This design comes from an exercise in tuning for small area and a short achievable clock period on the open sky130 flow, not from production work.
RTL that was checked went through simulation tests only; none was proved equivalent to the original.
Not every run is shown, and edits may drop behaviour that the tests do not exercise.
No functional check of the RTL was part of runs 11, 12 and 15.

File: design/flow/design.v
`timescale 1ns / 1ps
module iir_section1 (input logic clk, rst, 
        input logic signed  [10:0] x,
        output logic signed [10:0] y);
localparam logic signed [11:0] b0=12'sb000000011100;
localparam logic signed [11:0] b1=12'sb000000100001;
localparam logic signed [11:0] b2=12'sb000000011100;
localparam logic signed [11:0] ma1=12'sb011000101001;  
localparam logic signed [11:0] ma2=12'sb110101101110;  
localparam logic signed [20:0] round_const=21'sb000000000001000000000;  
logic signed [10:0] x1;
logic signed [10:0] x2;
logic signed [10:0] y0;
logic signed [10:0] y1;
logic signed [10:0] y2;
logic signed [22:0] t0;
logic signed [22:0] t1;
logic signed [22:0] t2;
logic signed [22:0] t3;
logic signed [22:0] t4;
logic signed [22:0] tout;
logic signed [20:0] t_troncato;
logic signed [20:0] temp;
always_ff @(posedge clk)
begin
        if (rst)
                begin
                        x1<='0;
                        x2<='0;
                        y<='0;
                        y1<='0;
                        y2<='0;       
                end
        else
                begin
                        x1<=x;
                        x2<=x1;
                        y2<=y1;
                        y1<=y0;
                        y<=y0;
                end
end
assign t0 = b0*x;
assign t1= x1 * b1;
assign t2 = x2 * b2;
assign t3 = y1 * ma1;
assign t4 = y2 * ma2;
assign tout = t0 + t1 + t2 + t3 + t4;
assign t_troncato = signed '(tout[20:0]);
assign temp = t_troncato + round_const;
assign y0 = signed '(temp[20:10]);
endmodule
`timescale 1ns / 1ps
module iir_section2 (input logic clk, rst, 
        input logic signed  [10:0] x,
        output logic signed [10:0] y);
localparam logic signed [11:0] b0=12'sb000000101111;
localparam logic signed [11:0] b1=12'sb111111110010;
localparam logic signed [11:0] b2=12'sb000000101111;
localparam logic signed [11:0] ma1=12'sb011000001000;
localparam logic signed [11:0] ma2=12'sb110010001111;
localparam logic signed [20:0] round_const=21'sb000000000001000000000; 
logic signed [10:0] x1;
logic signed [10:0] x2;
logic signed [10:0] y0;
logic signed [10:0] y1;
logic signed [10:0] y2;
logic signed [22:0] t0;
logic signed [22:0] t1;
logic signed [22:0] t2;
logic signed [22:0] t3;
logic signed [22:0] t4;
logic signed [22:0] tout;
logic signed [20:0] t_troncato;
logic signed [20:0] temp;
always_ff @(posedge clk)
begin
        if (rst)
                begin
                        x1<='0;
                        x2<='0;
                        y<='0;
                        y1<='0;
                        y2<='0;       
                end
        else
                begin
                        x1<=x;
                        x2<=x1;
                        y2<=y1;
                        y1<=y0;
                        y<=y0;
                end
end
assign t0 = b0*x;
assign t1= x1 * b1;
assign t2 = x2 * b2;
assign t3 = y1 * ma1;
assign t4 = y2 * ma2;
assign tout = t0 + t1 + t2 + t3 + t4;
assign t_troncato = signed '(tout[20:0]);
assign temp = t_troncato + round_const;
assign y0 = signed '(temp[20:10]);
endmodule
`timescale 1ns / 1ps
module iir (input logic clk, rst, 
        input logic signed  [10:0] x,
        output logic signed [10:0] z);
logic signed [10:0] yreg;
logic signed [10:0] y_intermedia;
always_ff @(posedge clk)
begin
        if (rst)
                yreg <= '0;
        else
                yreg <=x;
end
iir_section1 iir1 (.clk(clk),.rst(rst),.x(yreg),.y(y_intermedia));
iir_section2 iir2 (.clk(clk),.rst(rst),.x(y_intermedia),.y(z));
endmodule
`timescale 1ns / 1ps
module aso (input logic clk, rst, 
        input logic signed  [10:0] z,
        output logic signed [11:0] p);
localparam logic signed [21:0] round_const=signed'({12'b0,1'b1, 9'b0});
logic signed [10:0] z0,z1,z2,z3,z4,t1;
logic signed [21:0] t2,temp;
logic signed [11:0] p1;
always_ff @(posedge clk)
begin
        if (rst)
                begin
                        z0<='0;
                        z1<='0;
                        z2<='0;
                        z3<='0;
                        z4<='0;
                        p<='0;
                end
        else
                begin
                        z0<=z;
                        z1<=z0;
                        z2<=z1;
                        z3<=z2;
                        z4<=z3;
                        p<=p1;
                end
end
always_comb 
begin
        t1 = z0-z4;
        t2 = t1 * z0;
        temp = t2 + round_const;
        p1 = signed'(temp[21:10]);
end
endmodule
`timescale 1ns / 1ps
module fir (input logic clk, rst, 
        input logic signed  [11:0] p,
        output logic signed [11:0] q);
localparam logic signed [9:0] b0=10'sb0000010101;
localparam logic signed [9:0] b1=10'sb0001000011;
localparam logic signed [9:0] b2=10'sb0010101010;
localparam logic signed [9:0] b3=10'sb0011111101;
localparam logic signed [9:0] b4=10'sb0011111101;
localparam logic signed [9:0] b5=10'sb0010101010;
localparam logic signed [9:0] b6=10'sb0001000011;
localparam logic signed [9:0] b7=10'sb0000010101;
localparam logic signed [21:0] round_const=signed'({12'b0,1'b1, 9'b0});
logic signed [11:0] p0,p1,p2,p3,p4,p5,p6,p7,q1;
logic signed [21:0] r0,r1,r2,r3,r4,r5,r6,r7,t_sum,temp;
always_ff @(posedge clk)
begin
        if (rst)
                begin
                        p0<='0;
                        p1<='0;
                        p2<='0;
                        p3<='0;
                        p4<='0;
                        p5<='0;
                        p6<='0;
                        p7<='0;
                        q<='0;
                end
        else
                begin
                        p0<=p;
                        p1<=p0;
                        p2<=p1;
                        p3<=p2;
                        p4<=p3;
                        p5<=p4;
                        p6<=p5;
                        p7<=p6;
                        q<=q1;
                end
end
always_comb 
begin
        r0 = b0 * p0;
        r1 = b1 * p1;
        r2 = b2 * p2;
        r3 = b3 * p3;
        r4 = b4 * p4;
        r5 = b5 * p5;
        r6 = b6 * p6;
        r7 = b7 * p7;
        t_sum = r0+r1+r2+r3+r4+r5+r6+r7;
        temp = t_sum + round_const;
        q1 = signed '(temp[21:10]);
end
endmodule
`timescale 1ns / 1ps
module enfasi (input logic clk, rst,
               input logic signed  [10:0] z,
               output logic signed [11:0] q);
logic signed [11:0] p;
aso D1 (.clk(clk),.rst(rst),.p(p),.z(z));
fir D2 (.clk(clk),.rst(rst),.p(p),.q(q));
endmodule
`timescale 1ns/1ps
module ser_par(input logic clk, rst,
               input logic enable, din,
               output logic signed [11:0] soglia);
logic signed [11:0] temp;
always_ff @(posedge clk)
begin
    if (rst)
        begin
            temp <='0;
        end
    else if (enable)
        begin
            temp[11:1]<=temp[10:0];
            temp[0]<=din;
        end
end
assign soglia = temp;
endmodule
`timescale 1ns/1ps
module fsm(input logic clk, rst,
          input logic signed [11:0] q, soglia,
          output logic spike);
typedef enum logic [2:0] {S0, S1, S2, S3, S4, Z2, Z3} stato_t;
stato_t stato_corrente, stato_futuro;
logic r;
always_comb 
    begin
        if (q>=soglia)
            r = 1'b 1;
        else
            r = 1'b 0;
    end
always_comb
    begin
        case (stato_corrente)
            S0: stato_futuro = (r)?S1:S0;
            S1: stato_futuro = (r)?S2:Z2;
            S2: stato_futuro = (r)?S3:Z3;
            S3: stato_futuro = S4;
            S4: stato_futuro = (r)?S4:S0;
            Z2: stato_futuro = (r)?S0:Z3;
            Z3: stato_futuro = (r)?S4:S0;
            default:
                stato_futuro = S0;
        endcase
    end
always_ff @(posedge clk)
    begin
        if (rst)
            stato_corrente <= S0;
        else
            stato_corrente <= stato_futuro;
    end
    assign spike = stato_corrente == S4;
endmodule
`timescale 1ns/1ps
module detector(input logic clk, rst,
               input logic enable, din,
               input logic signed [11:0] q,
               output logic spike);
logic signed [11:0] soglia;
ser_par m1 (.*);
fsm m2 (.*);
endmodule
`timescale 1ns/1ps
module top (input logic clk, rst,
            input logic enable, din,
            input logic signed [10:0] x,
            output logic signed [11:0] q,
            output logic spike);
logic signed [10:0] output_iir;
logic signed [11:0] output_enfasi;
iir blocco1 (.clk(clk),.rst(rst),.x(x),.z(output_iir));
enfasi blocco2(.clk(clk),.rst(rst),.z(output_iir),.q(output_enfasi));
detector blocco3(.clk(clk),.rst(rst),.enable(enable),.din(din),.q(output_enfasi),.spike(spike));
assign q = output_enfasi;
endmodule
File: design/flow/run.sh
#!/bin/bash
# synth_recipe.tcl (not shown) runs the flow's synth.tcl, then flattens the netlist and writes it again
# the make line also repeats each setting of config.mk as NAME=value (left out here)
make -C /OpenROAD-flow-scripts/flow DESIGN_CONFIG=/design/flow/config.mk WORK_HOME=/design/flow/orfs CLKGATE_MAP_FILE= SYNTH_SCRIPT=/design/flow/synth_recipe.tcl finish
File: design/flow/config.mk
export PLATFORM = sky130hd
export DESIGN_NAME = top
export DESIGN_NICKNAME = top
export VERILOG_FILES = /design/flow/design.v
export SDC_FILE = /design/flow/constraint.sdc
export NUM_CORES = 4
export LEC_CHECK = 0
export CAP_MARGIN = 20
export CORE_MARGIN = 2
export CORE_UTILIZATION = 40
export SLEW_MARGIN = 20
File: design/flow/constraint.sdc
create_clock -name core_clock -period 12.0 [get_ports {clk}]
set_input_delay 2.4000 -clock core_clock [delete_from_list [all_inputs] [get_ports {clk}]]
set_output_delay 2.4000 -clock core_clock [all_outputs]
set_load 0.01 [all_outputs]
run_1/met2.png
Scale: 1.5 px per um.
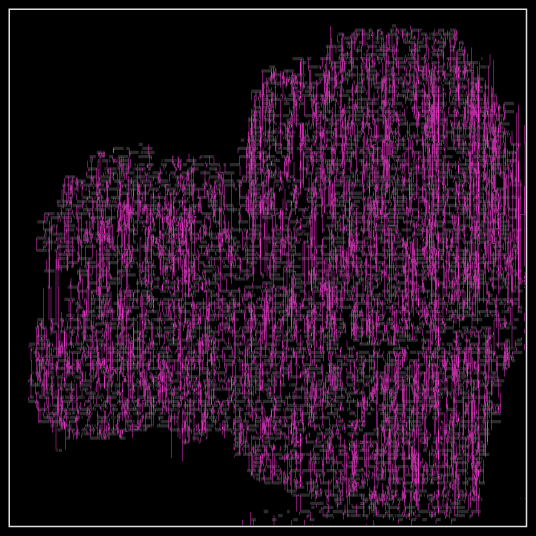
longest straight run = 78.4 um
share of all routed wire = 46%
main direction = vertical
nets with wire on the layer = 5196
total wire length: 100000 um
Via Count: 28300
grt met2 use: 29.2%

run_1/clock_map.png
Scale: 1.5 px per um.
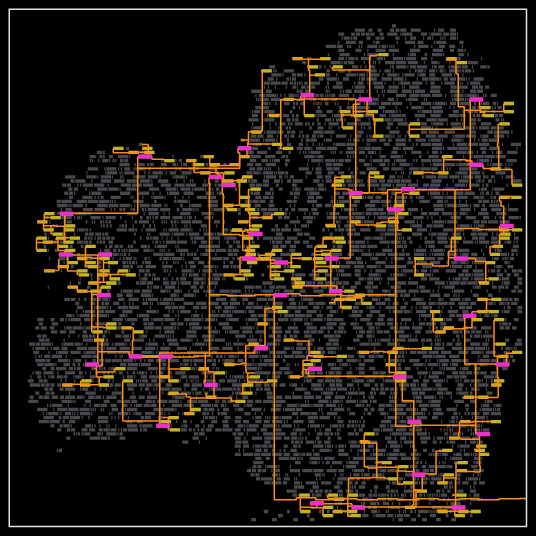
yellow -> flip-flops  # count 267
magenta -> cells driving clock nets  # count 39
orange -> clock wires  # length 5410 um
routed clock nets = 40
clock skew: 38.5 ps
Skew-Pair Late Insertion Delay: 620 ps

run_1/final_clocks.png
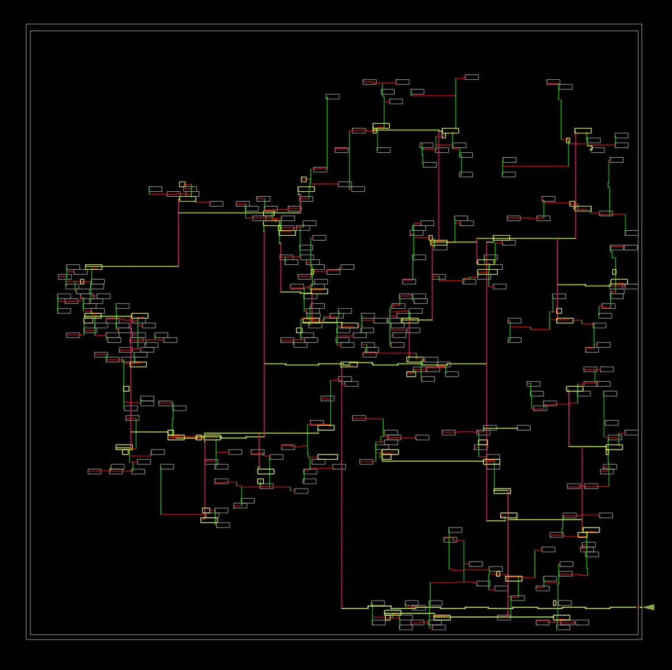
CLK BUF: 49
Seq cells: 267
Clock Sinks: 267
TritonCTS Buffers: 39

run_1/pdn.png
Scale: 1.5 px per um. Pins as bars on the die edge.
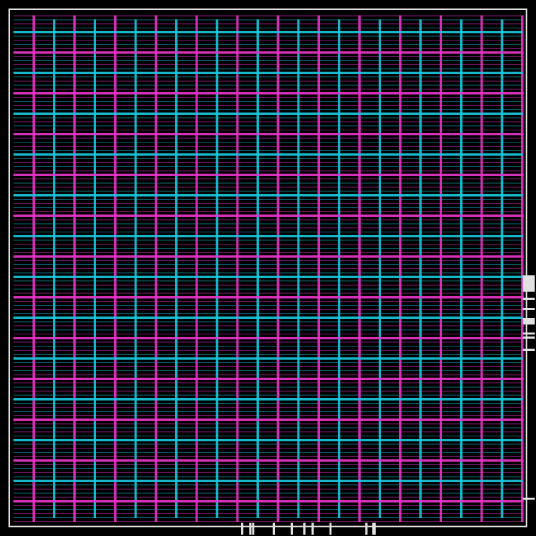
cyan -> VDD
magenta -> VSS
met5 straps = 24
rows = 124
met4 straps = 25
met1 rails = 125
signal pins = 28
Die Wd: 344 um
core area: 0.115 mm2
Die Height: 344 um

==> flow_summary.toml, run 1 <==
[synthesis]
yosysUniqueCellTypes = 74
yosys.area.top_type = "fa_1"
synth_compound_area_share_pct = 3.95
synth_ff_type = "dfxtp_1"
synth_edf_count = 0
ys_top_cells_by_area = "fa_1 (38%), ha_1 (23%), inv_1 (12%), dfxtp_1 (12%), xnor2_1 (3.0%)"

[placement]
place_inst = 6099
detailed_place_hpwl_um = 86700

[sta]
rsz0062_at_grt = "no"
hold_violations = 0
fin_crit_ps = 9890
worst_pin_slew_ps = 1010
setup_ws_ps = 2110
setup_tns_ps = 0
fin_crit_sh_pct = 82.4

[worst_setup_path]
worstPathRequired_ps = 12490
cp-end-kind = "flop"
worstSetupStartpoint = "blocco2.D2.p2[5]"
r2r-start = "blocco2.D2.p2[5]"
max_stage_delay_ps = 560
cp-start-kind = "flop"

[grt]
grt_first_pass_wirelength_um = 166000
grt_util_met3_pct = 2.45
antenna_found_initial = 1
use_met1_pct = 26.0
grt_pass1_vias = 30800

[clock_network]
cts_hold_buffers = 0
ctsResizeCount = 0
cts_buffer_depth = 3

[worst_hold_path]
min_delay_path_depth = 1
min_to = "blocco2.D2.p0[2]"

[run_status]
status = "no timing/DRC/antenna violations"

[layout]
area_delta_synth_final_pct = 7.47
num-fill-cells = 11000
multi_input_area_share_pct = 71.1
nMultiInputCombCells = 2843
final_common_cell = "inv_1"
num-nonclk-inverters = 1427
most-common-layout-cells = "inv_1 (1427), fa_1 (880), ha_1 (856)"

[floorplanning]
ios = 28
fp.dieArea_mm2 = 0.118

[route]
routed.top_layer = "met4"
viasPerCell = 4.59
run_1/final_worst_path.png
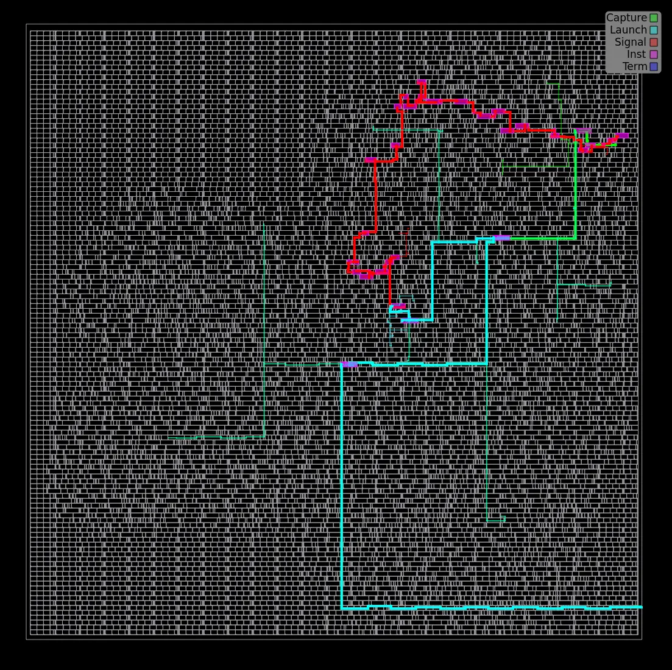

==> run 2: too many edits to list; what changed since run 1 <==
design/flow/design.v: 300 -> 2351 lines; modules unchanged: 0
  top: edited, 12 -> 2350 lines
  removed: iir_section1, iir_section2, iir, aso, fir, enfasi, ser_par, fsm, detector
--- a/design/flow/config.mk
+++ b/design/flow/config.mk
@@ -6,6 +6,7 @@
 export NUM_CORES = 4
 export LEC_CHECK = 0
-export CAP_MARGIN = 20
+export ABC_CLOCK_PERIOD_IN_PS = 3500
+export CAP_MARGIN = 50
 export CORE_MARGIN = 2
 export CORE_UTILIZATION = 40
-export SLEW_MARGIN = 20
+export SLEW_MARGIN = 80
run_2/final_worst_path.png
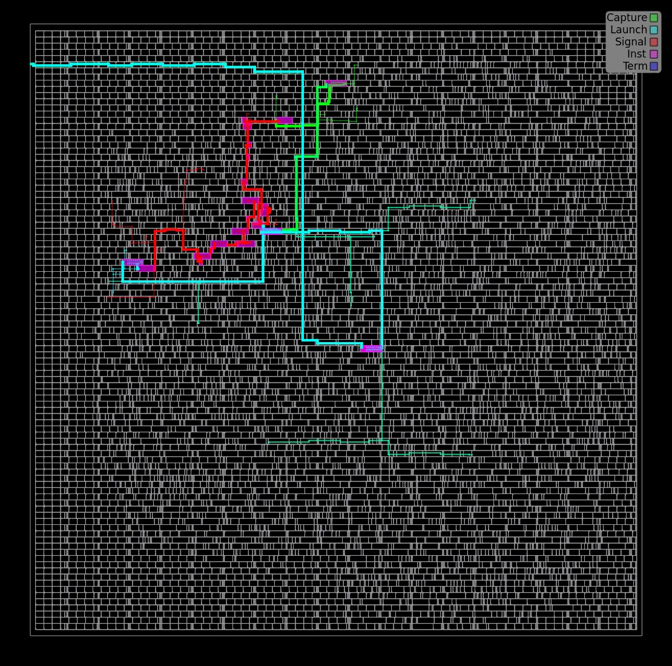
TNS Setup: 0 ps
final core utilization: 45.7%
Period minus WS final: 5060 ps
Finished Layout Cells: 3979

run_2/pdn.png
Scale: 2 px per um. Pins as bars on the die edge.
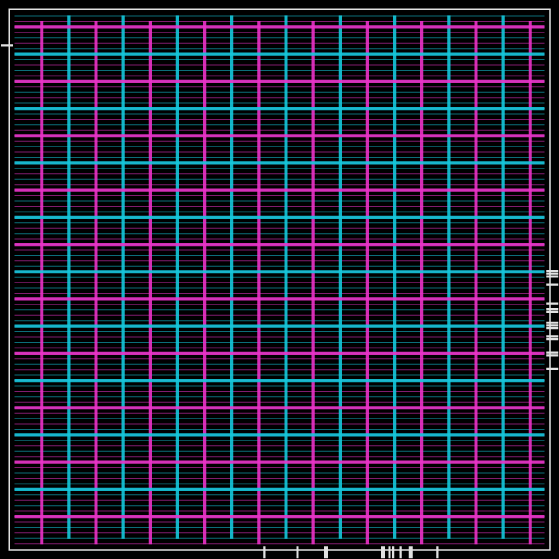
cyan -> VDD
magenta -> VSS
met1 rails = 98
met4 straps = 19
signal pins = 28
rows = 97
met5 straps = 19
core area: 0.0699 mm2
Die Wd: 270 um

run_2/pins.png
Scale: 2 px per um. Pins as bars across the die edge, other pins in gray.
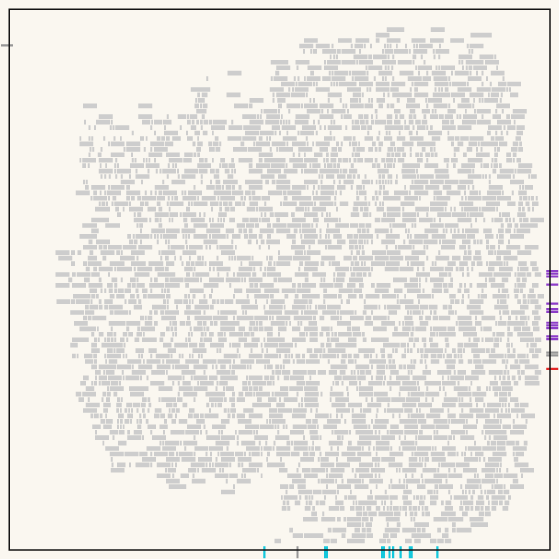
purple -> q  # pins 12, direction output, edge east
red -> spike  # pins 1, direction output, edge east
cyan -> x  # pins 11, direction input, edge south
Die Height: 270 um
Port Buffers: 27

run_2/final_clocks.png
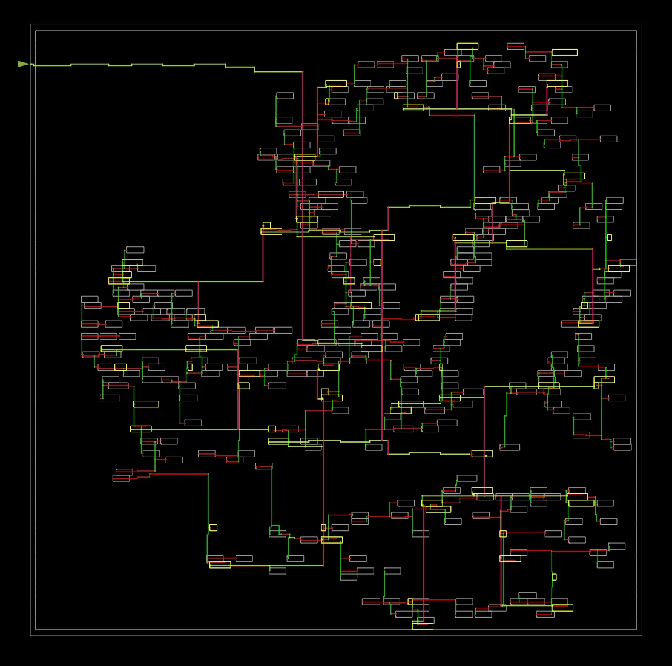
Seq cells: 320
TritonCTS Buffers: 40

==> flow_summary.toml, run 2 <==
[synthesis]
yosysUniqueCellTypes = 70
yosys.area.top_type = "fa_1"
synth_edf_count = 0
synth_compound_area_share_pct = 7.84
synth_ff_type = "dfxtp_1"

[layout]
num-fill-cells = 6714
nClkBuffers = 52
final_common_cell = "inv_1"
num-nonclk-inverters = 728
area_delta_synth_final_pct = 13.2

[sta]
fin_crit_sh_pct = 42.2
clock_skew_ps = 24.5
hold_violations = 0
worst_pin_slew_ps = 287

[placement]
place_inst = 3904
detailed_place_hpwl_um = 48300

[grt]
grt_pass1_vias = 19900
grt_first_pass_wirelength_um = 103000
grt_util_met3_pct = 2.68
use_met1_pct = 24.1
use_met2_pct = 29.0
antenna_found_initial = 0

[floorplanning]
fp.dieArea_mm2 = 0.0727
ios = 28

[worst_hold_path]
hp-class = "flop to flop"
min_delay_path_depth = 1
min_to = "z3[2]"

[clock_network]
cts_buffer_depth = 3
cts.sinks = 320
clk_latency_ps = 580
ctsResizeCount = 0
cts_hold_buffers = 0

[worst_setup_path]
worstPathRequired_ps = 12500
r2r-start = "z0[10]"
cp-start-kind = "flop"

[route]
vias = 18900
drt-total-wl_um = 61100

[run_status]
status = "no timing/DRC/antenna violations"
run_2/clock_map.png
Scale: 2 px per um.
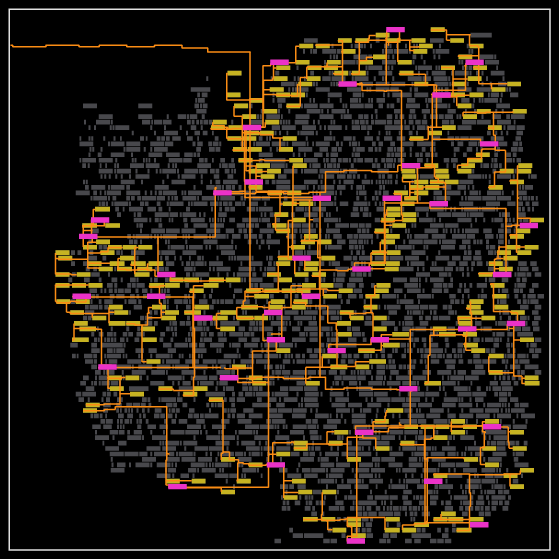

==> inputs of run 3 (changes only) <==
--- a/design/flow/config.mk
+++ b/design/flow/config.mk
@@ -6,7 +6,8 @@
 export NUM_CORES = 4
 export LEC_CHECK = 0
 export ABC_CLOCK_PERIOD_IN_PS = 3500
-export CAP_MARGIN = 50
+export CAP_MARGIN = 20
 export CORE_MARGIN = 2
 export CORE_UTILIZATION = 40
-export SLEW_MARGIN = 80
+export SETUP_SLACK_MARGIN = 5
+export SLEW_MARGIN = 60
run_3/clock_map.png
Scale: 2 px per um.
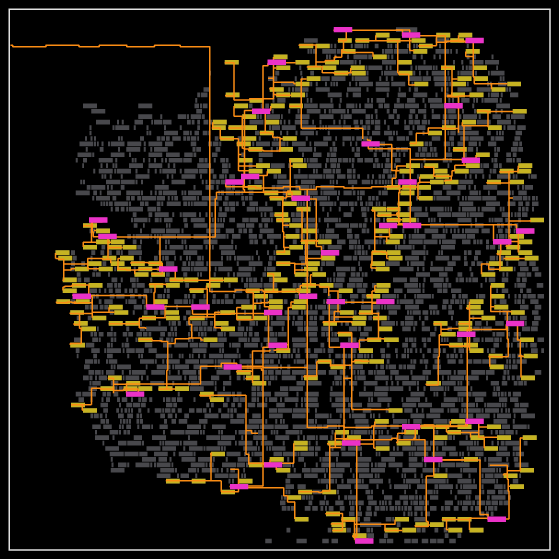
Skew-Pair Late Insertion Delay: 570 ps

run_3/final_clocks.png
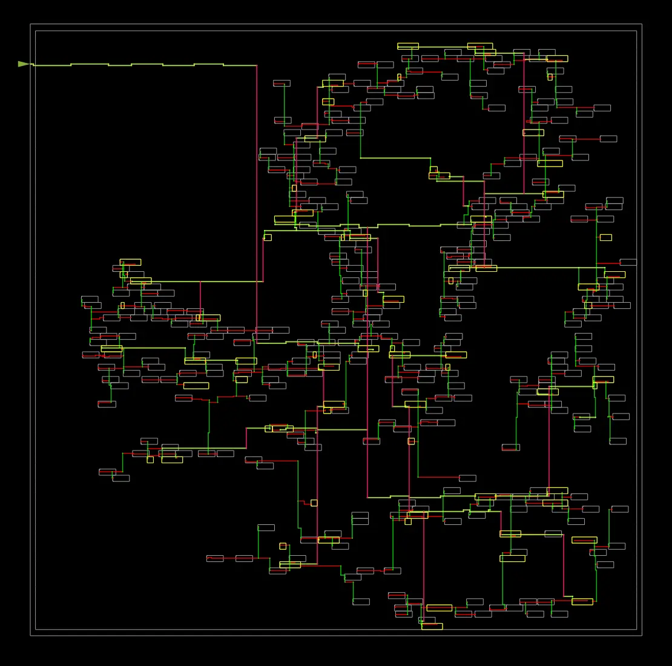
clock skew: 28.3 ps
TritonCTS Buffers: 41
Clock Sinks: 320

run_3/met2.png
Scale: 2 px per um.
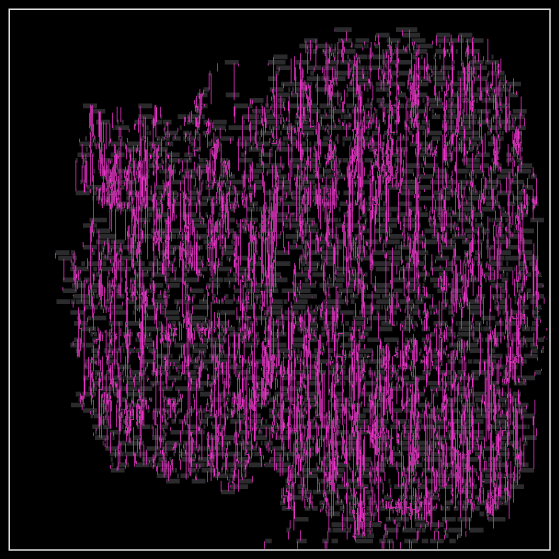
share of all routed wire = 47%
main direction = vertical
wire length on this layer = 27.9 mm
nets with wire on the layer = 3044
longest straight run = 69.4 um
grt met2 use: 28.8%
total wire length: 60000 um
Via Count: 18600

run_3/pins.png
Scale: 2 px per um. Pins as bars across the die edge, other pins in gray.
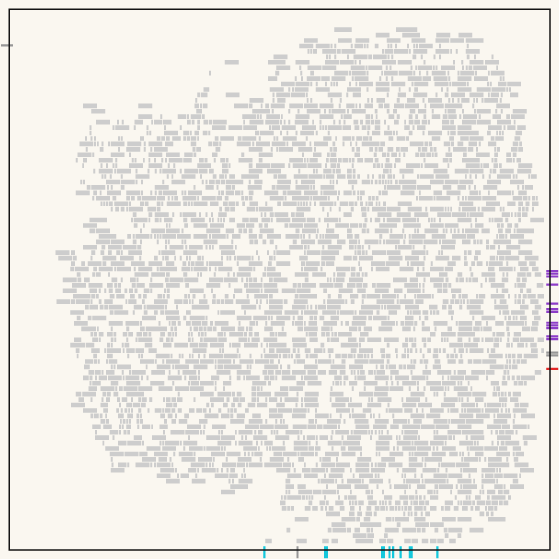
cyan -> x  # pins 11, direction input, edge south
red -> spike  # pins 1, direction output, edge east
purple -> q  # pins 12, direction output, edge east
all pins by edge = 15 east, 12 south, 1 west

==> flow_summary.toml, run 3 <==
[placement]
detailed_place_hpwl_um = 47700
place_inst = 3885
port_buffers = 27

[layout]
num-nonclk-inverters = 728
seq_cells = 320
clk_share_pct = 4.58
final_common_cell = "inv_1"
most-common-layout-cells = "inv_1 (719), fa_1 (437), dfxtp_1 (309)"
stdcell_count = 3960
nClkBuffers = 49
area_delta_synth_final_pct = 9.97
fin_util_pct = 44.4
multi_input_area_share_pct = 60.8
num-fill-cells = 6833
multiInputGateArea_mm2 = 0.0189
nMultiInputCombCells = 1860

[worst_setup_path]
cp_slowest_cell = "dfxtp_1"
r2r-start = "z0[10]"
cp-end-kind = "flop"
worstSetupStartpoint = "z0[10]"
max_stage_delay_ps = 610
cp-start-kind = "flop"

[clock_network]
cts-root-buf = "clkbuf_16"
cts_buffer_depth = 3
ctsResizeCount = 0

[sta]
rsz0062_at_grt = "no"
fin_crit_sh_pct = 42.9
setup_tns_ps = 0
fin_crit_ps = 5150
setup_ws_ps = 6850
worst_pin_slew_ps = 590

[floorplanning]
fp.dieArea_mm2 = 0.0727
ios = 28
die_y_um = 270
fp.dieW_um = 270
fp.coreArea_mm2 = 0.0699

[synthesis]
yosys.area.top_type = "fa_1"
synth_edf_count = 0
ys_top_cells_by_area = "fa_1 (31%), dfxtp_1 (23%), ha_1 (12%), inv_1 (9.7%), nor2_1 (3.1%)"
synth_ff_type = "dfxtp_1"

[grt]
grt_util_met3_pct = 2.50
antenna_found_initial = 0
grt_first_pass_wirelength_um = 102000
use_met1_pct = 23.8

[worst_hold_path]
hp-class = "flop to flop"
min_to = "z3[2]"
min_delay_path_depth = 1

[route]
routed.top_layer = "met4"
routedWlPerCell_um = 15.2
viasPerCell = 4.71

[run_status]
status = "no timing/DRC/antenna violations"

[flow_run]
drv_cap = 0
run_3/final_worst_path.png
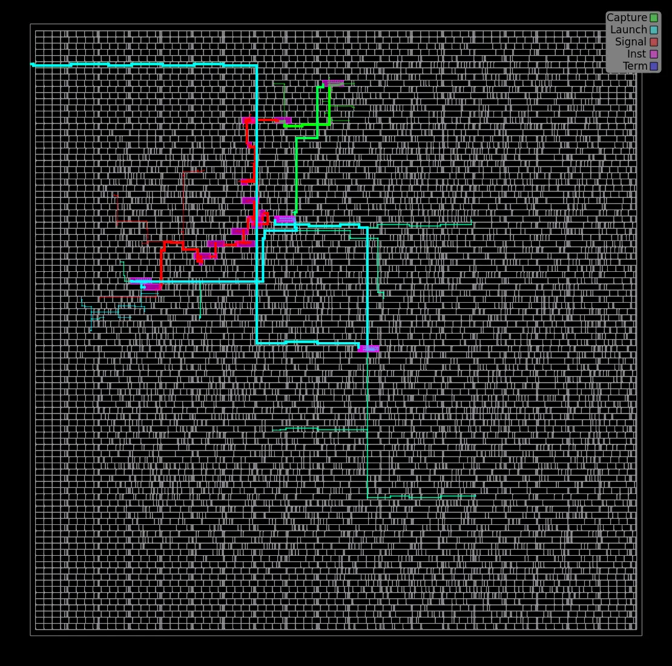

==> inputs of run 4 (changes only) <==
==> design/flow/config.mk (replaced) <==
export PLATFORM = sky130hd
export DESIGN_NAME = top
export DESIGN_NICKNAME = top
export VERILOG_FILES = /design/flow/design.v
export SDC_FILE = /design/flow/constraint.sdc
export NUM_CORES = 4
export LEC_CHECK = 0
export CAP_MARGIN = 20
export CORE_MARGIN = 2
export CORE_UTILIZATION = 40
export SLEW_MARGIN = 20
run_4/final_worst_path.png
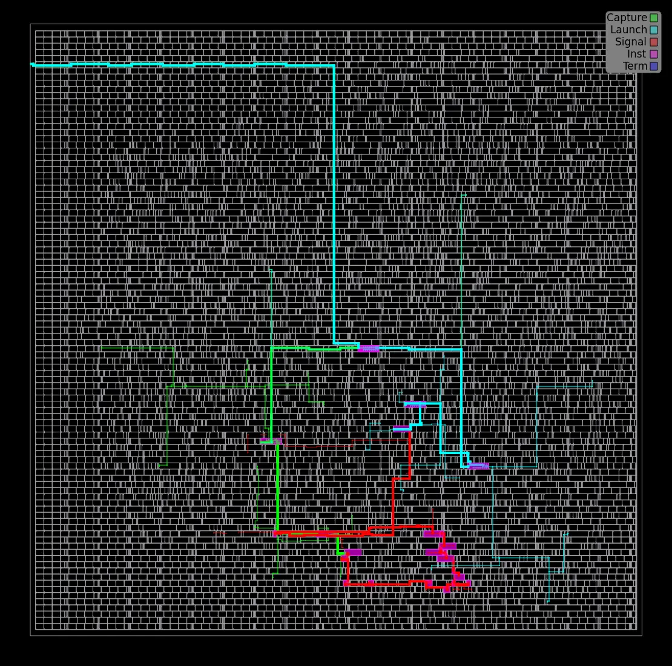
Period minus WS final: 5360 ps
Setup WS post-layout: 6640 ps
Finished Layout Cells: 3956
final core utilization: 44.3%

run_4/met2.png
Scale: 2 px per um.
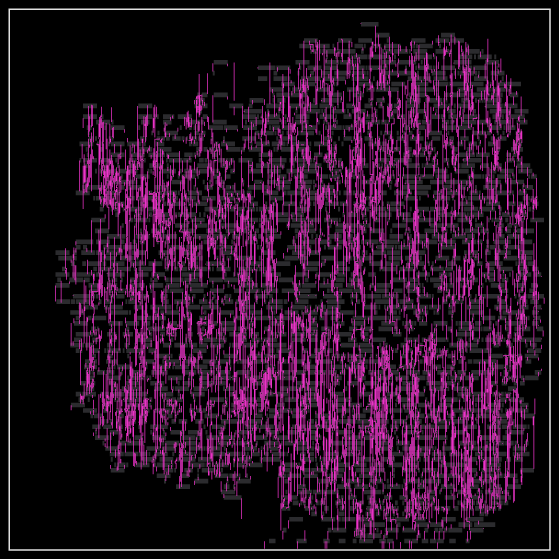
Via Count: 18600
total wire length: 59800 um
grt met2 use: 28.6%

==> flow_summary.toml, run 4 <==
[run_status]
status = "no timing/DRC/antenna violations"

[floorplanning]
fp.dieArea_mm2 = 0.0727
fp.dieW_um = 270
fp.coreArea_mm2 = 0.0699
ios = 28

[sta]
rsz0062_at_grt = "no"
hold_violations = 0
worst_pin_slew_ps = 964

[layout]
clk_share_pct = 4.69
area_delta_synth_final_pct = 9.64
multiInputGateArea_mm2 = 0.0188
num-fill-cells = 6819
nClkBuffers = 49
multi_input_area_share_pct = 60.9

[worst_setup_path]
worstPathRequired_ps = 12400
cp-end-kind = "flop"
max_stage_delay_ps = 790

[route]
routedWlPerCell_um = 15.1

[grt]
use_met1_pct = 23.9
grt_util_met3_pct = 1.95
grt_first_pass_wirelength_um = 101000

[clock_network]
cts.sinks = 320
clk_latency_ps = 570
cts_hold_buffers = 0
numCtsBuffers = 40
cts-root-buf = "clkbuf_16"

[synthesis]
synth_compound_area_share_pct = 7.84
run_4/pins.png
Scale: 2 px per um. Pins as bars across the die edge, other pins in gray.
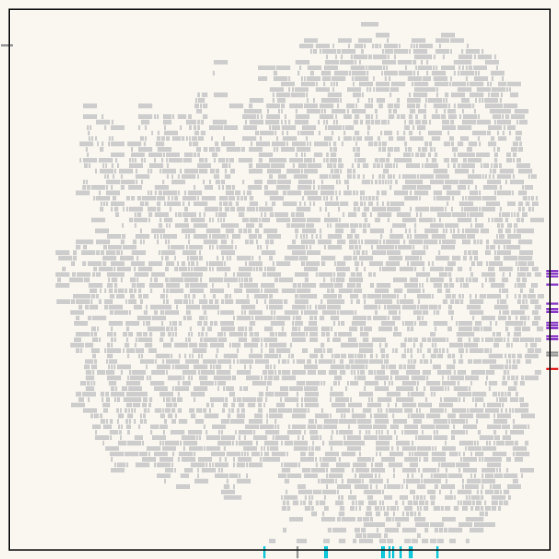
purple -> q  # pins 12, direction output, edge east
red -> spike  # pins 1, direction output, edge east
cyan -> x  # pins 11, direction input, edge south
all pins by edge = 15 east, 12 south, 1 west

run_4/clock_map.png
Scale: 2 px per um.
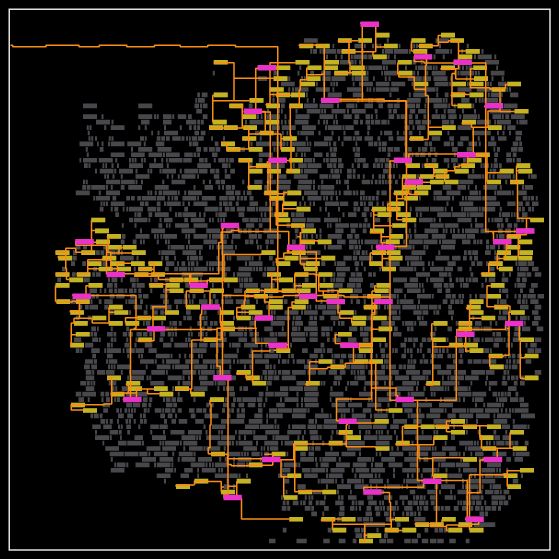
clock skew: 22.4 ps

run_4/final_clocks.png
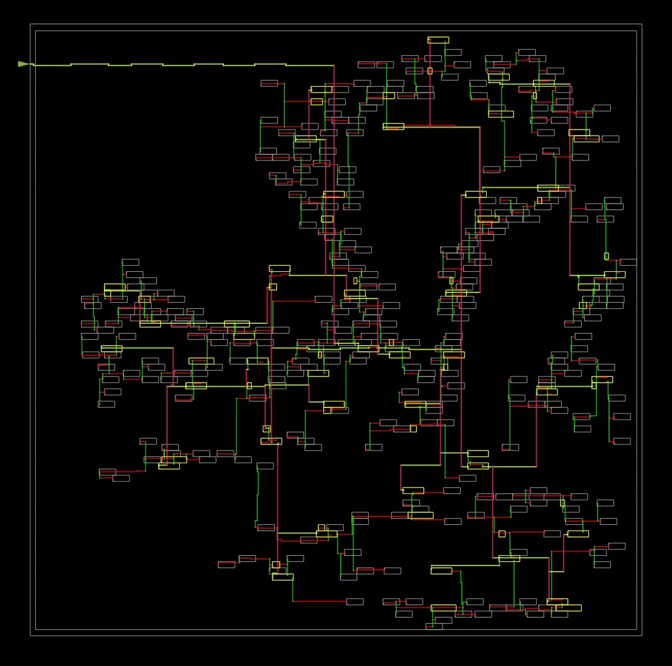

## Run 5: large edit since run 4, in outline
design/flow/design.v: 2351 -> 1775 lines; modules unchanged: 0
  top: edited, 2350 -> 1766 lines
  fa: new, 4 lines
  ha: new, 4 lines
==> module ha as of run 5 <==
module ha (input logic a, b, output logic s, co);
assign s = a ^ b;
assign co = a & b;
endmodule
==> module fa as of run 5 <==
module fa (input logic a, b, c, output logic s, co);
assign s = a ^ b ^ c;
assign co = (a & b) | (a & c) | (b & c);
endmodule
--- a/design/flow/config.mk
+++ b/design/flow/config.mk
@@ -9,3 +9,6 @@
 export CORE_MARGIN = 2
 export CORE_UTILIZATION = 40
-export SLEW_MARGIN = 20
+export SETUP_SLACK_MARGIN = 5
+export SLEW_MARGIN = 60
+export SYNTH_HIERARCHICAL = 1
+export SYNTH_MINIMUM_KEEP_SIZE = 0
run_5/final_clocks.png
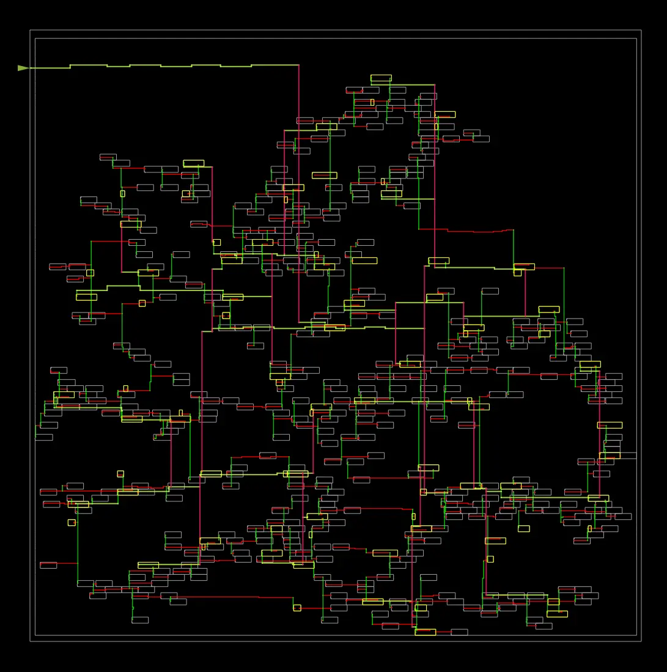
clock skew: 17.6 ps
Clock Sinks: 401
Seq cells: 401
Skew-Pair Late Insertion Delay: 600 ps

run_5/pdn.png
Scale: 1.5 px per um. Pins as bars on the die edge.
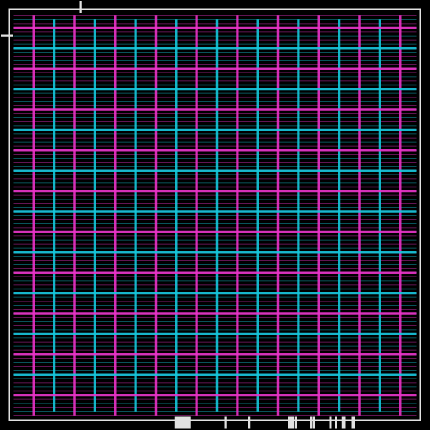
cyan -> VDD
magenta -> VSS
met1 rails = 99
signal pins = 28
met5 straps = 19
rows = 98
Die Height: 273 um
Die Wd: 273 um
core area: 0.0716 mm2

run_5/final_worst_path.png
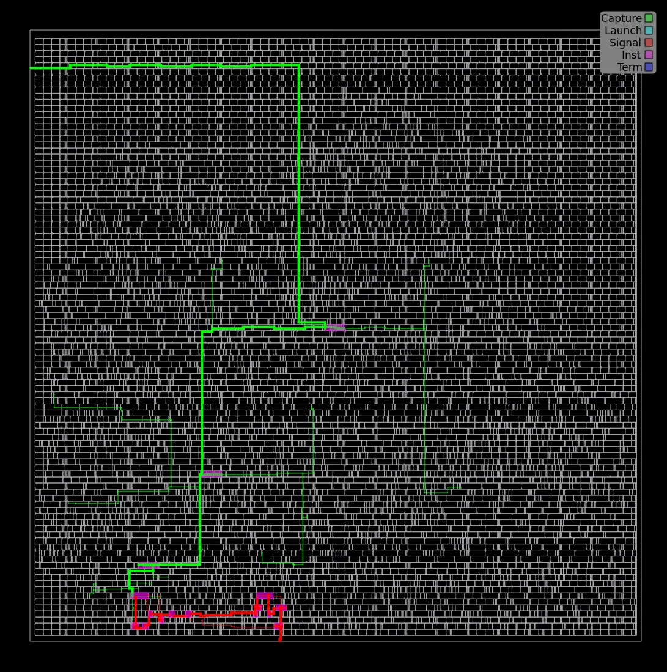
Finished Layout Cells: 3782
final core utilization: 44.5%

run_5/pins.png
Scale: 1.5 px per um. Pins as bars across the die edge, other pins in gray.
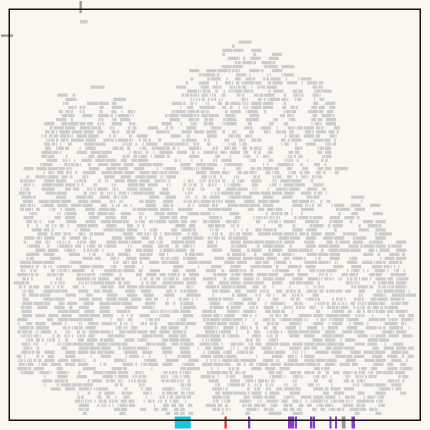
cyan -> x  # pins 11, direction input, edge south
purple -> q  # pins 12, direction output, edge south
red -> spike  # pins 1, direction output, edge south

==> flow_summary.toml, run 5 <==
[run_status]
status = "no timing/DRC/antenna violations"

[placement]
place_inst = 3694
detailed_place_hpwl_um = 48600
port_buffers = 27

[layout]
most-common-layout-cells = "dfxtp_1 (376), fa_1 (364), ha_1 (294)"
area_delta_synth_final_pct = 9.99
multiInputGateArea_mm2 = 0.0197
clk_share_pct = 4.89
final_common_cell = "dfxtp_1"
nClkBuffers = 62
num-fill-cells = 6771
nMultiInputCombCells = 2067

[worst_hold_path]
min_to = "z3[4]"

[grt]
grt_first_pass_wirelength_um = 107000
antenna_found_initial = 0

[sta]
hold_violations = 0
setup_tns_ps = 0
rsz0062_at_grt = "no"

[synthesis]
yosys.area.top_type = "dfxtp_1"
ys_top_cells_by_area = "dfxtp_1 (28%), fa_1 (25%), ha_1 (13%), nor2b_1 (3.7%), mux2i_1 (3.4%)"
synth_compound_area_share_pct = 9.19
synth_ff_type = "dfxtp_1"

[worst_setup_path]
cp-start-kind = "input pin"
worstPathRequired_ps = 12490
max_stage_delay_ps = 580
worstSetupStartpoint = "x[5]"
r2r-start = "z0[7]"

[route]
drt-total-wl_um = 63900
routedWlPerCell_um = 16.9
vias = 19400
routed.top_layer = "met4"

[clock_network]
numCtsBuffers = 47
cts_hold_buffers = 0
ctsResizeCount = 0

[flow_run]
drv_cap = 0

[floorplanning]
ios = 28
run_5/met2.png
Scale: 1.5 px per um.
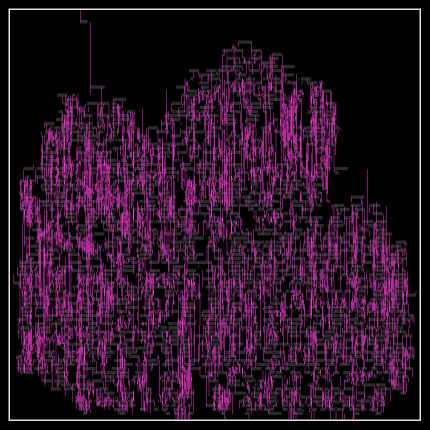

==> inputs of run 6 (changes only) <==
--- a/design/flow/config.mk
+++ b/design/flow/config.mk
@@ -7,8 +7,9 @@
 export LEC_CHECK = 0
 export CAP_MARGIN = 20
 export CORE_MARGIN = 2
-export CORE_UTILIZATION = 40
+export CORE_UTILIZATION = 50
+export PLACE_DENSITY = 0.6
 export SETUP_SLACK_MARGIN = 5
-export SLEW_MARGIN = 60
+export SLEW_MARGIN = 40
 export SYNTH_HIERARCHICAL = 1
 export SYNTH_MINIMUM_KEEP_SIZE = 0
run_6/met2.png
Scale: 2 px per um.
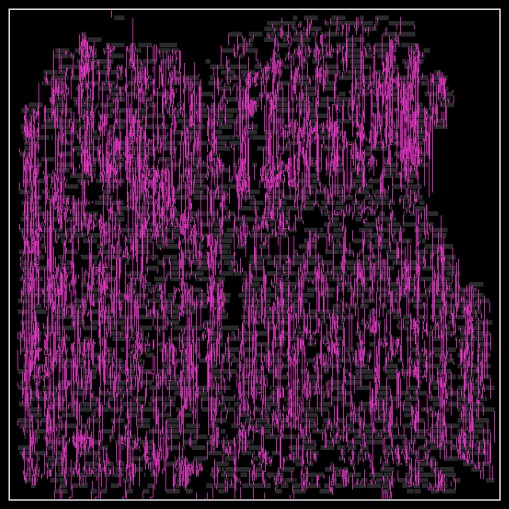
share of all routed wire = 49%
wire length on this layer = 30.8 mm
Via Count: 19100
total wire length: 62800 um
grt met2 use: 37.8%

run_6/final_worst_path.png
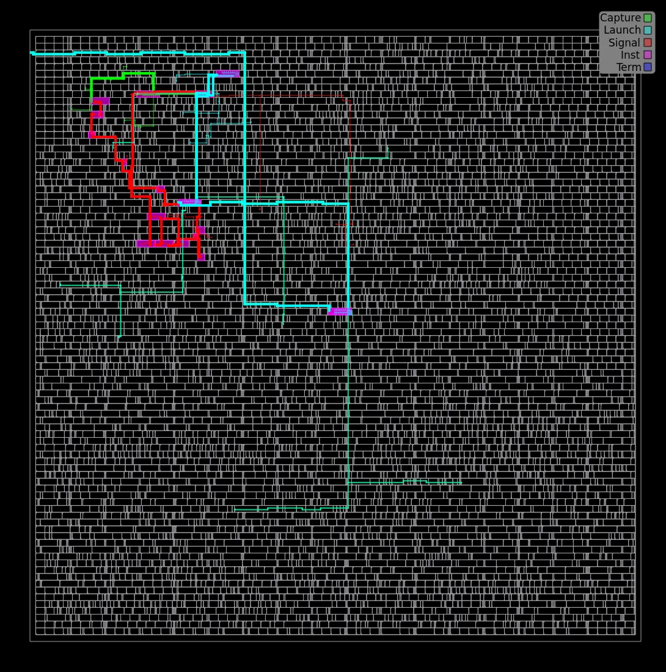
Setup WS post-layout: 7470 ps
Period minus WS final: 4530 ps
final core utilization: 54.7%

run_6/pins.png
Scale: 2 px per um. Pins as bars across the die edge, other pins in gray.
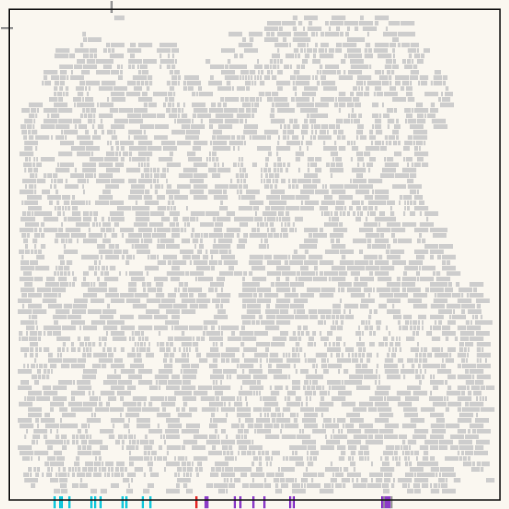
purple -> q  # pins 12, direction output, edge south
red -> spike  # pins 1, direction output, edge south
cyan -> x  # pins 11, direction input, edge south
Die Wd: 245 um
Die Height: 245 um

run_6/clock_map.png
Scale: 2 px per um.
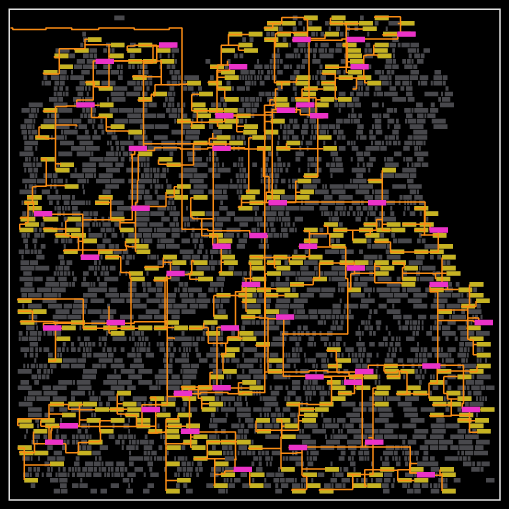
orange -> clock wires  # length 5710 um
yellow -> flip-flops  # count 401
magenta -> cells driving clock nets  # count 47
flops lie = all over the die
clock skew: 19.5 ps
Skew-Pair Late Insertion Delay: 590 ps

==> flow_summary.toml, run 6 <==
[grt]
use_met1_pct = 29.2
grt_first_pass_wirelength_um = 105000
antenna_found_initial = 0

[clock_network]
ctsResizeCount = 0
cts-root-buf = "clkbuf_16"
cts_buffer_depth = 3
numCtsBuffers = 47

[sta]
worst_pin_slew_ps = 838
setup_tns_ps = 0
rsz0062_at_grt = "no"

[run_status]
status = "no timing/DRC/antenna violations"

[synthesis]
synth_top_family_by_area = "adder cells"
synth_compound_area_share_pct = 9.19
synth_ff_type = "dfxtp_1"
synth_edf_count = 0
yosys.area.top_type = "dfxtp_1"

[layout]
multiInputGateArea_mm2 = 0.0197
clk_share_pct = 4.97
seq_cells = 401
num-fill-cells = 5079
num-nonclk-inverters = 236
reg_top3 = "h1 (21), h2 (21)"
most-common-layout-cells = "dfxtp_1 (395), fa_1 (364), ha_1 (294)"
nClkBuffers = 60
area_delta_synth_final_pct = 8.65
nMultiInputCombCells = 2067

[flow_run]
drv_cap = 0

[worst_setup_path]
cp-end-kind = "flop"
cp-start-kind = "flop"

[floorplanning]
fp.coreArea_mm2 = 0.0575
fp.dieArea_mm2 = 0.0598

[placement]
port_buffers = 27
detailed_place_hpwl_um = 48100
place_inst = 3505

[route]
routedWlPerCell_um = 17.5
routed.top_layer = "met4"

[worst_hold_path]
min_to = "z3[10]"
hp-class = "flop to flop"
min_delay_path_depth = 1
run_6/final_clocks.png
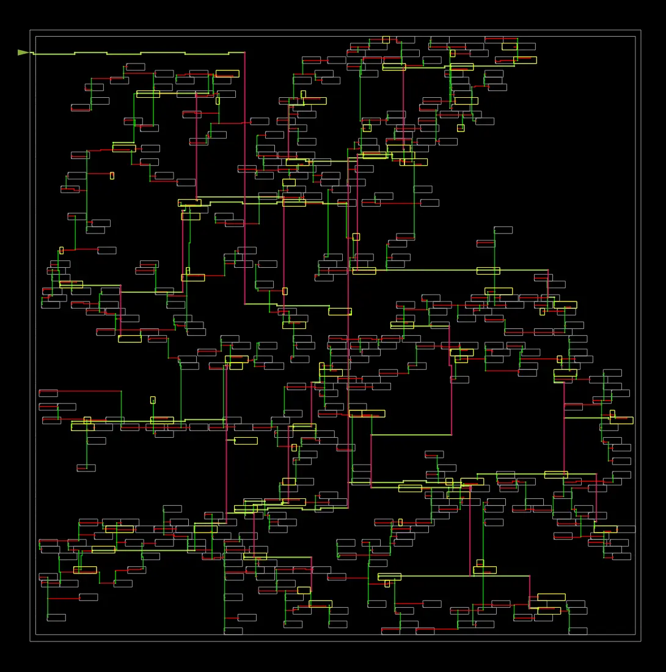

==> inputs of run 7 (changes only) <==
==> design/flow/flow/run.sh (new file) <==
#!/bin/bash
# Standard ORFS layout (standard.sh), with timing repair aimed at a
# setup slack of 8.6 ns at the design's 12 ns clock, so that the resizer keeps
# improving paths that already meet 12 ns.  Logs: standard.log and orfs/logs.
set -euo pipefail
bash standard.sh SETUP_SLACK_MARGIN=8.6 finish > standard.log 2>&1
==> design/flow/standard.sh (new file) <==
#!/bin/bash
# synth_recipe.tcl (not shown) runs the flow's synth.tcl, then flattens the netlist and writes it again
# the make line also repeats each setting of config.mk as NAME=value (left out here)
make -C /OpenROAD-flow-scripts/flow DESIGN_CONFIG=/design/flow/config.mk WORK_HOME=/design/flow/orfs CLKGATE_MAP_FILE= SYNTH_SCRIPT=/design/flow/synth_recipe.tcl "${@:-finish}"
--- a/design/flow/config.mk
+++ b/design/flow/config.mk
@@ -7,9 +7,8 @@
 export LEC_CHECK = 0
 export CAP_MARGIN = 20
 export CORE_MARGIN = 2
-export CORE_UTILIZATION = 50
-export PLACE_DENSITY = 0.6
+export CORE_UTILIZATION = 40
 export SETUP_SLACK_MARGIN = 5
-export SLEW_MARGIN = 40
+export SLEW_MARGIN = 60
 export SYNTH_HIERARCHICAL = 1
 export SYNTH_MINIMUM_KEEP_SIZE = 0
removed: design/flow/run.sh
run_7/final_clocks.png
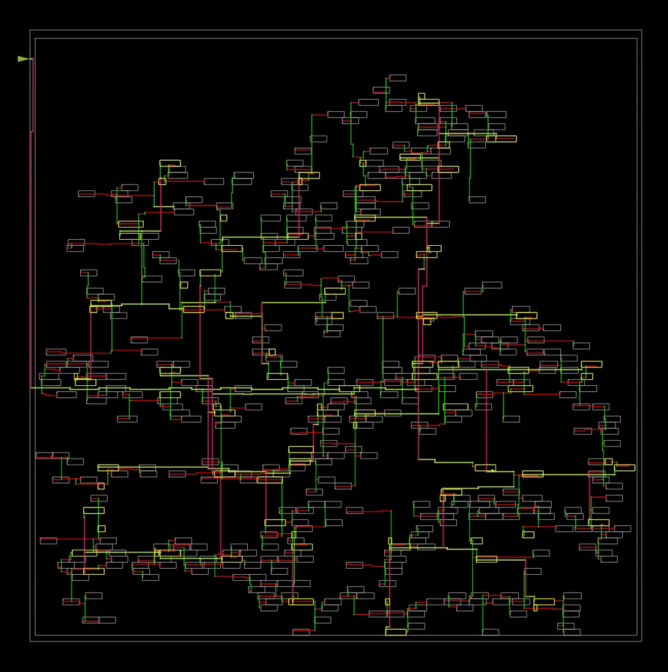
Skew-Pair Late Insertion Delay: 600 ps
clock skew: 27.6 ps
CLK BUF: 59

run_7/final_worst_path.png
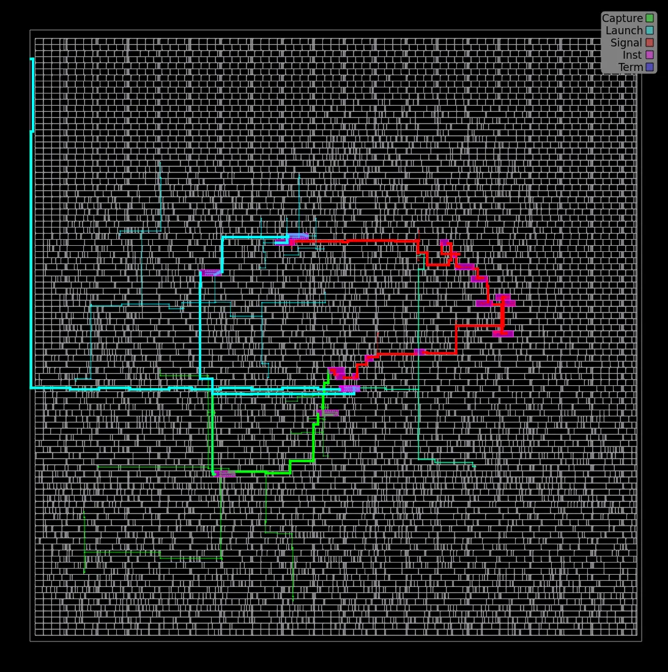
Finished Layout Cells: 4008
final core utilization: 50.7%
Period minus WS final: 4110 ps
Setup WS post-layout: 7890 ps

run_7/met2.png
Scale: 1.5 px per um.
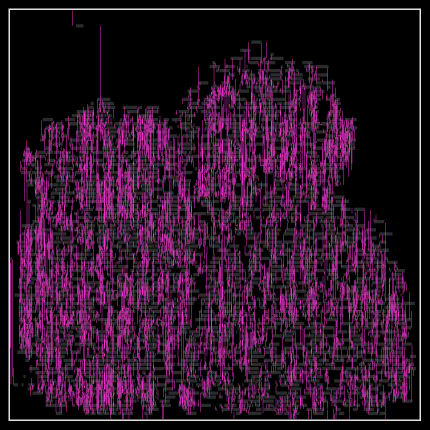
total wire length: 70100 um
grt met2 use: 32.9%
Via Count: 20700

run_7/clock_map.png
Scale: 2 px per um.
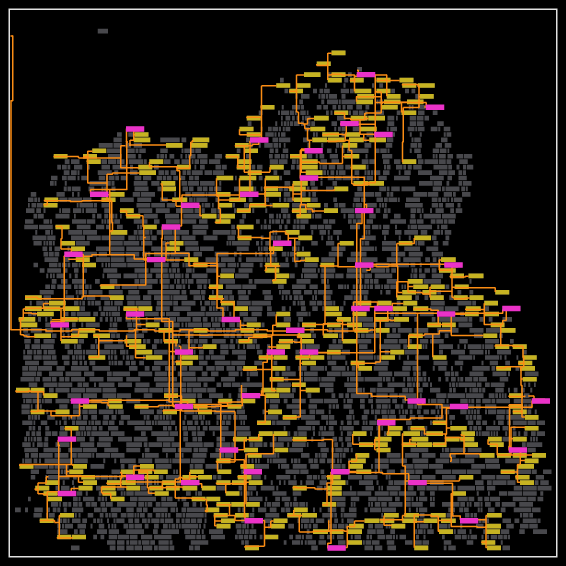
magenta -> cells driving clock nets  # count 48
orange -> clock wires  # length 6060 um
yellow -> flip-flops  # count 401
flops lie = all over the die
routed clock nets = 49

==> flow_summary.toml, run 7 <==
[grt]
antenna_found_initial = 1
grt_pass1_vias = 22100
grt_util_met3_pct = 2.40

[clock_network]
cts_buffer_depth = 3
ctsResizeCount = 451
cts.sinks = 401
cts-root-buf = "clkbuf_16"
numCtsBuffers = 48

[run_status]
status = "no timing/DRC/antenna violations"

[sta]
fin_crit_sh_pct = 34.2
rsz0062_at_grt = "yes"

[layout]
multi_input_area_share_pct = 59.9
num-fill-cells = 6314
seq_cells = 401
nMultiInputCombCells = 2067
reg_top3 = "h1 (21), h2 (21)"
clk_share_pct = 4.76

[synthesis]
synth_top_family_by_area = "adder cells"
ys_top_cells_by_area = "dfxtp_1 (28%), fa_1 (25%), ha_1 (13%), nor2b_1 (3.7%), mux2i_1 (3.4%)"
synth_edf_count = 0

[route]
viasPerCell = 5.16

[worst_setup_path]
worstSetupStartpoint = "z0[10]"
worstPathRequired_ps = 12480

[floorplanning]
fp.dieW_um = 273
run_7/pins.png
Scale: 1.5 px per um. Pins as bars across the die edge, other pins in gray.
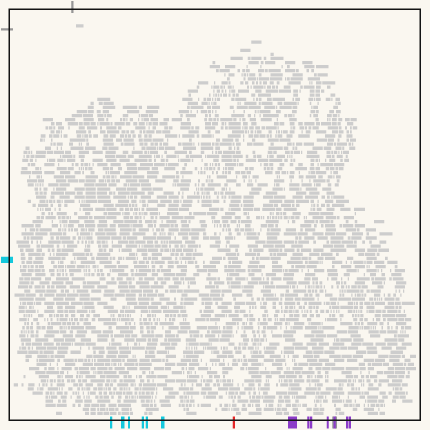

==> inputs of run 8 (changes only) <==
==> design/flow/flow/run.sh (replaced) <==
#!/bin/bash
# Standard ORFS layout (standard.sh), with timing repair aimed at a
# setup slack of 8.0 ns at the design's 12 ns clock, so that the resizer keeps
# improving paths that already meet 12 ns.  Logs: standard.log and orfs/logs.
set -euo pipefail
bash standard.sh SETUP_SLACK_MARGIN=8.0 finish > standard.log 2>&1
run_8/pins.png
Scale: 1.5 px per um. Pins as bars across the die edge, other pins in gray.
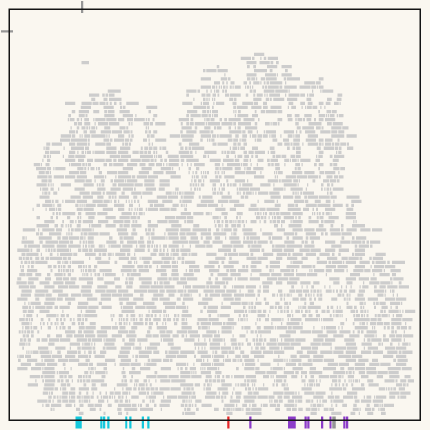
Die Wd: 273 um
Die Height: 273 um

run_8/final_worst_path.png
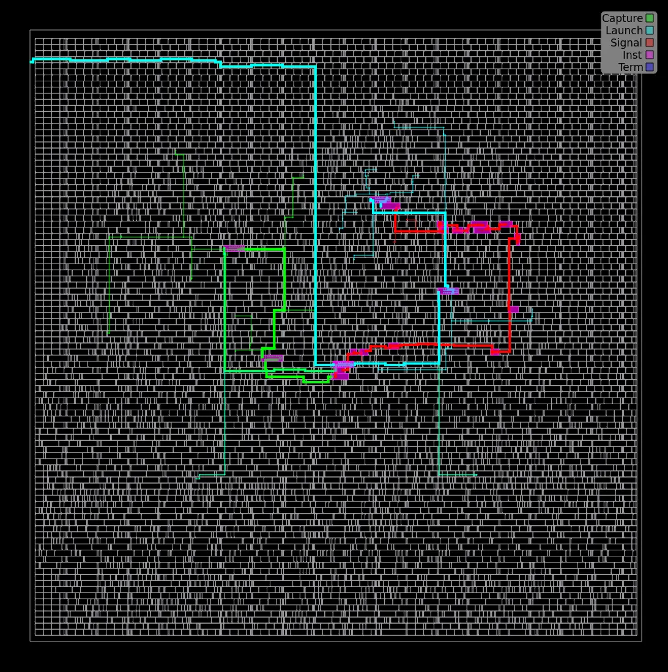
final core utilization: 45.9%
Period minus WS final: 4090 ps
Setup WS post-layout: 7910 ps

==> flow_summary.toml, run 8 <==
[worst_hold_path]
min_to = "z3[5]"
min_delay_path_depth = 1
hp-class = "flop to flop"

[sta]
hold_violations = 0
worst_pin_slew_ps = 526
rsz0062_at_grt = "yes"
fin_crit_sh_pct = 34.0
setup_tns_ps = 0

[grt]
grt_util_met3_pct = 2.13
grt_pass1_vias = 20700
use_met2_pct = 30.8
grt_first_pass_wirelength_um = 106000
antenna_found_initial = 0

[layout]
multiInputGateArea_mm2 = 0.0201
num-nonclk-inverters = 236
final_common_cell = "fa_1"
area_delta_synth_final_pct = 13.5
nMultiInputCombCells = 2067
seq_cells = 401
num-fill-cells = 6662
clk_share_pct = 4.77
reg_top3 = "h1 (21), h2 (21)"

[clock_network]
cts.sinks = 401
clk_latency_ps = 600
cts_setup_buffers = 22
cts_hold_buffers = 0
cts-root-buf = "clkbuf_16"

[synthesis]
yosys.area.top_type = "dfxtp_1"
yosysUniqueCellTypes = 85
synth_ff_type = "dfxtp_1"
synth_edf_count = 0
synth_compound_area_share_pct = 9.19
netlist_area_mm2 = 0.0290

[worst_setup_path]
r2r-start = "z0n[7]"
cp_slowest_cell = "fa_1"
worstPathRequired_ps = 12460
worstSetupStartpoint = "z0n[7]"
max_stage_delay_ps = 500
cp-start-kind = "flop"
cp-end-kind = "flop"

[run_status]
status = "no timing/DRC/antenna violations"

[placement]
port_buffers = 27
place_inst = 3693
detailed_place_hpwl_um = 48500
dpl_worst_slack_ps = 6980

[floorplanning]
ios = 28

[route]
drt-total-wl_um = 64400
routedWlPerCell_um = 16.8
vias = 19400
routed.top_layer = "met4"

[flow_run]
drv_cap = 0
run_8/clock_map.png
Scale: 2 px per um.
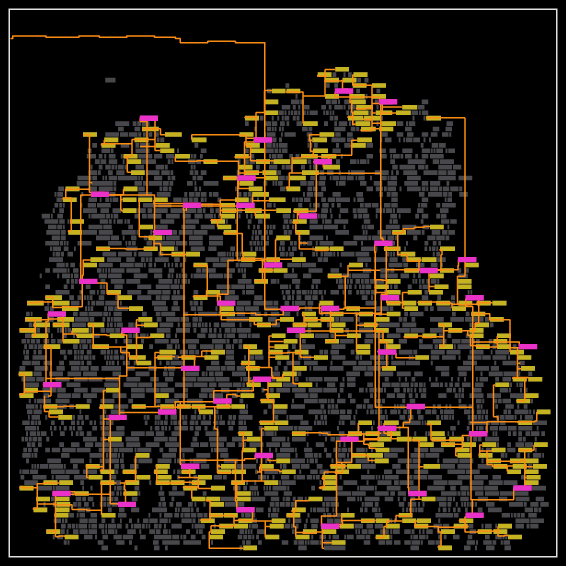
orange -> clock wires  # length 5770 um
magenta -> cells driving clock nets  # count 45
yellow -> flip-flops  # count 401
flops lie = all over the die
clock skew: 28.8 ps

run_8/final_clocks.png
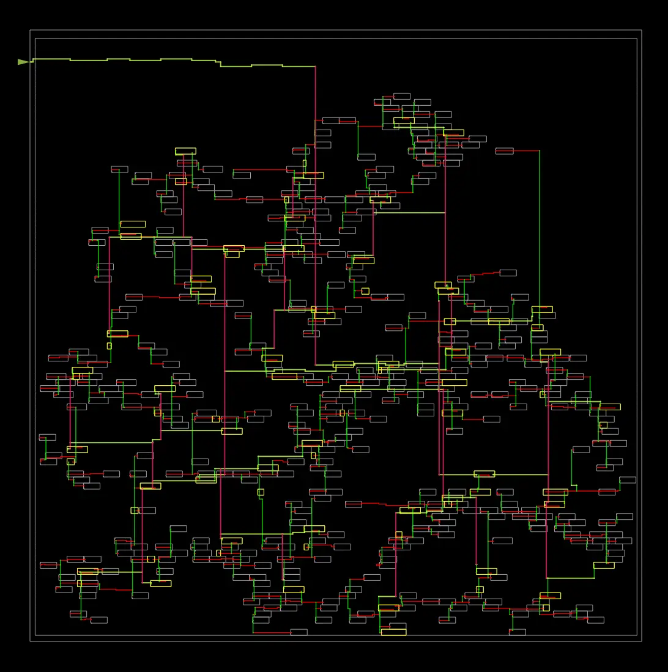
TritonCTS Buffers: 45
CLK BUF: 51

run_8/pdn.png
Scale: 1.5 px per um. Pins as bars on the die edge.
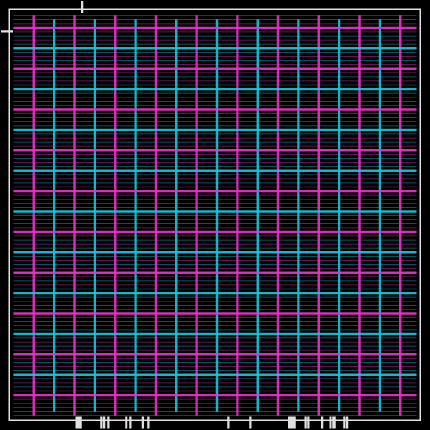

==> inputs of run 9 (changes only) <==
==> design/flow/flow/run.sh (replaced) <==
#!/bin/bash
# Standard ORFS layout (standard.sh), with timing repair aimed at a
# setup slack of 8.0 ns at the design's 12 ns clock, so that the resizer keeps
# improving paths that already meet 12 ns.  Logs: standard.log and orfs/logs.
set -euo pipefail
bash standard.sh SETUP_SLACK_MARGIN=8.0 TNS_END_PERCENT=0 BUFFER_PORTS_ARGS="-buffer_cell sky130_fd_sc_hd__buf_2" finish > standard.log 2>&1
run_9/pdn.png
Scale: 1.5 px per um. Pins as bars on the die edge.
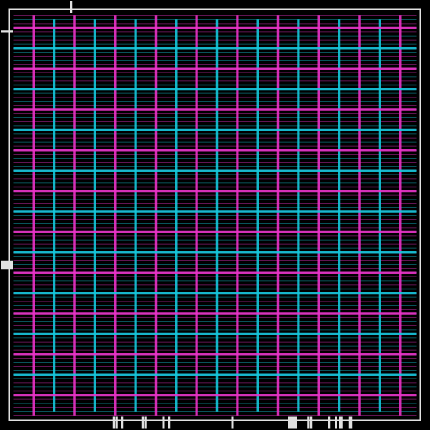
cyan -> VDD
magenta -> VSS
met1 rails = 99
rows = 98
met5 straps = 19
signal pins = 28

run_9/final_worst_path.png
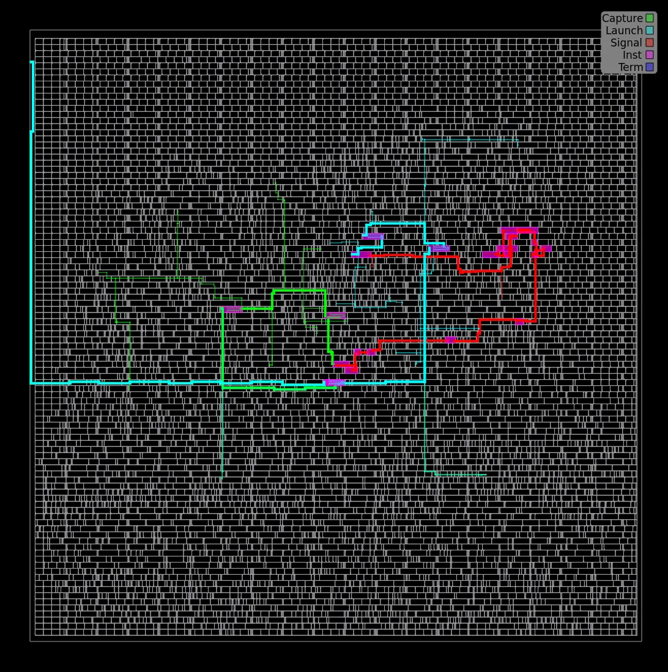
Setup WS post-layout: 7790 ps
Period minus WS final: 4210 ps
Finished Layout Cells: 3785
final core utilization: 44.6%

==> flow_summary.toml, run 9 <==
[clock_network]
cts_setup_buffers = 1
cts_hold_buffers = 0
cts.sinks = 401
ctsResizeCount = 46
clkTransAtPathRegs_ps = 60
cts_buffer_depth = 3
cts-root-buf = "clkbuf_16"

[floorplanning]
fp.coreArea_mm2 = 0.0716
die_y_um = 273
ios = 28
fp.dieArea_mm2 = 0.0746
fp.dieW_um = 273

[layout]
num-fill-cells = 6782
nMultiInputCombCells = 2067
reg_top3 = "h1 (21), h2 (21)"
most-common-layout-cells = "fa_1 (364), dfxtp_1 (341), ha_1 (288)"
final_common_cell = "fa_1"
multi_input_area_share_pct = 62.2
clk_share_pct = 4.67
seq_cells = 401
area_delta_synth_final_pct = 10.2

[grt]
antenna_found_initial = 0
use_met1_pct = 23.2
use_met2_pct = 29.9
grt_pass1_vias = 20500
gr-usage-all-layers_pct = 17.6

[synthesis]
synth_ff_type = "dfxtp_1"
synth_top_family_by_area = "adder cells"
synth_compound_area_share_pct = 9.19
yosysUniqueCellTypes = 85
synth_edf_count = 0
yosys.area.top_type = "dfxtp_1"
ys_top_cells_by_area = "dfxtp_1 (28%), fa_1 (25%), ha_1 (13%), nor2b_1 (3.7%), mux2i_1 (3.4%)"
netlist_area_mm2 = 0.0290

[worst_setup_path]
r2r-start = "bon[4]"
max_stage_delay_ps = 540
cp-start-kind = "flop"
worstSetupStartpoint = "bon[4]"
cp-end-kind = "flop"

[worst_hold_path]
min_delay_path_depth = 1
min_to = "z3[2]"
hp-class = "flop to flop"

[route]
ant_nets = 0
routed.top_layer = "met4"
vias = 19300

[sta]
rsz0062_at_grt = "yes"
hold_violations = 0
worst_pin_slew_ps = 531
fin_crit_sh_pct = 35.1
setup_tns_ps = 0

[flow_run]
drv_cap = 0

[run_status]
status = "no timing/DRC/antenna violations"

[placement]
port_buffers = 27
place_inst = 3695
detailed_place_hpwl_um = 49400
run_9/clock_map.png
Scale: 2 px per um.
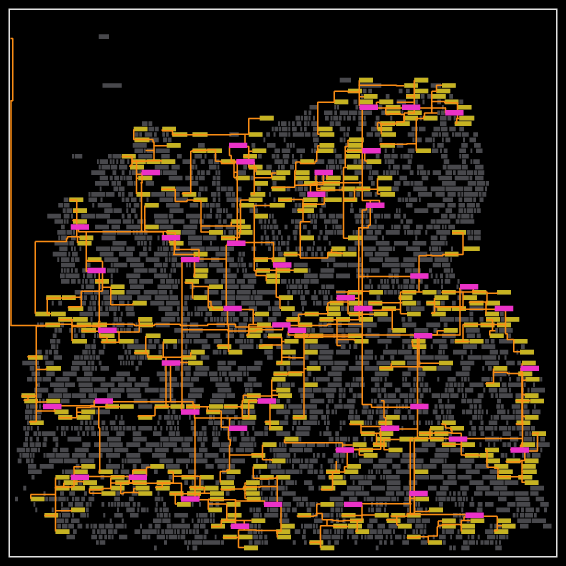
magenta -> cells driving clock nets  # count 46
yellow -> flip-flops  # count 401
orange -> clock wires  # length 5620 um
flops lie = all over the die
routed clock nets = 47
clock skew: 34.9 ps

run_9/final_clocks.png
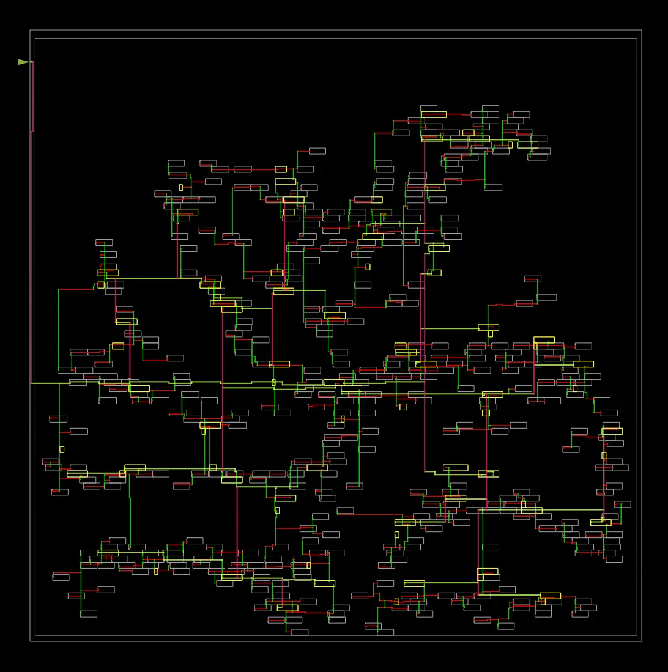
CLK BUF: 60
TritonCTS Buffers: 46

run_9/pins.png
Scale: 1.5 px per um. Pins as bars across the die edge, other pins in gray.
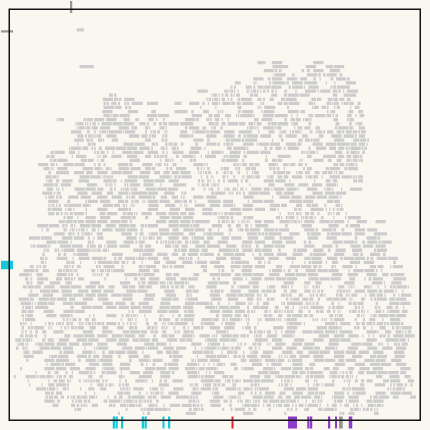

==> inputs of run 10 (changes only) <==
==> design/flow/flow/run.sh (replaced) <==
#!/bin/bash
# Standard ORFS layout (standard.sh), with timing repair aimed at a
# setup slack of 8.0 ns at the design's 12 ns clock, so that the resizer keeps
# improving paths that already meet 12 ns.  Logs: standard.log and orfs/logs.
set -euo pipefail
bash standard.sh SETUP_SLACK_MARGIN=8.0 BUFFER_PORTS_ARGS="-buffer_cell sky130_fd_sc_hd__buf_2" finish > standard.log 2>&1
run_10/pins.png
Scale: 1.5 px per um. Pins as bars across the die edge, other pins in gray.
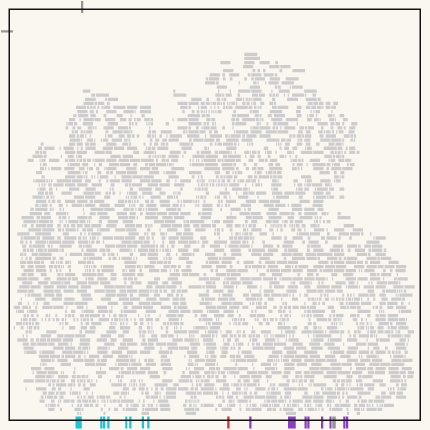
cyan -> x  # pins 11, direction input, edge south
purple -> q  # pins 12, direction output, edge south
red -> spike  # pins 1, direction output, edge south

run_10/final_clocks.png
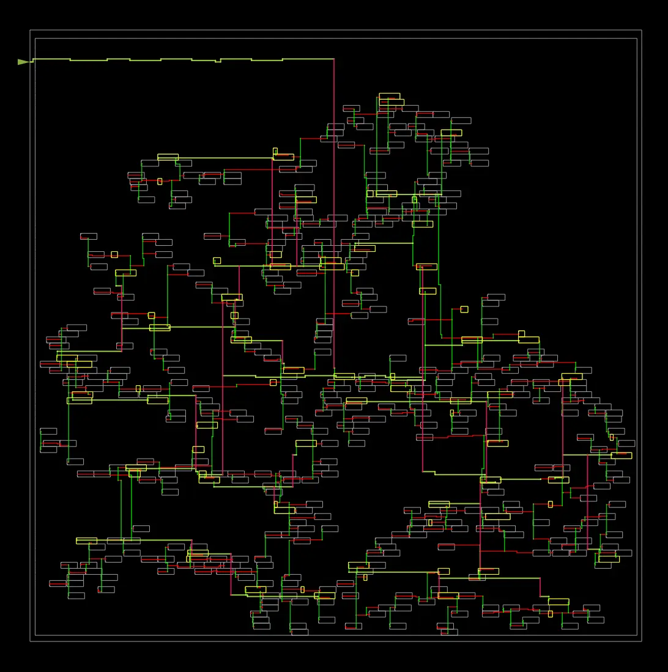
Skew-Pair Late Insertion Delay: 590 ps
TritonCTS Buffers: 45

run_10/clock_map.png
Scale: 2 px per um.
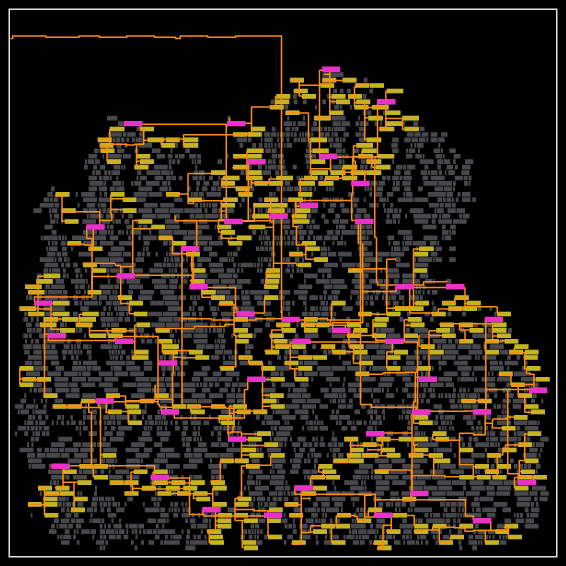
magenta -> cells driving clock nets  # count 45
yellow -> flip-flops  # count 401
orange -> clock wires  # length 5810 um
flops lie = all over the die
clock skew: 19.8 ps

run_10/met2.png
Scale: 1.5 px per um.
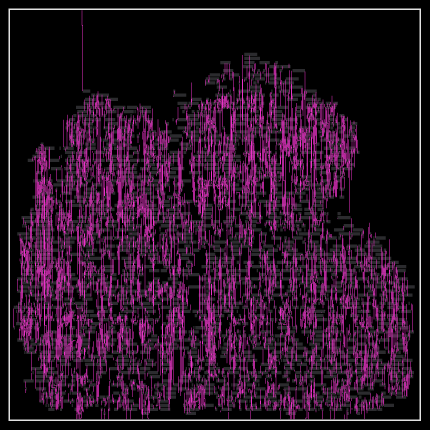
share of all routed wire = 49%
main direction = vertical
Via Count: 19500
grt met2 use: 30.6%
total wire length: 63900 um

==> flow_summary.toml, run 10 <==
[floorplanning]
fp.dieW_um = 273
die_y_um = 273
fp.coreArea_mm2 = 0.0716
ios = 28

[synthesis]
netlist_area_mm2 = 0.0290
synth_top_family_by_area = "adder cells"
ys_top_cells_by_area = "dfxtp_1 (28%), fa_1 (25%), ha_1 (13%), nor2b_1 (3.7%), mux2i_1 (3.4%)"
yosys.area.top_type = "dfxtp_1"
yosysUniqueCellTypes = 85
synth_ff_type = "dfxtp_1"
synth_edf_count = 0
synth_compound_area_share_pct = 9.19

[sta]
fin_crit_sh_pct = 33.9
setup_tns_ps = 0
setup_ws_ps = 7930
hold_violations = 0
fin_crit_ps = 4070

[worst_hold_path]
hp-class = "flop to flop"
min_to = "z2[7]"
min_delay_path_depth = 1

[clock_network]
clkTransAtPathRegs_ps = 60
cts-root-buf = "clkbuf_16"

[run_status]
status = "no timing/DRC/antenna violations"

[layout]
nMultiInputCombCells = 2067
seq_cells = 401
multi_input_area_share_pct = 61.7
nClkBuffers = 57
most-common-layout-cells = "fa_1 (358), dfxtp_1 (323), ha_1 (279)"
num-nonclk-inverters = 236
area_delta_synth_final_pct = 12.6
reg_top3 = "h1 (21), h2 (21)"

[worst_setup_path]
worstPathRequired_ps = 12470
cp-end-kind = "flop"
worstSetupStartpoint = "z0n[9]"
cp-start-kind = "flop"
r2r-start = "z0n[9]"

[route]
ant_nets = 0
viasPerCell = 5.09
routed.top_layer = "met4"

[grt]
use_met1_pct = 23.1

[placement]
port_buffers = 27
detailed_place_hpwl_um = 48500
dpl_worst_slack_ps = 7520
place_inst = 3691

[flow_run]
drv_cap = 0
run_10/final_worst_path.png
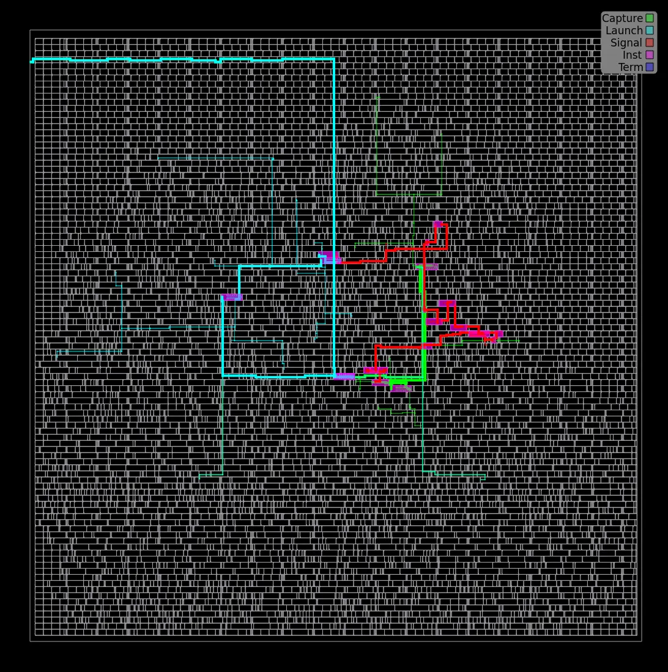

## Run 11: large edit since run 10, in outline
design/flow/design.v: 1775 -> 1766 lines; modules unchanged: 2
  top: edited, 1766 -> 1757 lines
==> design/flow/run.sh (new file) <==
#!/bin/bash
# synth_recipe.tcl (not shown) runs the flow's synth.tcl, then flattens the netlist and writes it again
# the make line also repeats each setting of config.mk as NAME=value (left out here)
make -C /OpenROAD-flow-scripts/flow DESIGN_CONFIG=/design/flow/config.mk WORK_HOME=/design/flow/orfs CLKGATE_MAP_FILE= SYNTH_SCRIPT=/design/flow/synth_recipe.tcl finish
--- a/design/flow/config.mk
+++ b/design/flow/config.mk
@@ -6,4 +6,5 @@
 export NUM_CORES = 4
 export LEC_CHECK = 0
+export ABC_CLOCK_PERIOD_IN_PS = 3500
 export CAP_MARGIN = 20
 export CORE_MARGIN = 2
removed: design/flow/flow/run.sh
removed: design/flow/standard.sh
run_11/final_worst_path.png
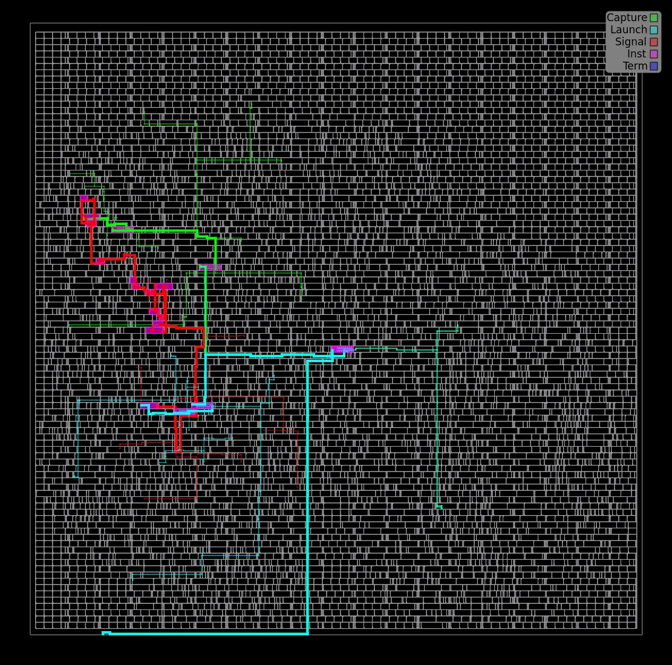
Finished Layout Cells: 3545
Setup WS post-layout: 7280 ps
final core utilization: 44.7%
Period minus WS final: 4720 ps

run_11/pins.png
Scale: 2 px per um. Pins as bars across the die edge, other pins in gray.
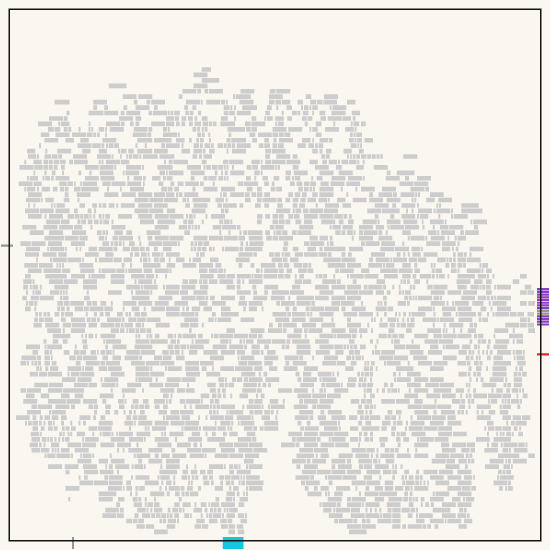
cyan -> x  # pins 11, direction input, edge south
red -> spike  # pins 1, direction output, edge east
purple -> q  # pins 12, direction output, edge east
Die Wd: 265 um
Die Height: 265 um

run_11/pdn.png
Scale: 2 px per um. Pins as bars on the die edge.
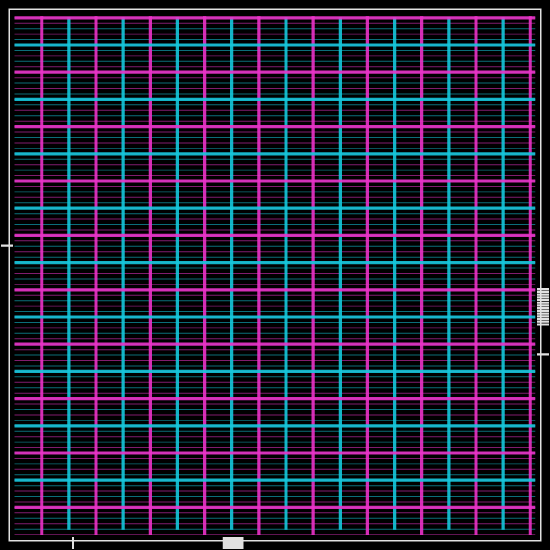
magenta -> VSS
cyan -> VDD
rows = 95
signal pins = 28
met4 straps = 19
met1 rails = 96
core area: 0.0673 mm2

run_11/clock_map.png
Scale: 2 px per um.
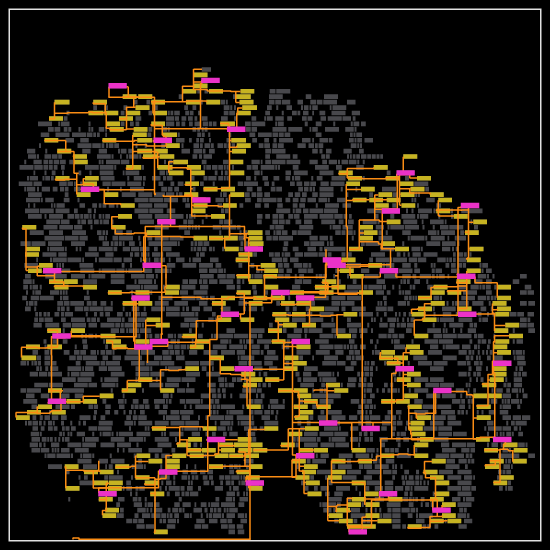
magenta -> cells driving clock nets  # count 42
orange -> clock wires  # length 5030 um
yellow -> flip-flops  # count 354
flops lie = all over the die
clock skew: 35.8 ps

==> flow_summary.toml, run 11 <==
[run_status]
status = "no timing/DRC/antenna violations"

[layout]
area_delta_synth_final_pct = 10.4
num-fill-cells = 6290
multi_input_area_share_pct = 62.9
multiInputGateArea_mm2 = 0.0189
num-nonclk-inverters = 277
most-common-layout-cells = "fa_1 (363), dfxtp_1 (334), ha_1 (297)"
clk_share_pct = 4.90

[route]
routed.top_layer = "met4"
routedWlPerCell_um = 16.4
viasPerCell = 5.03
ant_nets = 0
drt-total-wl_um = 58200

[worst_setup_path]
worstSetupStartpoint = "y1a[3]"
max_stage_delay_ps = 660
cp-end-kind = "flop"
cp_slowest_cell = "dfxtp_2"

[clock_network]
clk_latency_ps = 590
cts_buffer_depth = 3
clkTransAtPathRegs_ps = 60

[floorplanning]
fp.dieArea_mm2 = 0.0702
ios = 28

[synthesis]
netlist_area_mm2 = 0.0273

[placement]
port_buffers = 27
detailed_place_hpwl_um = 45500

[worst_hold_path]
min_delay_path_depth = 1

[sta]
setup_tns_ps = 0

[grt]
use_met2_pct = 30.5
grt_util_met3_pct = 1.95
run_11/met2.png
Scale: 2 px per um.
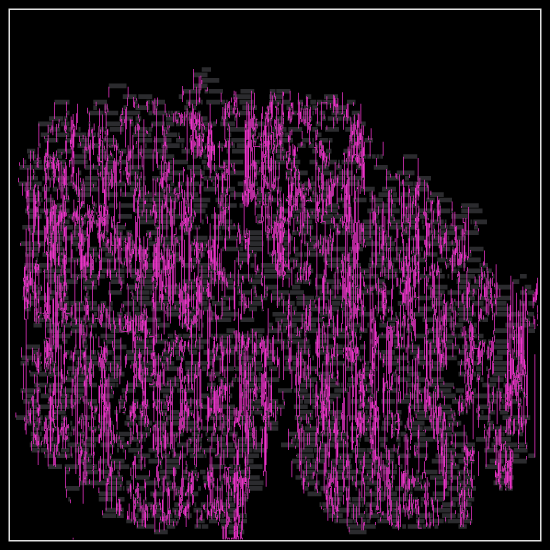

==> inputs of run 12 (changes only) <==
==> design/flow/config.mk (replaced) <==
export PLATFORM = sky130hd
export DESIGN_NAME = top
export DESIGN_NICKNAME = top
export VERILOG_FILES = /design/flow/design.v
export SDC_FILE = /design/flow/constraint.sdc
export NUM_CORES = 4
export LEC_CHECK = 0
export ABC_CLOCK_PERIOD_IN_PS = 2500
export CAP_MARGIN = 60
export CORE_MARGIN = 2
export CORE_UTILIZATION = 40
export SETUP_SLACK_MARGIN = 5
export SLEW_MARGIN = 85
export SYNTH_HIERARCHICAL = 1
export SYNTH_MINIMUM_KEEP_SIZE = 0
run_12/met2.png
Scale: 2 px per um.
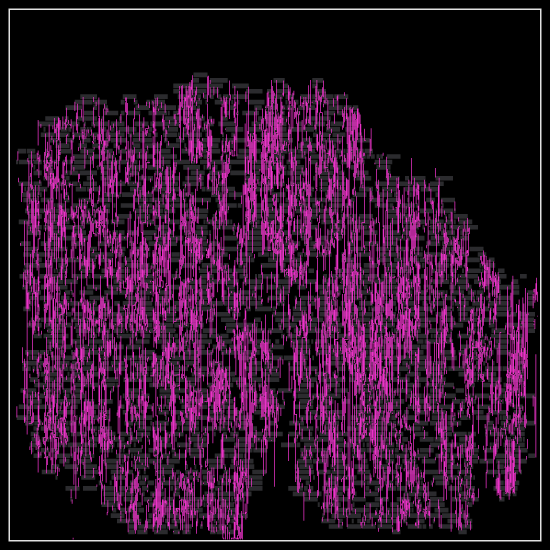
total wire length: 63400 um
Via Count: 19100

run_12/final_clocks.png
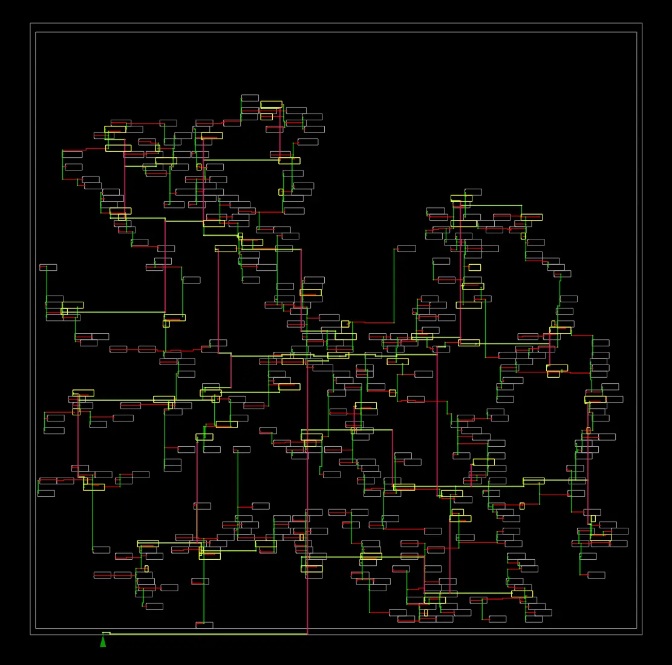
CLK BUF: 56
Skew-Pair Late Insertion Delay: 580 ps
clock skew: 40.4 ps

==> flow_summary.toml, run 12 <==
[sta]
rsz0062_at_grt = "no"
fin_crit_ps = 6800
worst_pin_slew_ps = 287
setup_ws_ps = 5200
setup_tns_ps = 0
hold_violations = 0
fin_crit_sh_pct = 56.7

[run_status]
status = "no timing/DRC/antenna violations"

[layout]
most-common-layout-cells = "fa_1 (356), dfxtp_1 (285), inv_1 (257)"
area_delta_synth_final_pct = 25.2
clk_share_pct = 4.21
num-nonclk-inverters = 277
seq_cells = 354
fin_util_pct = 50.7
num-fill-cells = 5831

[worst_setup_path]
cp-start-kind = "flop"
worstSetupStartpoint = "p[2]"
cp_slowest_cell = "clkdlybuf4s50_1"

[synthesis]
synth_compound_area_share_pct = 10.2
ys_top_cells_by_area = "fa_1 (27%), dfxtp_1 (26%), ha_1 (14%), xnor2_1 (3.9%), inv_1 (3.8%)"
synth_edf_count = 0
yosys.area.top_type = "fa_1"

[grt]
gr-usage-all-layers_pct = 18.1

[route]
routedWlPerCell_um = 17.0
viasPerCell = 5.10

[clock_network]
numCtsBuffers = 43
ctsResizeCount = 38
clkTransAtPathRegs_ps = 60

[flow_run]
drv_cap = 0

[floorplanning]
die_y_um = 265
run_12/clock_map.png
Scale: 2 px per um.
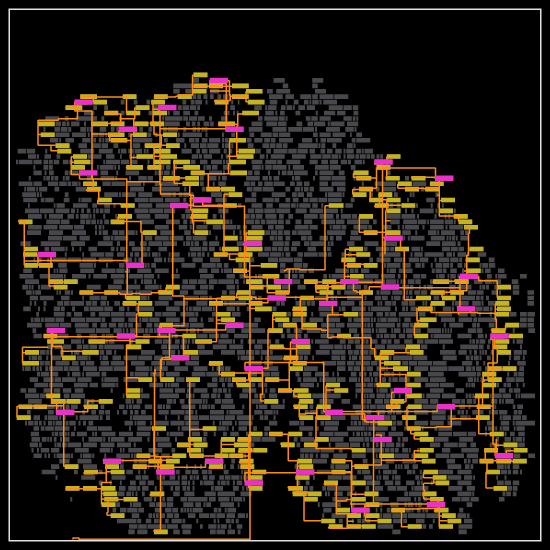

run_12/pins.png
Scale: 2 px per um. Pins as bars across the die edge, other pins in gray.
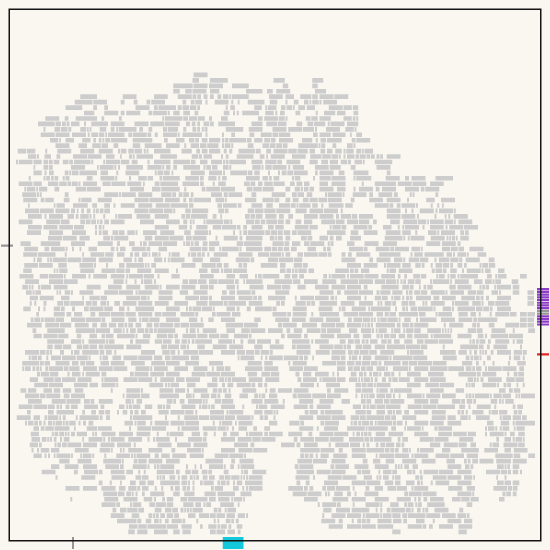

run_12/final_worst_path.png
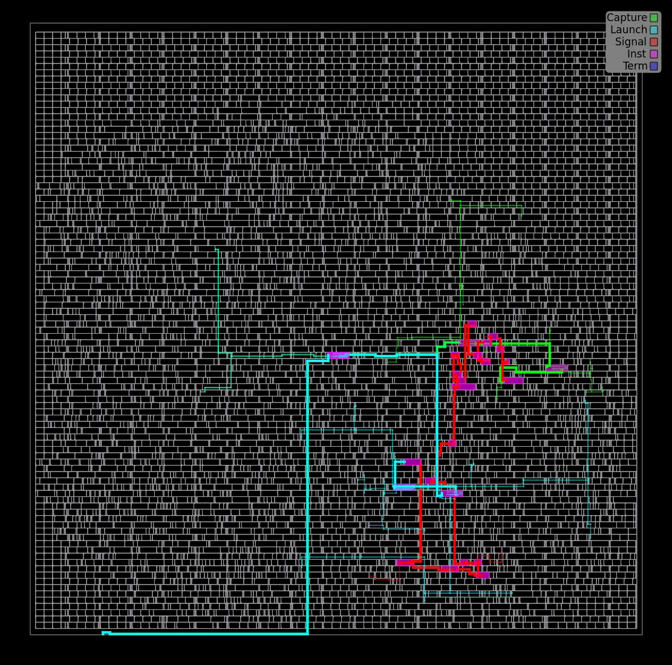

--- run 13: outline of the changes from run 12 ---
design/flow/design.v: 1766 -> 1842 lines; modules unchanged: 2
  top: edited, 1757 -> 1833 lines
==> design/flow/config.mk (replaced) <==
export PLATFORM = sky130hd
export DESIGN_NAME = top
export DESIGN_NICKNAME = top
export VERILOG_FILES = /design/flow/design.v
export SDC_FILE = /design/flow/constraint.sdc
export NUM_CORES = 4
export LEC_CHECK = 0
export CAP_MARGIN = 20
export CORE_MARGIN = 2
export CORE_UTILIZATION = 40
export SLEW_MARGIN = 20
export SYNTH_HIERARCHICAL = 1
export SYNTH_MINIMUM_KEEP_SIZE = 0
run_13/final_worst_path.png
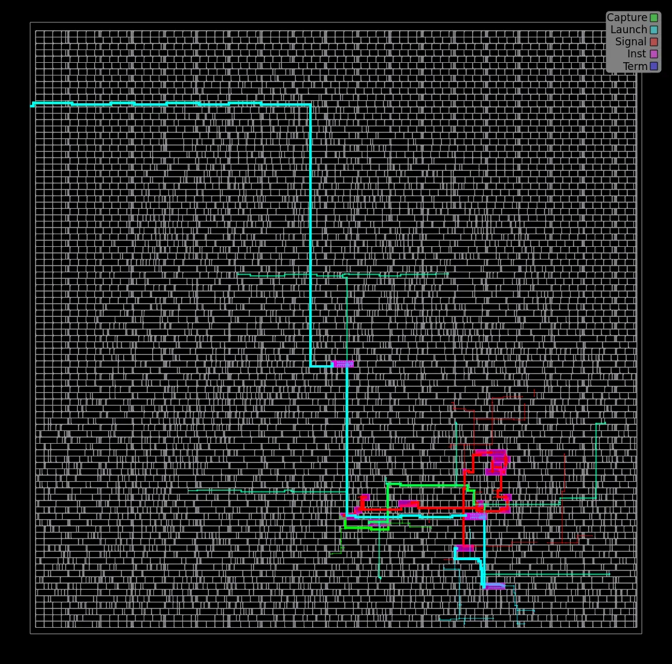
Finished Layout Cells: 3440
final core utilization: 44.1%
Period minus WS final: 5140 ps

run_13/final_clocks.png
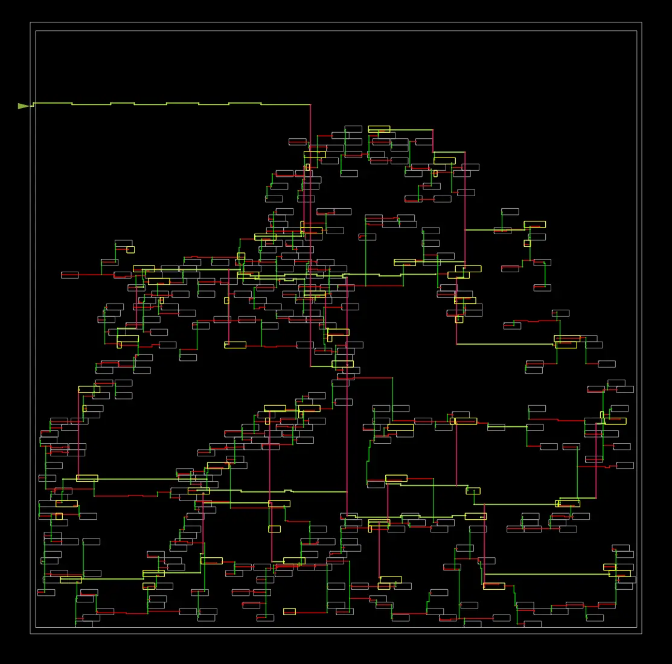
CLK BUF: 52
Seq cells: 326
clock skew: 23.8 ps

run_13/pdn.png
Scale: 2 px per um. Pins as bars on the die edge.
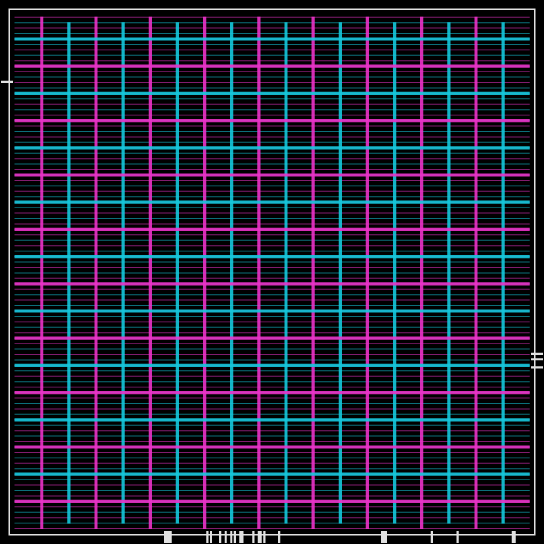
Die Wd: 262 um
Die Height: 262 um

run_13/clock_map.png
Scale: 2 px per um.
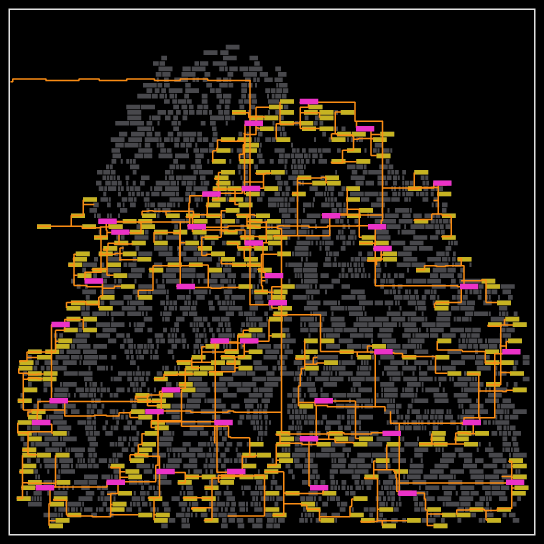
yellow -> flip-flops  # count 326
orange -> clock wires  # length 4930 um
magenta -> cells driving clock nets  # count 39
routed clock nets = 40
flops lie = all over the die
Skew-Pair Late Insertion Delay: 570 ps

==> flow_summary.toml, run 13 <==
[run_status]
status = "no timing/DRC/antenna violations"

[route]
drt-total-wl_um = 59400
ant_nets = 0
routedWlPerCell_um = 17.3
vias = 17700
routed.top_layer = "met4"

[placement]
port_buffers = 27
place_inst = 3373
detailed_place_hpwl_um = 45800

[sta]
setup_ws_ps = 6860
setup_tns_ps = 0
hold_violations = 0

[grt]
gr-usage-all-layers_pct = 18.0
use_met1_pct = 24.1
grt_pass1_vias = 18800
antenna_found_initial = 0
use_met2_pct = 30.8
grt_util_met3_pct = 2.90

[clock_network]
cts_buffer_depth = 3
cts.sinks = 326
cts_setup_buffers = 0
clkTransAtPathRegs_ps = 60
ctsResizeCount = 0
cts-root-buf = "clkbuf_16"
numCtsBuffers = 39

[synthesis]
synth_compound_area_share_pct = 10.8
yosysUniqueCellTypes = 84
netlist_area_mm2 = 0.0266
synth_edf_count = 0
synth_ff_type = "dfxtp_1"
yosys.area.top_type = "fa_1"
synth_top_family_by_area = "adder cells"

[layout]
multiInputGateArea_mm2 = 0.0187
most-common-layout-cells = "fa_1 (392), dfxtp_1 (326), inv_1 (297)"
num-nonclk-inverters = 297
nMultiInputCombCells = 1850
final_common_cell = "fa_1"
clk_share_pct = 4.31
area_delta_synth_final_pct = 9.08

[worst_setup_path]
max_stage_delay_ps = 850
cp-end-kind = "flop"
worstPathRequired_ps = 12470
worstSetupStartpoint = "y1a[3]"
r2r-start = "y1a[3]"
cp_slowest_cell = "dfxtp_1"

[floorplanning]
ios = 28
fp.dieArea_mm2 = 0.0686

[worst_hold_path]
min_delay_path_depth = 1
hp-class = "flop to flop"

[flow_run]
drv_cap = 0
run_13/met2.png
Scale: 2 px per um.
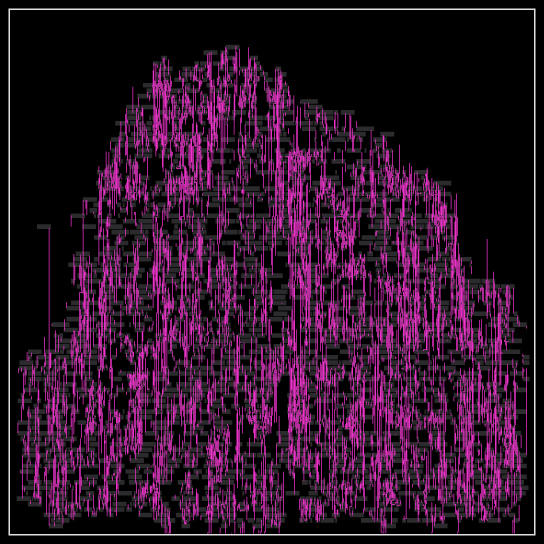

==> inputs of run 14 (changes only) <==
--- a/design/flow/config.mk
+++ b/design/flow/config.mk
@@ -5,9 +5,11 @@
 export SDC_FILE = /design/flow/constraint.sdc
 export NUM_CORES = 4
 export LEC_CHECK = 0
+export ABC_CLOCK_PERIOD_IN_PS = 3500
 export CAP_MARGIN = 20
 export CORE_MARGIN = 2
 export CORE_UTILIZATION = 40
-export SLEW_MARGIN = 20
+export SETUP_SLACK_MARGIN = 5
+export SLEW_MARGIN = 60
 export SYNTH_HIERARCHICAL = 1
 export SYNTH_MINIMUM_KEEP_SIZE = 0
run_14/met2.png
Scale: 2 px per um.
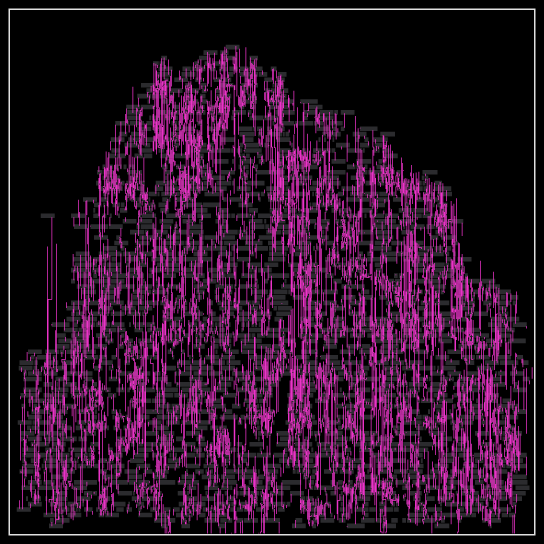
longest straight run = 81.7 um
share of all routed wire = 49%
total wire length: 59700 um
grt met2 use: 31.4%
Via Count: 17700

run_14/final_clocks.png
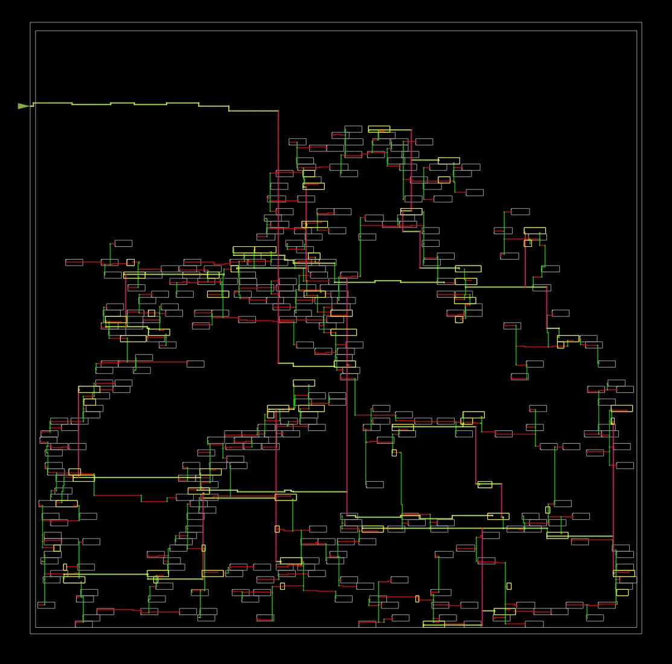
TritonCTS Buffers: 39
clock skew: 31.8 ps
Clock Sinks: 326
Skew-Pair Late Insertion Delay: 580 ps

run_14/final_worst_path.png
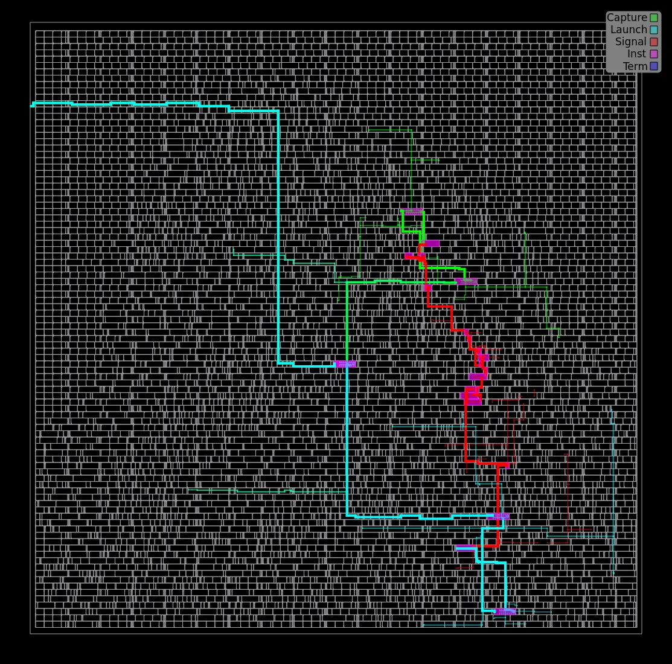
Setup WS post-layout: 7250 ps
Period minus WS final: 4750 ps

run_14/clock_map.png
Scale: 2 px per um.
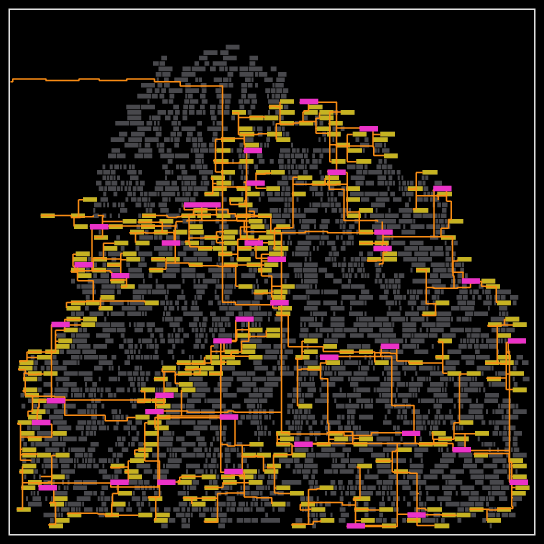

==> flow_summary.toml, run 14 <==
[run_status]
status = "no timing/DRC/antenna violations"

[layout]
final_common_cell = "fa_1"
num-nonclk-inverters = 297
nClkBuffers = 51
multiInputGateArea_mm2 = 0.0188
most-common-layout-cells = "fa_1 (392), dfxtp_1 (300), inv_1 (297)"
fin_util_pct = 44.5
seq_cells = 326
num-fill-cells = 6165
multi_input_area_share_pct = 64.1
reg_top3 = "h1 (21), h2 (21), fe_r (16)"
nMultiInputCombCells = 1850

[placement]
detailed_place_hpwl_um = 46000
port_buffers = 27
place_inst = 3375
dpl_worst_slack_ps = 7250

[grt]
grt_first_pass_wirelength_um = 99100
use_met1_pct = 23.7
antenna_found_initial = 0
gr-usage-all-layers_pct = 18.1
grt_pass1_vias = 19000

[worst_setup_path]
cp-end-kind = "flop"
max_stage_delay_ps = 600
cp-start-kind = "flop"

[sta]
fin_crit_sh_pct = 39.6
hold_violations = 0
rsz0062_at_grt = "no"

[synthesis]
yosys.area.top_type = "fa_1"
synth_edf_count = 0
synth_compound_area_share_pct = 10.8
yosysUniqueCellTypes = 84
netlist_area_mm2 = 0.0266

[floorplanning]
die_y_um = 262
fp.dieW_um = 262
fp.dieArea_mm2 = 0.0686
fp.coreArea_mm2 = 0.0659
ios = 28

[route]
viasPerCell = 5.12

[clock_network]
cts_setup_buffers = 0
cts_hold_buffers = 0
cts_buffer_depth = 3
ctsResizeCount = 0

[worst_hold_path]
min_delay_path_depth = 1

[flow_run]
drv_cap = 0
run_14/pins.png
Scale: 2 px per um. Pins as bars across the die edge, other pins in gray.
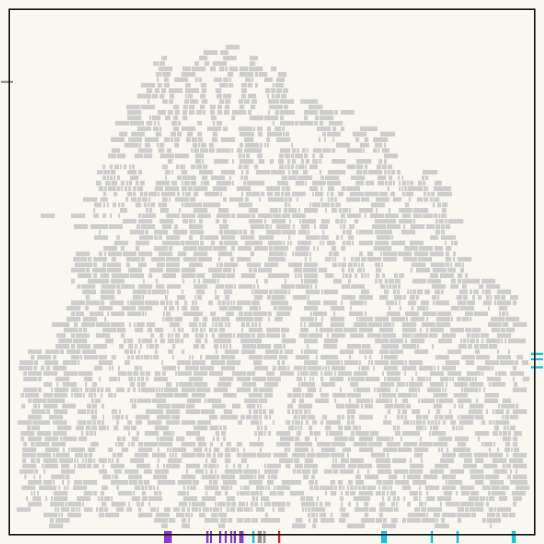

==> run 15: too many edits to list; what changed since run 14 <==
design/flow/design.v: 1842 -> 1752 lines; modules unchanged: 2
  top: edited, 1833 -> 1743 lines
==> design/flow/flow/run.sh (new file) <==
#!/bin/bash
# Standard ORFS layout (standard.sh), with timing repair aimed at a
# setup slack of 8.0 ns at the design's 12 ns clock, so that the resizer keeps
# improving paths that already meet 12 ns.  Logs: standard.log and orfs/logs.
set -euo pipefail
bash standard.sh SETUP_SLACK_MARGIN=8.0 BUFFER_PORTS_ARGS="-buffer_cell sky130_fd_sc_hd__buf_2" finish > standard.log 2>&1
==> design/flow/standard.sh (new file) <==
#!/bin/bash
# synth_recipe.tcl (not shown) runs the flow's synth.tcl, then flattens the netlist and writes it again
# the make line also repeats each setting of config.mk as NAME=value (left out here)
make -C /OpenROAD-flow-scripts/flow DESIGN_CONFIG=/design/flow/config.mk WORK_HOME=/design/flow/orfs CLKGATE_MAP_FILE= SYNTH_SCRIPT=/design/flow/synth_recipe.tcl "${@:-finish}"
--- a/design/flow/config.mk
+++ b/design/flow/config.mk
@@ -6,5 +6,4 @@
 export NUM_CORES = 4
 export LEC_CHECK = 0
-export ABC_CLOCK_PERIOD_IN_PS = 3500
 export CAP_MARGIN = 20
 export CORE_MARGIN = 2
removed: design/flow/run.sh
run_15/pins.png
Scale: 1.5 px per um. Pins as bars across the die edge, other pins in gray.
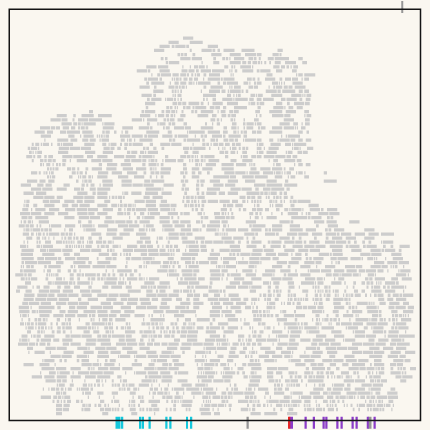
red -> spike  # pins 1, direction output, edge south
purple -> q  # pins 12, direction output, edge south
cyan -> x  # pins 11, direction input, edge south
Die Wd: 273 um
Die Height: 273 um

run_15/final_clocks.png
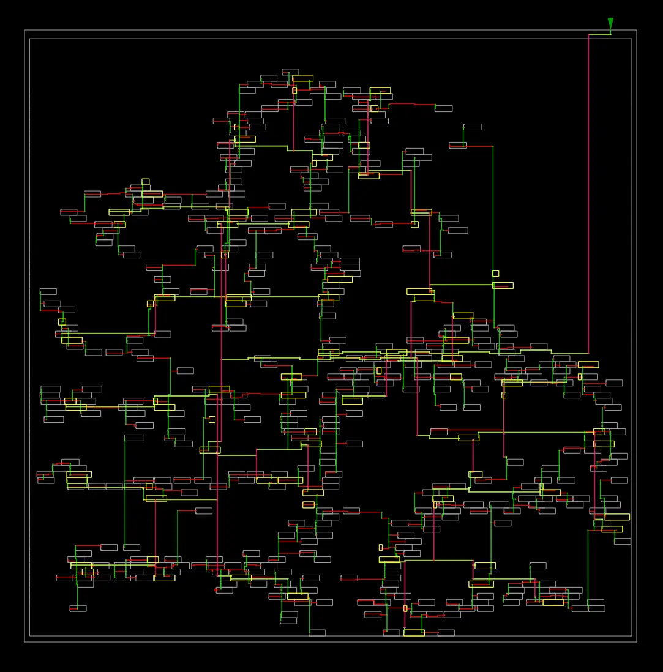
clock skew: 26.4 ps
Clock Sinks: 403

run_15/met2.png
Scale: 1.5 px per um.
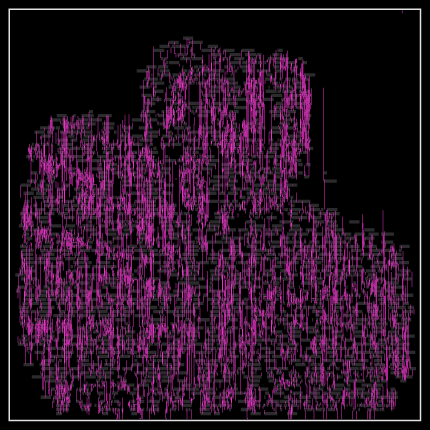
longest straight run = 61.9 um
wire length on this layer = 31.3 mm
nets with wire on the layer = 3055
grt met2 use: 29.9%
Via Count: 19500
total wire length: 63500 um

run_15/clock_map.png
Scale: 2 px per um.
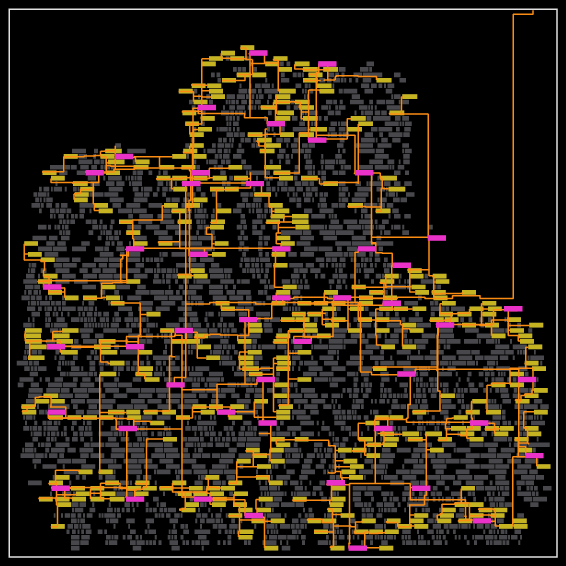
magenta -> cells driving clock nets  # count 47
yellow -> flip-flops  # count 403
orange -> clock wires  # length 5940 um
routed clock nets = 48
flops lie = all over the die
Skew-Pair Late Insertion Delay: 600 ps

==> flow_summary.toml, run 15 <==
[run_status]
status = "no timing/DRC/antenna violations"

[flow_run]
drv_cap = 0

[clock_network]
cts-root-buf = "clkbuf_16"
cts_buffer_depth = 3
cts_hold_buffers = 0
numCtsBuffers = 47
ctsResizeCount = 82
cts_setup_buffers = 8
clkTransAtPathRegs_ps = 70

[worst_hold_path]
hp-class = "flop to flop"
min_to = "z3[3]"

[synthesis]
yosys.area.top_type = "dfxtp_1"
netlist_area_mm2 = 0.0290
synth_edf_count = 0
ys_top_cells_by_area = "dfxtp_1 (28%), fa_1 (25%), ha_1 (13%), nor2b_1 (3.8%), mux2i_1 (3.5%)"
yosysUniqueCellTypes = 72
synth_ff_type = "dfxtp_1"

[layout]
multi_input_area_share_pct = 61.2
area_delta_synth_final_pct = 13.8
reg_top3 = "h1 (21), h2 (21), v47 (19)"
final_common_cell = "fa_1"
stdcell_count = 3828
num-fill-cells = 6687
seq_cells = 403

[grt]
gr-usage-all-layers_pct = 17.3
grt_util_met3_pct = 2.14
grt_pass1_vias = 20200
use_met1_pct = 22.8

[worst_setup_path]
r2r-start = "z0[5]"
worstPathRequired_ps = 12510
cp-start-kind = "flop"
max_stage_delay_ps = 580
cp_slowest_cell = "fa_1"

[sta]
setup_tns_ps = 0
setup_ws_ps = 8070
fin_crit_ps = 3930

[placement]
place_inst = 3684
dpl_worst_slack_ps = 7520
detailed_place_hpwl_um = 48100
port_buffers = 27

[route]
ant_nets = 0
routedWlPerCell_um = 16.6
viasPerCell = 5.10
routed.top_layer = "met4"

[floorplanning]
fp.coreArea_mm2 = 0.0716
ios = 28
fp.dieArea_mm2 = 0.0746
run_15/pdn.png
Scale: 1.5 px per um. Pins as bars on the die edge.
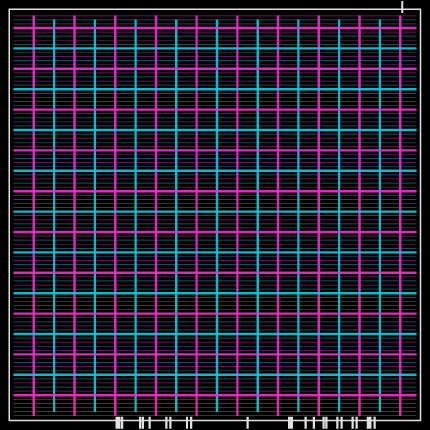

==> inputs of run 16 (changes only) <==
--- a/design/flow/design.v
+++ b/design/flow/design.v
@@ -506,7 +506,6 @@
 logic [11:0] zs;
 logic [11:0] r5_n;
 logic [11:0] r5p;
-logic [11:0] r5m;
 logic [12:0] za;
 logic [12:0] zb;
 logic [11:0] pp0;
@@ -1389,9 +1388,8 @@
 assign pp4[10] = (bop[4] & za[11]) | (bon[4] & ~za[11]) | (btp[4] & za[10]) | (btn[4] & ~za[10]);
 assign pp4[11] = (bop[4] & za[12]) | (bon[4] & ~za[12]) | (btp[4] & za[11]) | (btn[4] & ~za[11]);
 assign bng4 = bon[4] | btn[4];
-assign r5p = zs + 12'd3414;
-assign r5m = 12'd3414 - zs;
-assign r5_n = (t1n[9] & ~t1n[10]) ? r5p : (~t1n[9] & t1n[10]) ? r5m : 12'd3414;
+assign r5p = (t1n[9] ^ t1n[10]) ? (t1n[10] ? ~zs : zs) : 12'd0;
+assign r5_n = r5p + 12'd3414 + {11'd0, ~t1n[9] & t1n[10]};
 always_ff @(posedge clk) begin
   bop <= bop_n;
   bon <= bon_n;
--- a/design/flow/config.mk
+++ b/design/flow/config.mk
@@ -5,6 +5,7 @@
 export SDC_FILE = /design/flow/constraint.sdc
 export NUM_CORES = 4
 export LEC_CHECK = 0
+export ABC_AREA = 1
 export CAP_MARGIN = 20
 export CORE_MARGIN = 2
 export CORE_UTILIZATION = 40
run_16/pdn.png
Scale: 1.5 px per um. Pins as bars on the die edge.
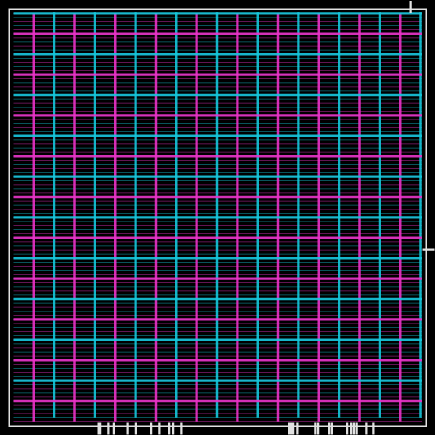
cyan -> VDD
magenta -> VSS
signal pins = 28
met1 rails = 101
rows = 100
met4 straps = 20
met5 straps = 20
Die Wd: 277 um
core area: 0.0741 mm2

run_16/final_worst_path.png
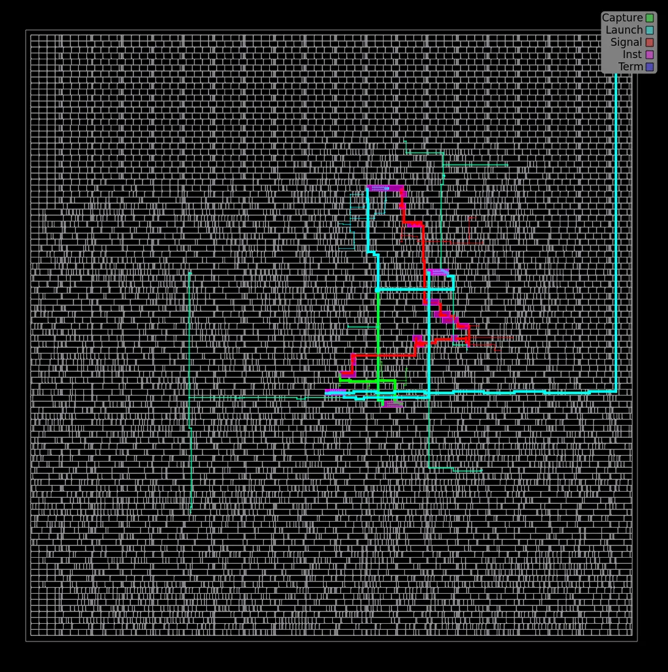
Finished Layout Cells: 4441
final core utilization: 44.4%
Setup WS post-layout: 8170 ps
Period minus WS final: 3830 ps

run_16/final_clocks.png
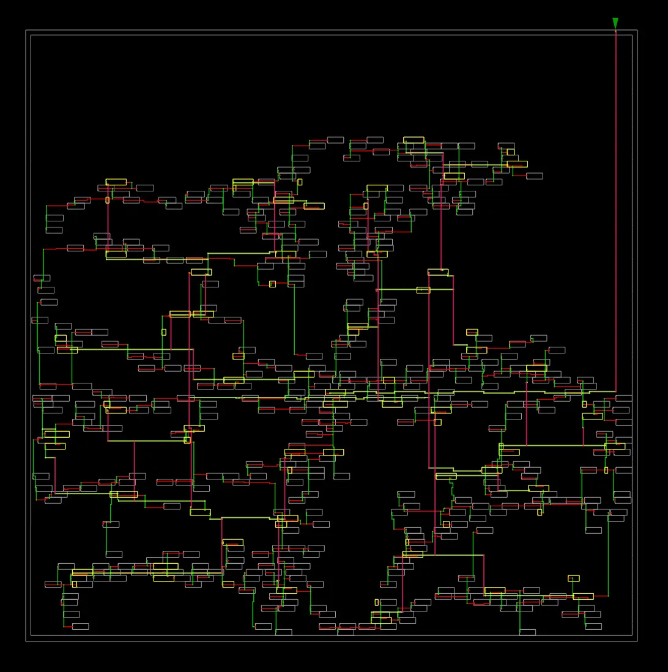
clock skew: 24.7 ps
TritonCTS Buffers: 45
CLK BUF: 59
Seq cells: 403

run_16/pins.png
Scale: 1.5 px per um. Pins as bars across the die edge, other pins in gray.
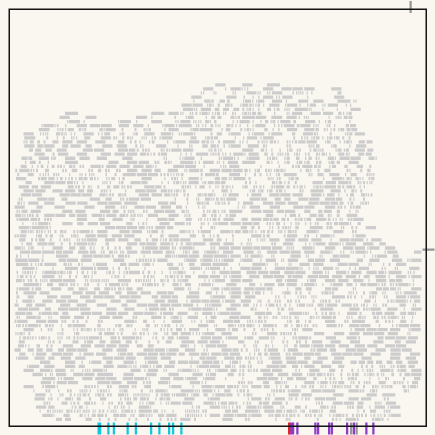
purple -> q  # pins 12, direction output, edge south
red -> spike  # pins 1, direction output, edge south
cyan -> x  # pins 11, direction input, edge south
Die Height: 277 um

==> flow_summary.toml, run 16 <==
[route]
ant_nets = 0
routedWlPerCell_um = 15.5
viasPerCell = 4.97
drt-total-wl_um = 68800

[worst_setup_path]
worstSetupStartpoint = "bon[3]"
cp_slowest_cell = "fa_1"
r2r-start = "bon[3]"

[placement]
place_inst = 4350
port_buffers = 27
detailed_place_hpwl_um = 53400

[layout]
most-common-layout-cells = "inv_1 (511), nand2_1 (461), dfxtp_1 (358)"
multiInputGateArea_mm2 = 0.0197
num-fill-cells = 7325

[clock_network]
clk_latency_ps = 600
cts.sinks = 403

[sta]
worst_pin_slew_ps = 548
setup_tns_ps = 0
rsz0062_at_grt = "yes"
fin_crit_sh_pct = 32.0
hold_violations = 0

[synthesis]
synth_compound_area_share_pct = 14.0
synth_ff_type = "dfxtp_1"
yosys.area.top_type = "dfxtp_1"
synth_top_family_by_area = "adder cells"

[worst_hold_path]
hp-class = "flop to flop"
min_delay_path_depth = 2

[grt]
gr-usage-all-layers_pct = 18.2
use_met1_pct = 26.2

[flow_run]
drv_cap = 0

[run_status]
status = "no timing/DRC/antenna violations"

-- port drivers added, routing unchanged --
The flow's constraints put no driver on any port. The routed layouts listed below were extracted and timed again, unchanged, in two steps. Step 1 sets driving cells, clkbuf_16 on the clock port and buf_2 on the other inputs (assumed; they add their load-dependent delay and slew). Step 2 moves the port delays by t, midway between the first and last clock arrival at a register: inputs arrive t later, outputs are due t later. That takes back most of the time a late clock gives input paths. Slacks: ideal ports / drivers / drivers and shift; pairs: ideal ports / drivers.
run	shift t [ns]	setup WS [ns]	worst setup path at the end
run 1	0.667	2.111 / 2.111 / 2.111	register to register
run 2	0.624	6.936 / 6.936 / 6.936	register to register
run 3	0.625	6.854 / 6.854 / 6.854	register to register
run 4	0.617	6.636 / 6.636 / 6.636	register to register
run 5	0.647	7.467 / 7.496 / 6.849	input to register
run 6	0.645	7.466 / 7.466 / 6.887	input to register
run 7	0.645	7.894 / 7.894 / 7.606	input to register
run 8	0.649	7.915 / 7.915 / 7.453	input to register
run 9	0.639	7.786 / 7.786 / 7.477	input to register
run 10	0.647	7.928 / 7.928 / 7.570	input to register
run 11	0.621	7.285 / 7.285 / 6.939	input to register
run 12	0.619	5.200 / 5.200 / 4.642	input to register
run 13	0.619	6.857 / 6.857 / 6.764	input to register
run 14	0.628	7.253 / 7.253 / 7.247	input to register
run 15	0.649	8.066 / 8.066 / 7.489	input to register
run 16	0.648	8.165 / 8.165 / 7.606	input to register
After both steps setup and hold are still met in every run listed. The setup slack of run 5, which loses most, moves by +0.029 ns with the drivers and by -0.618 ns with both steps.
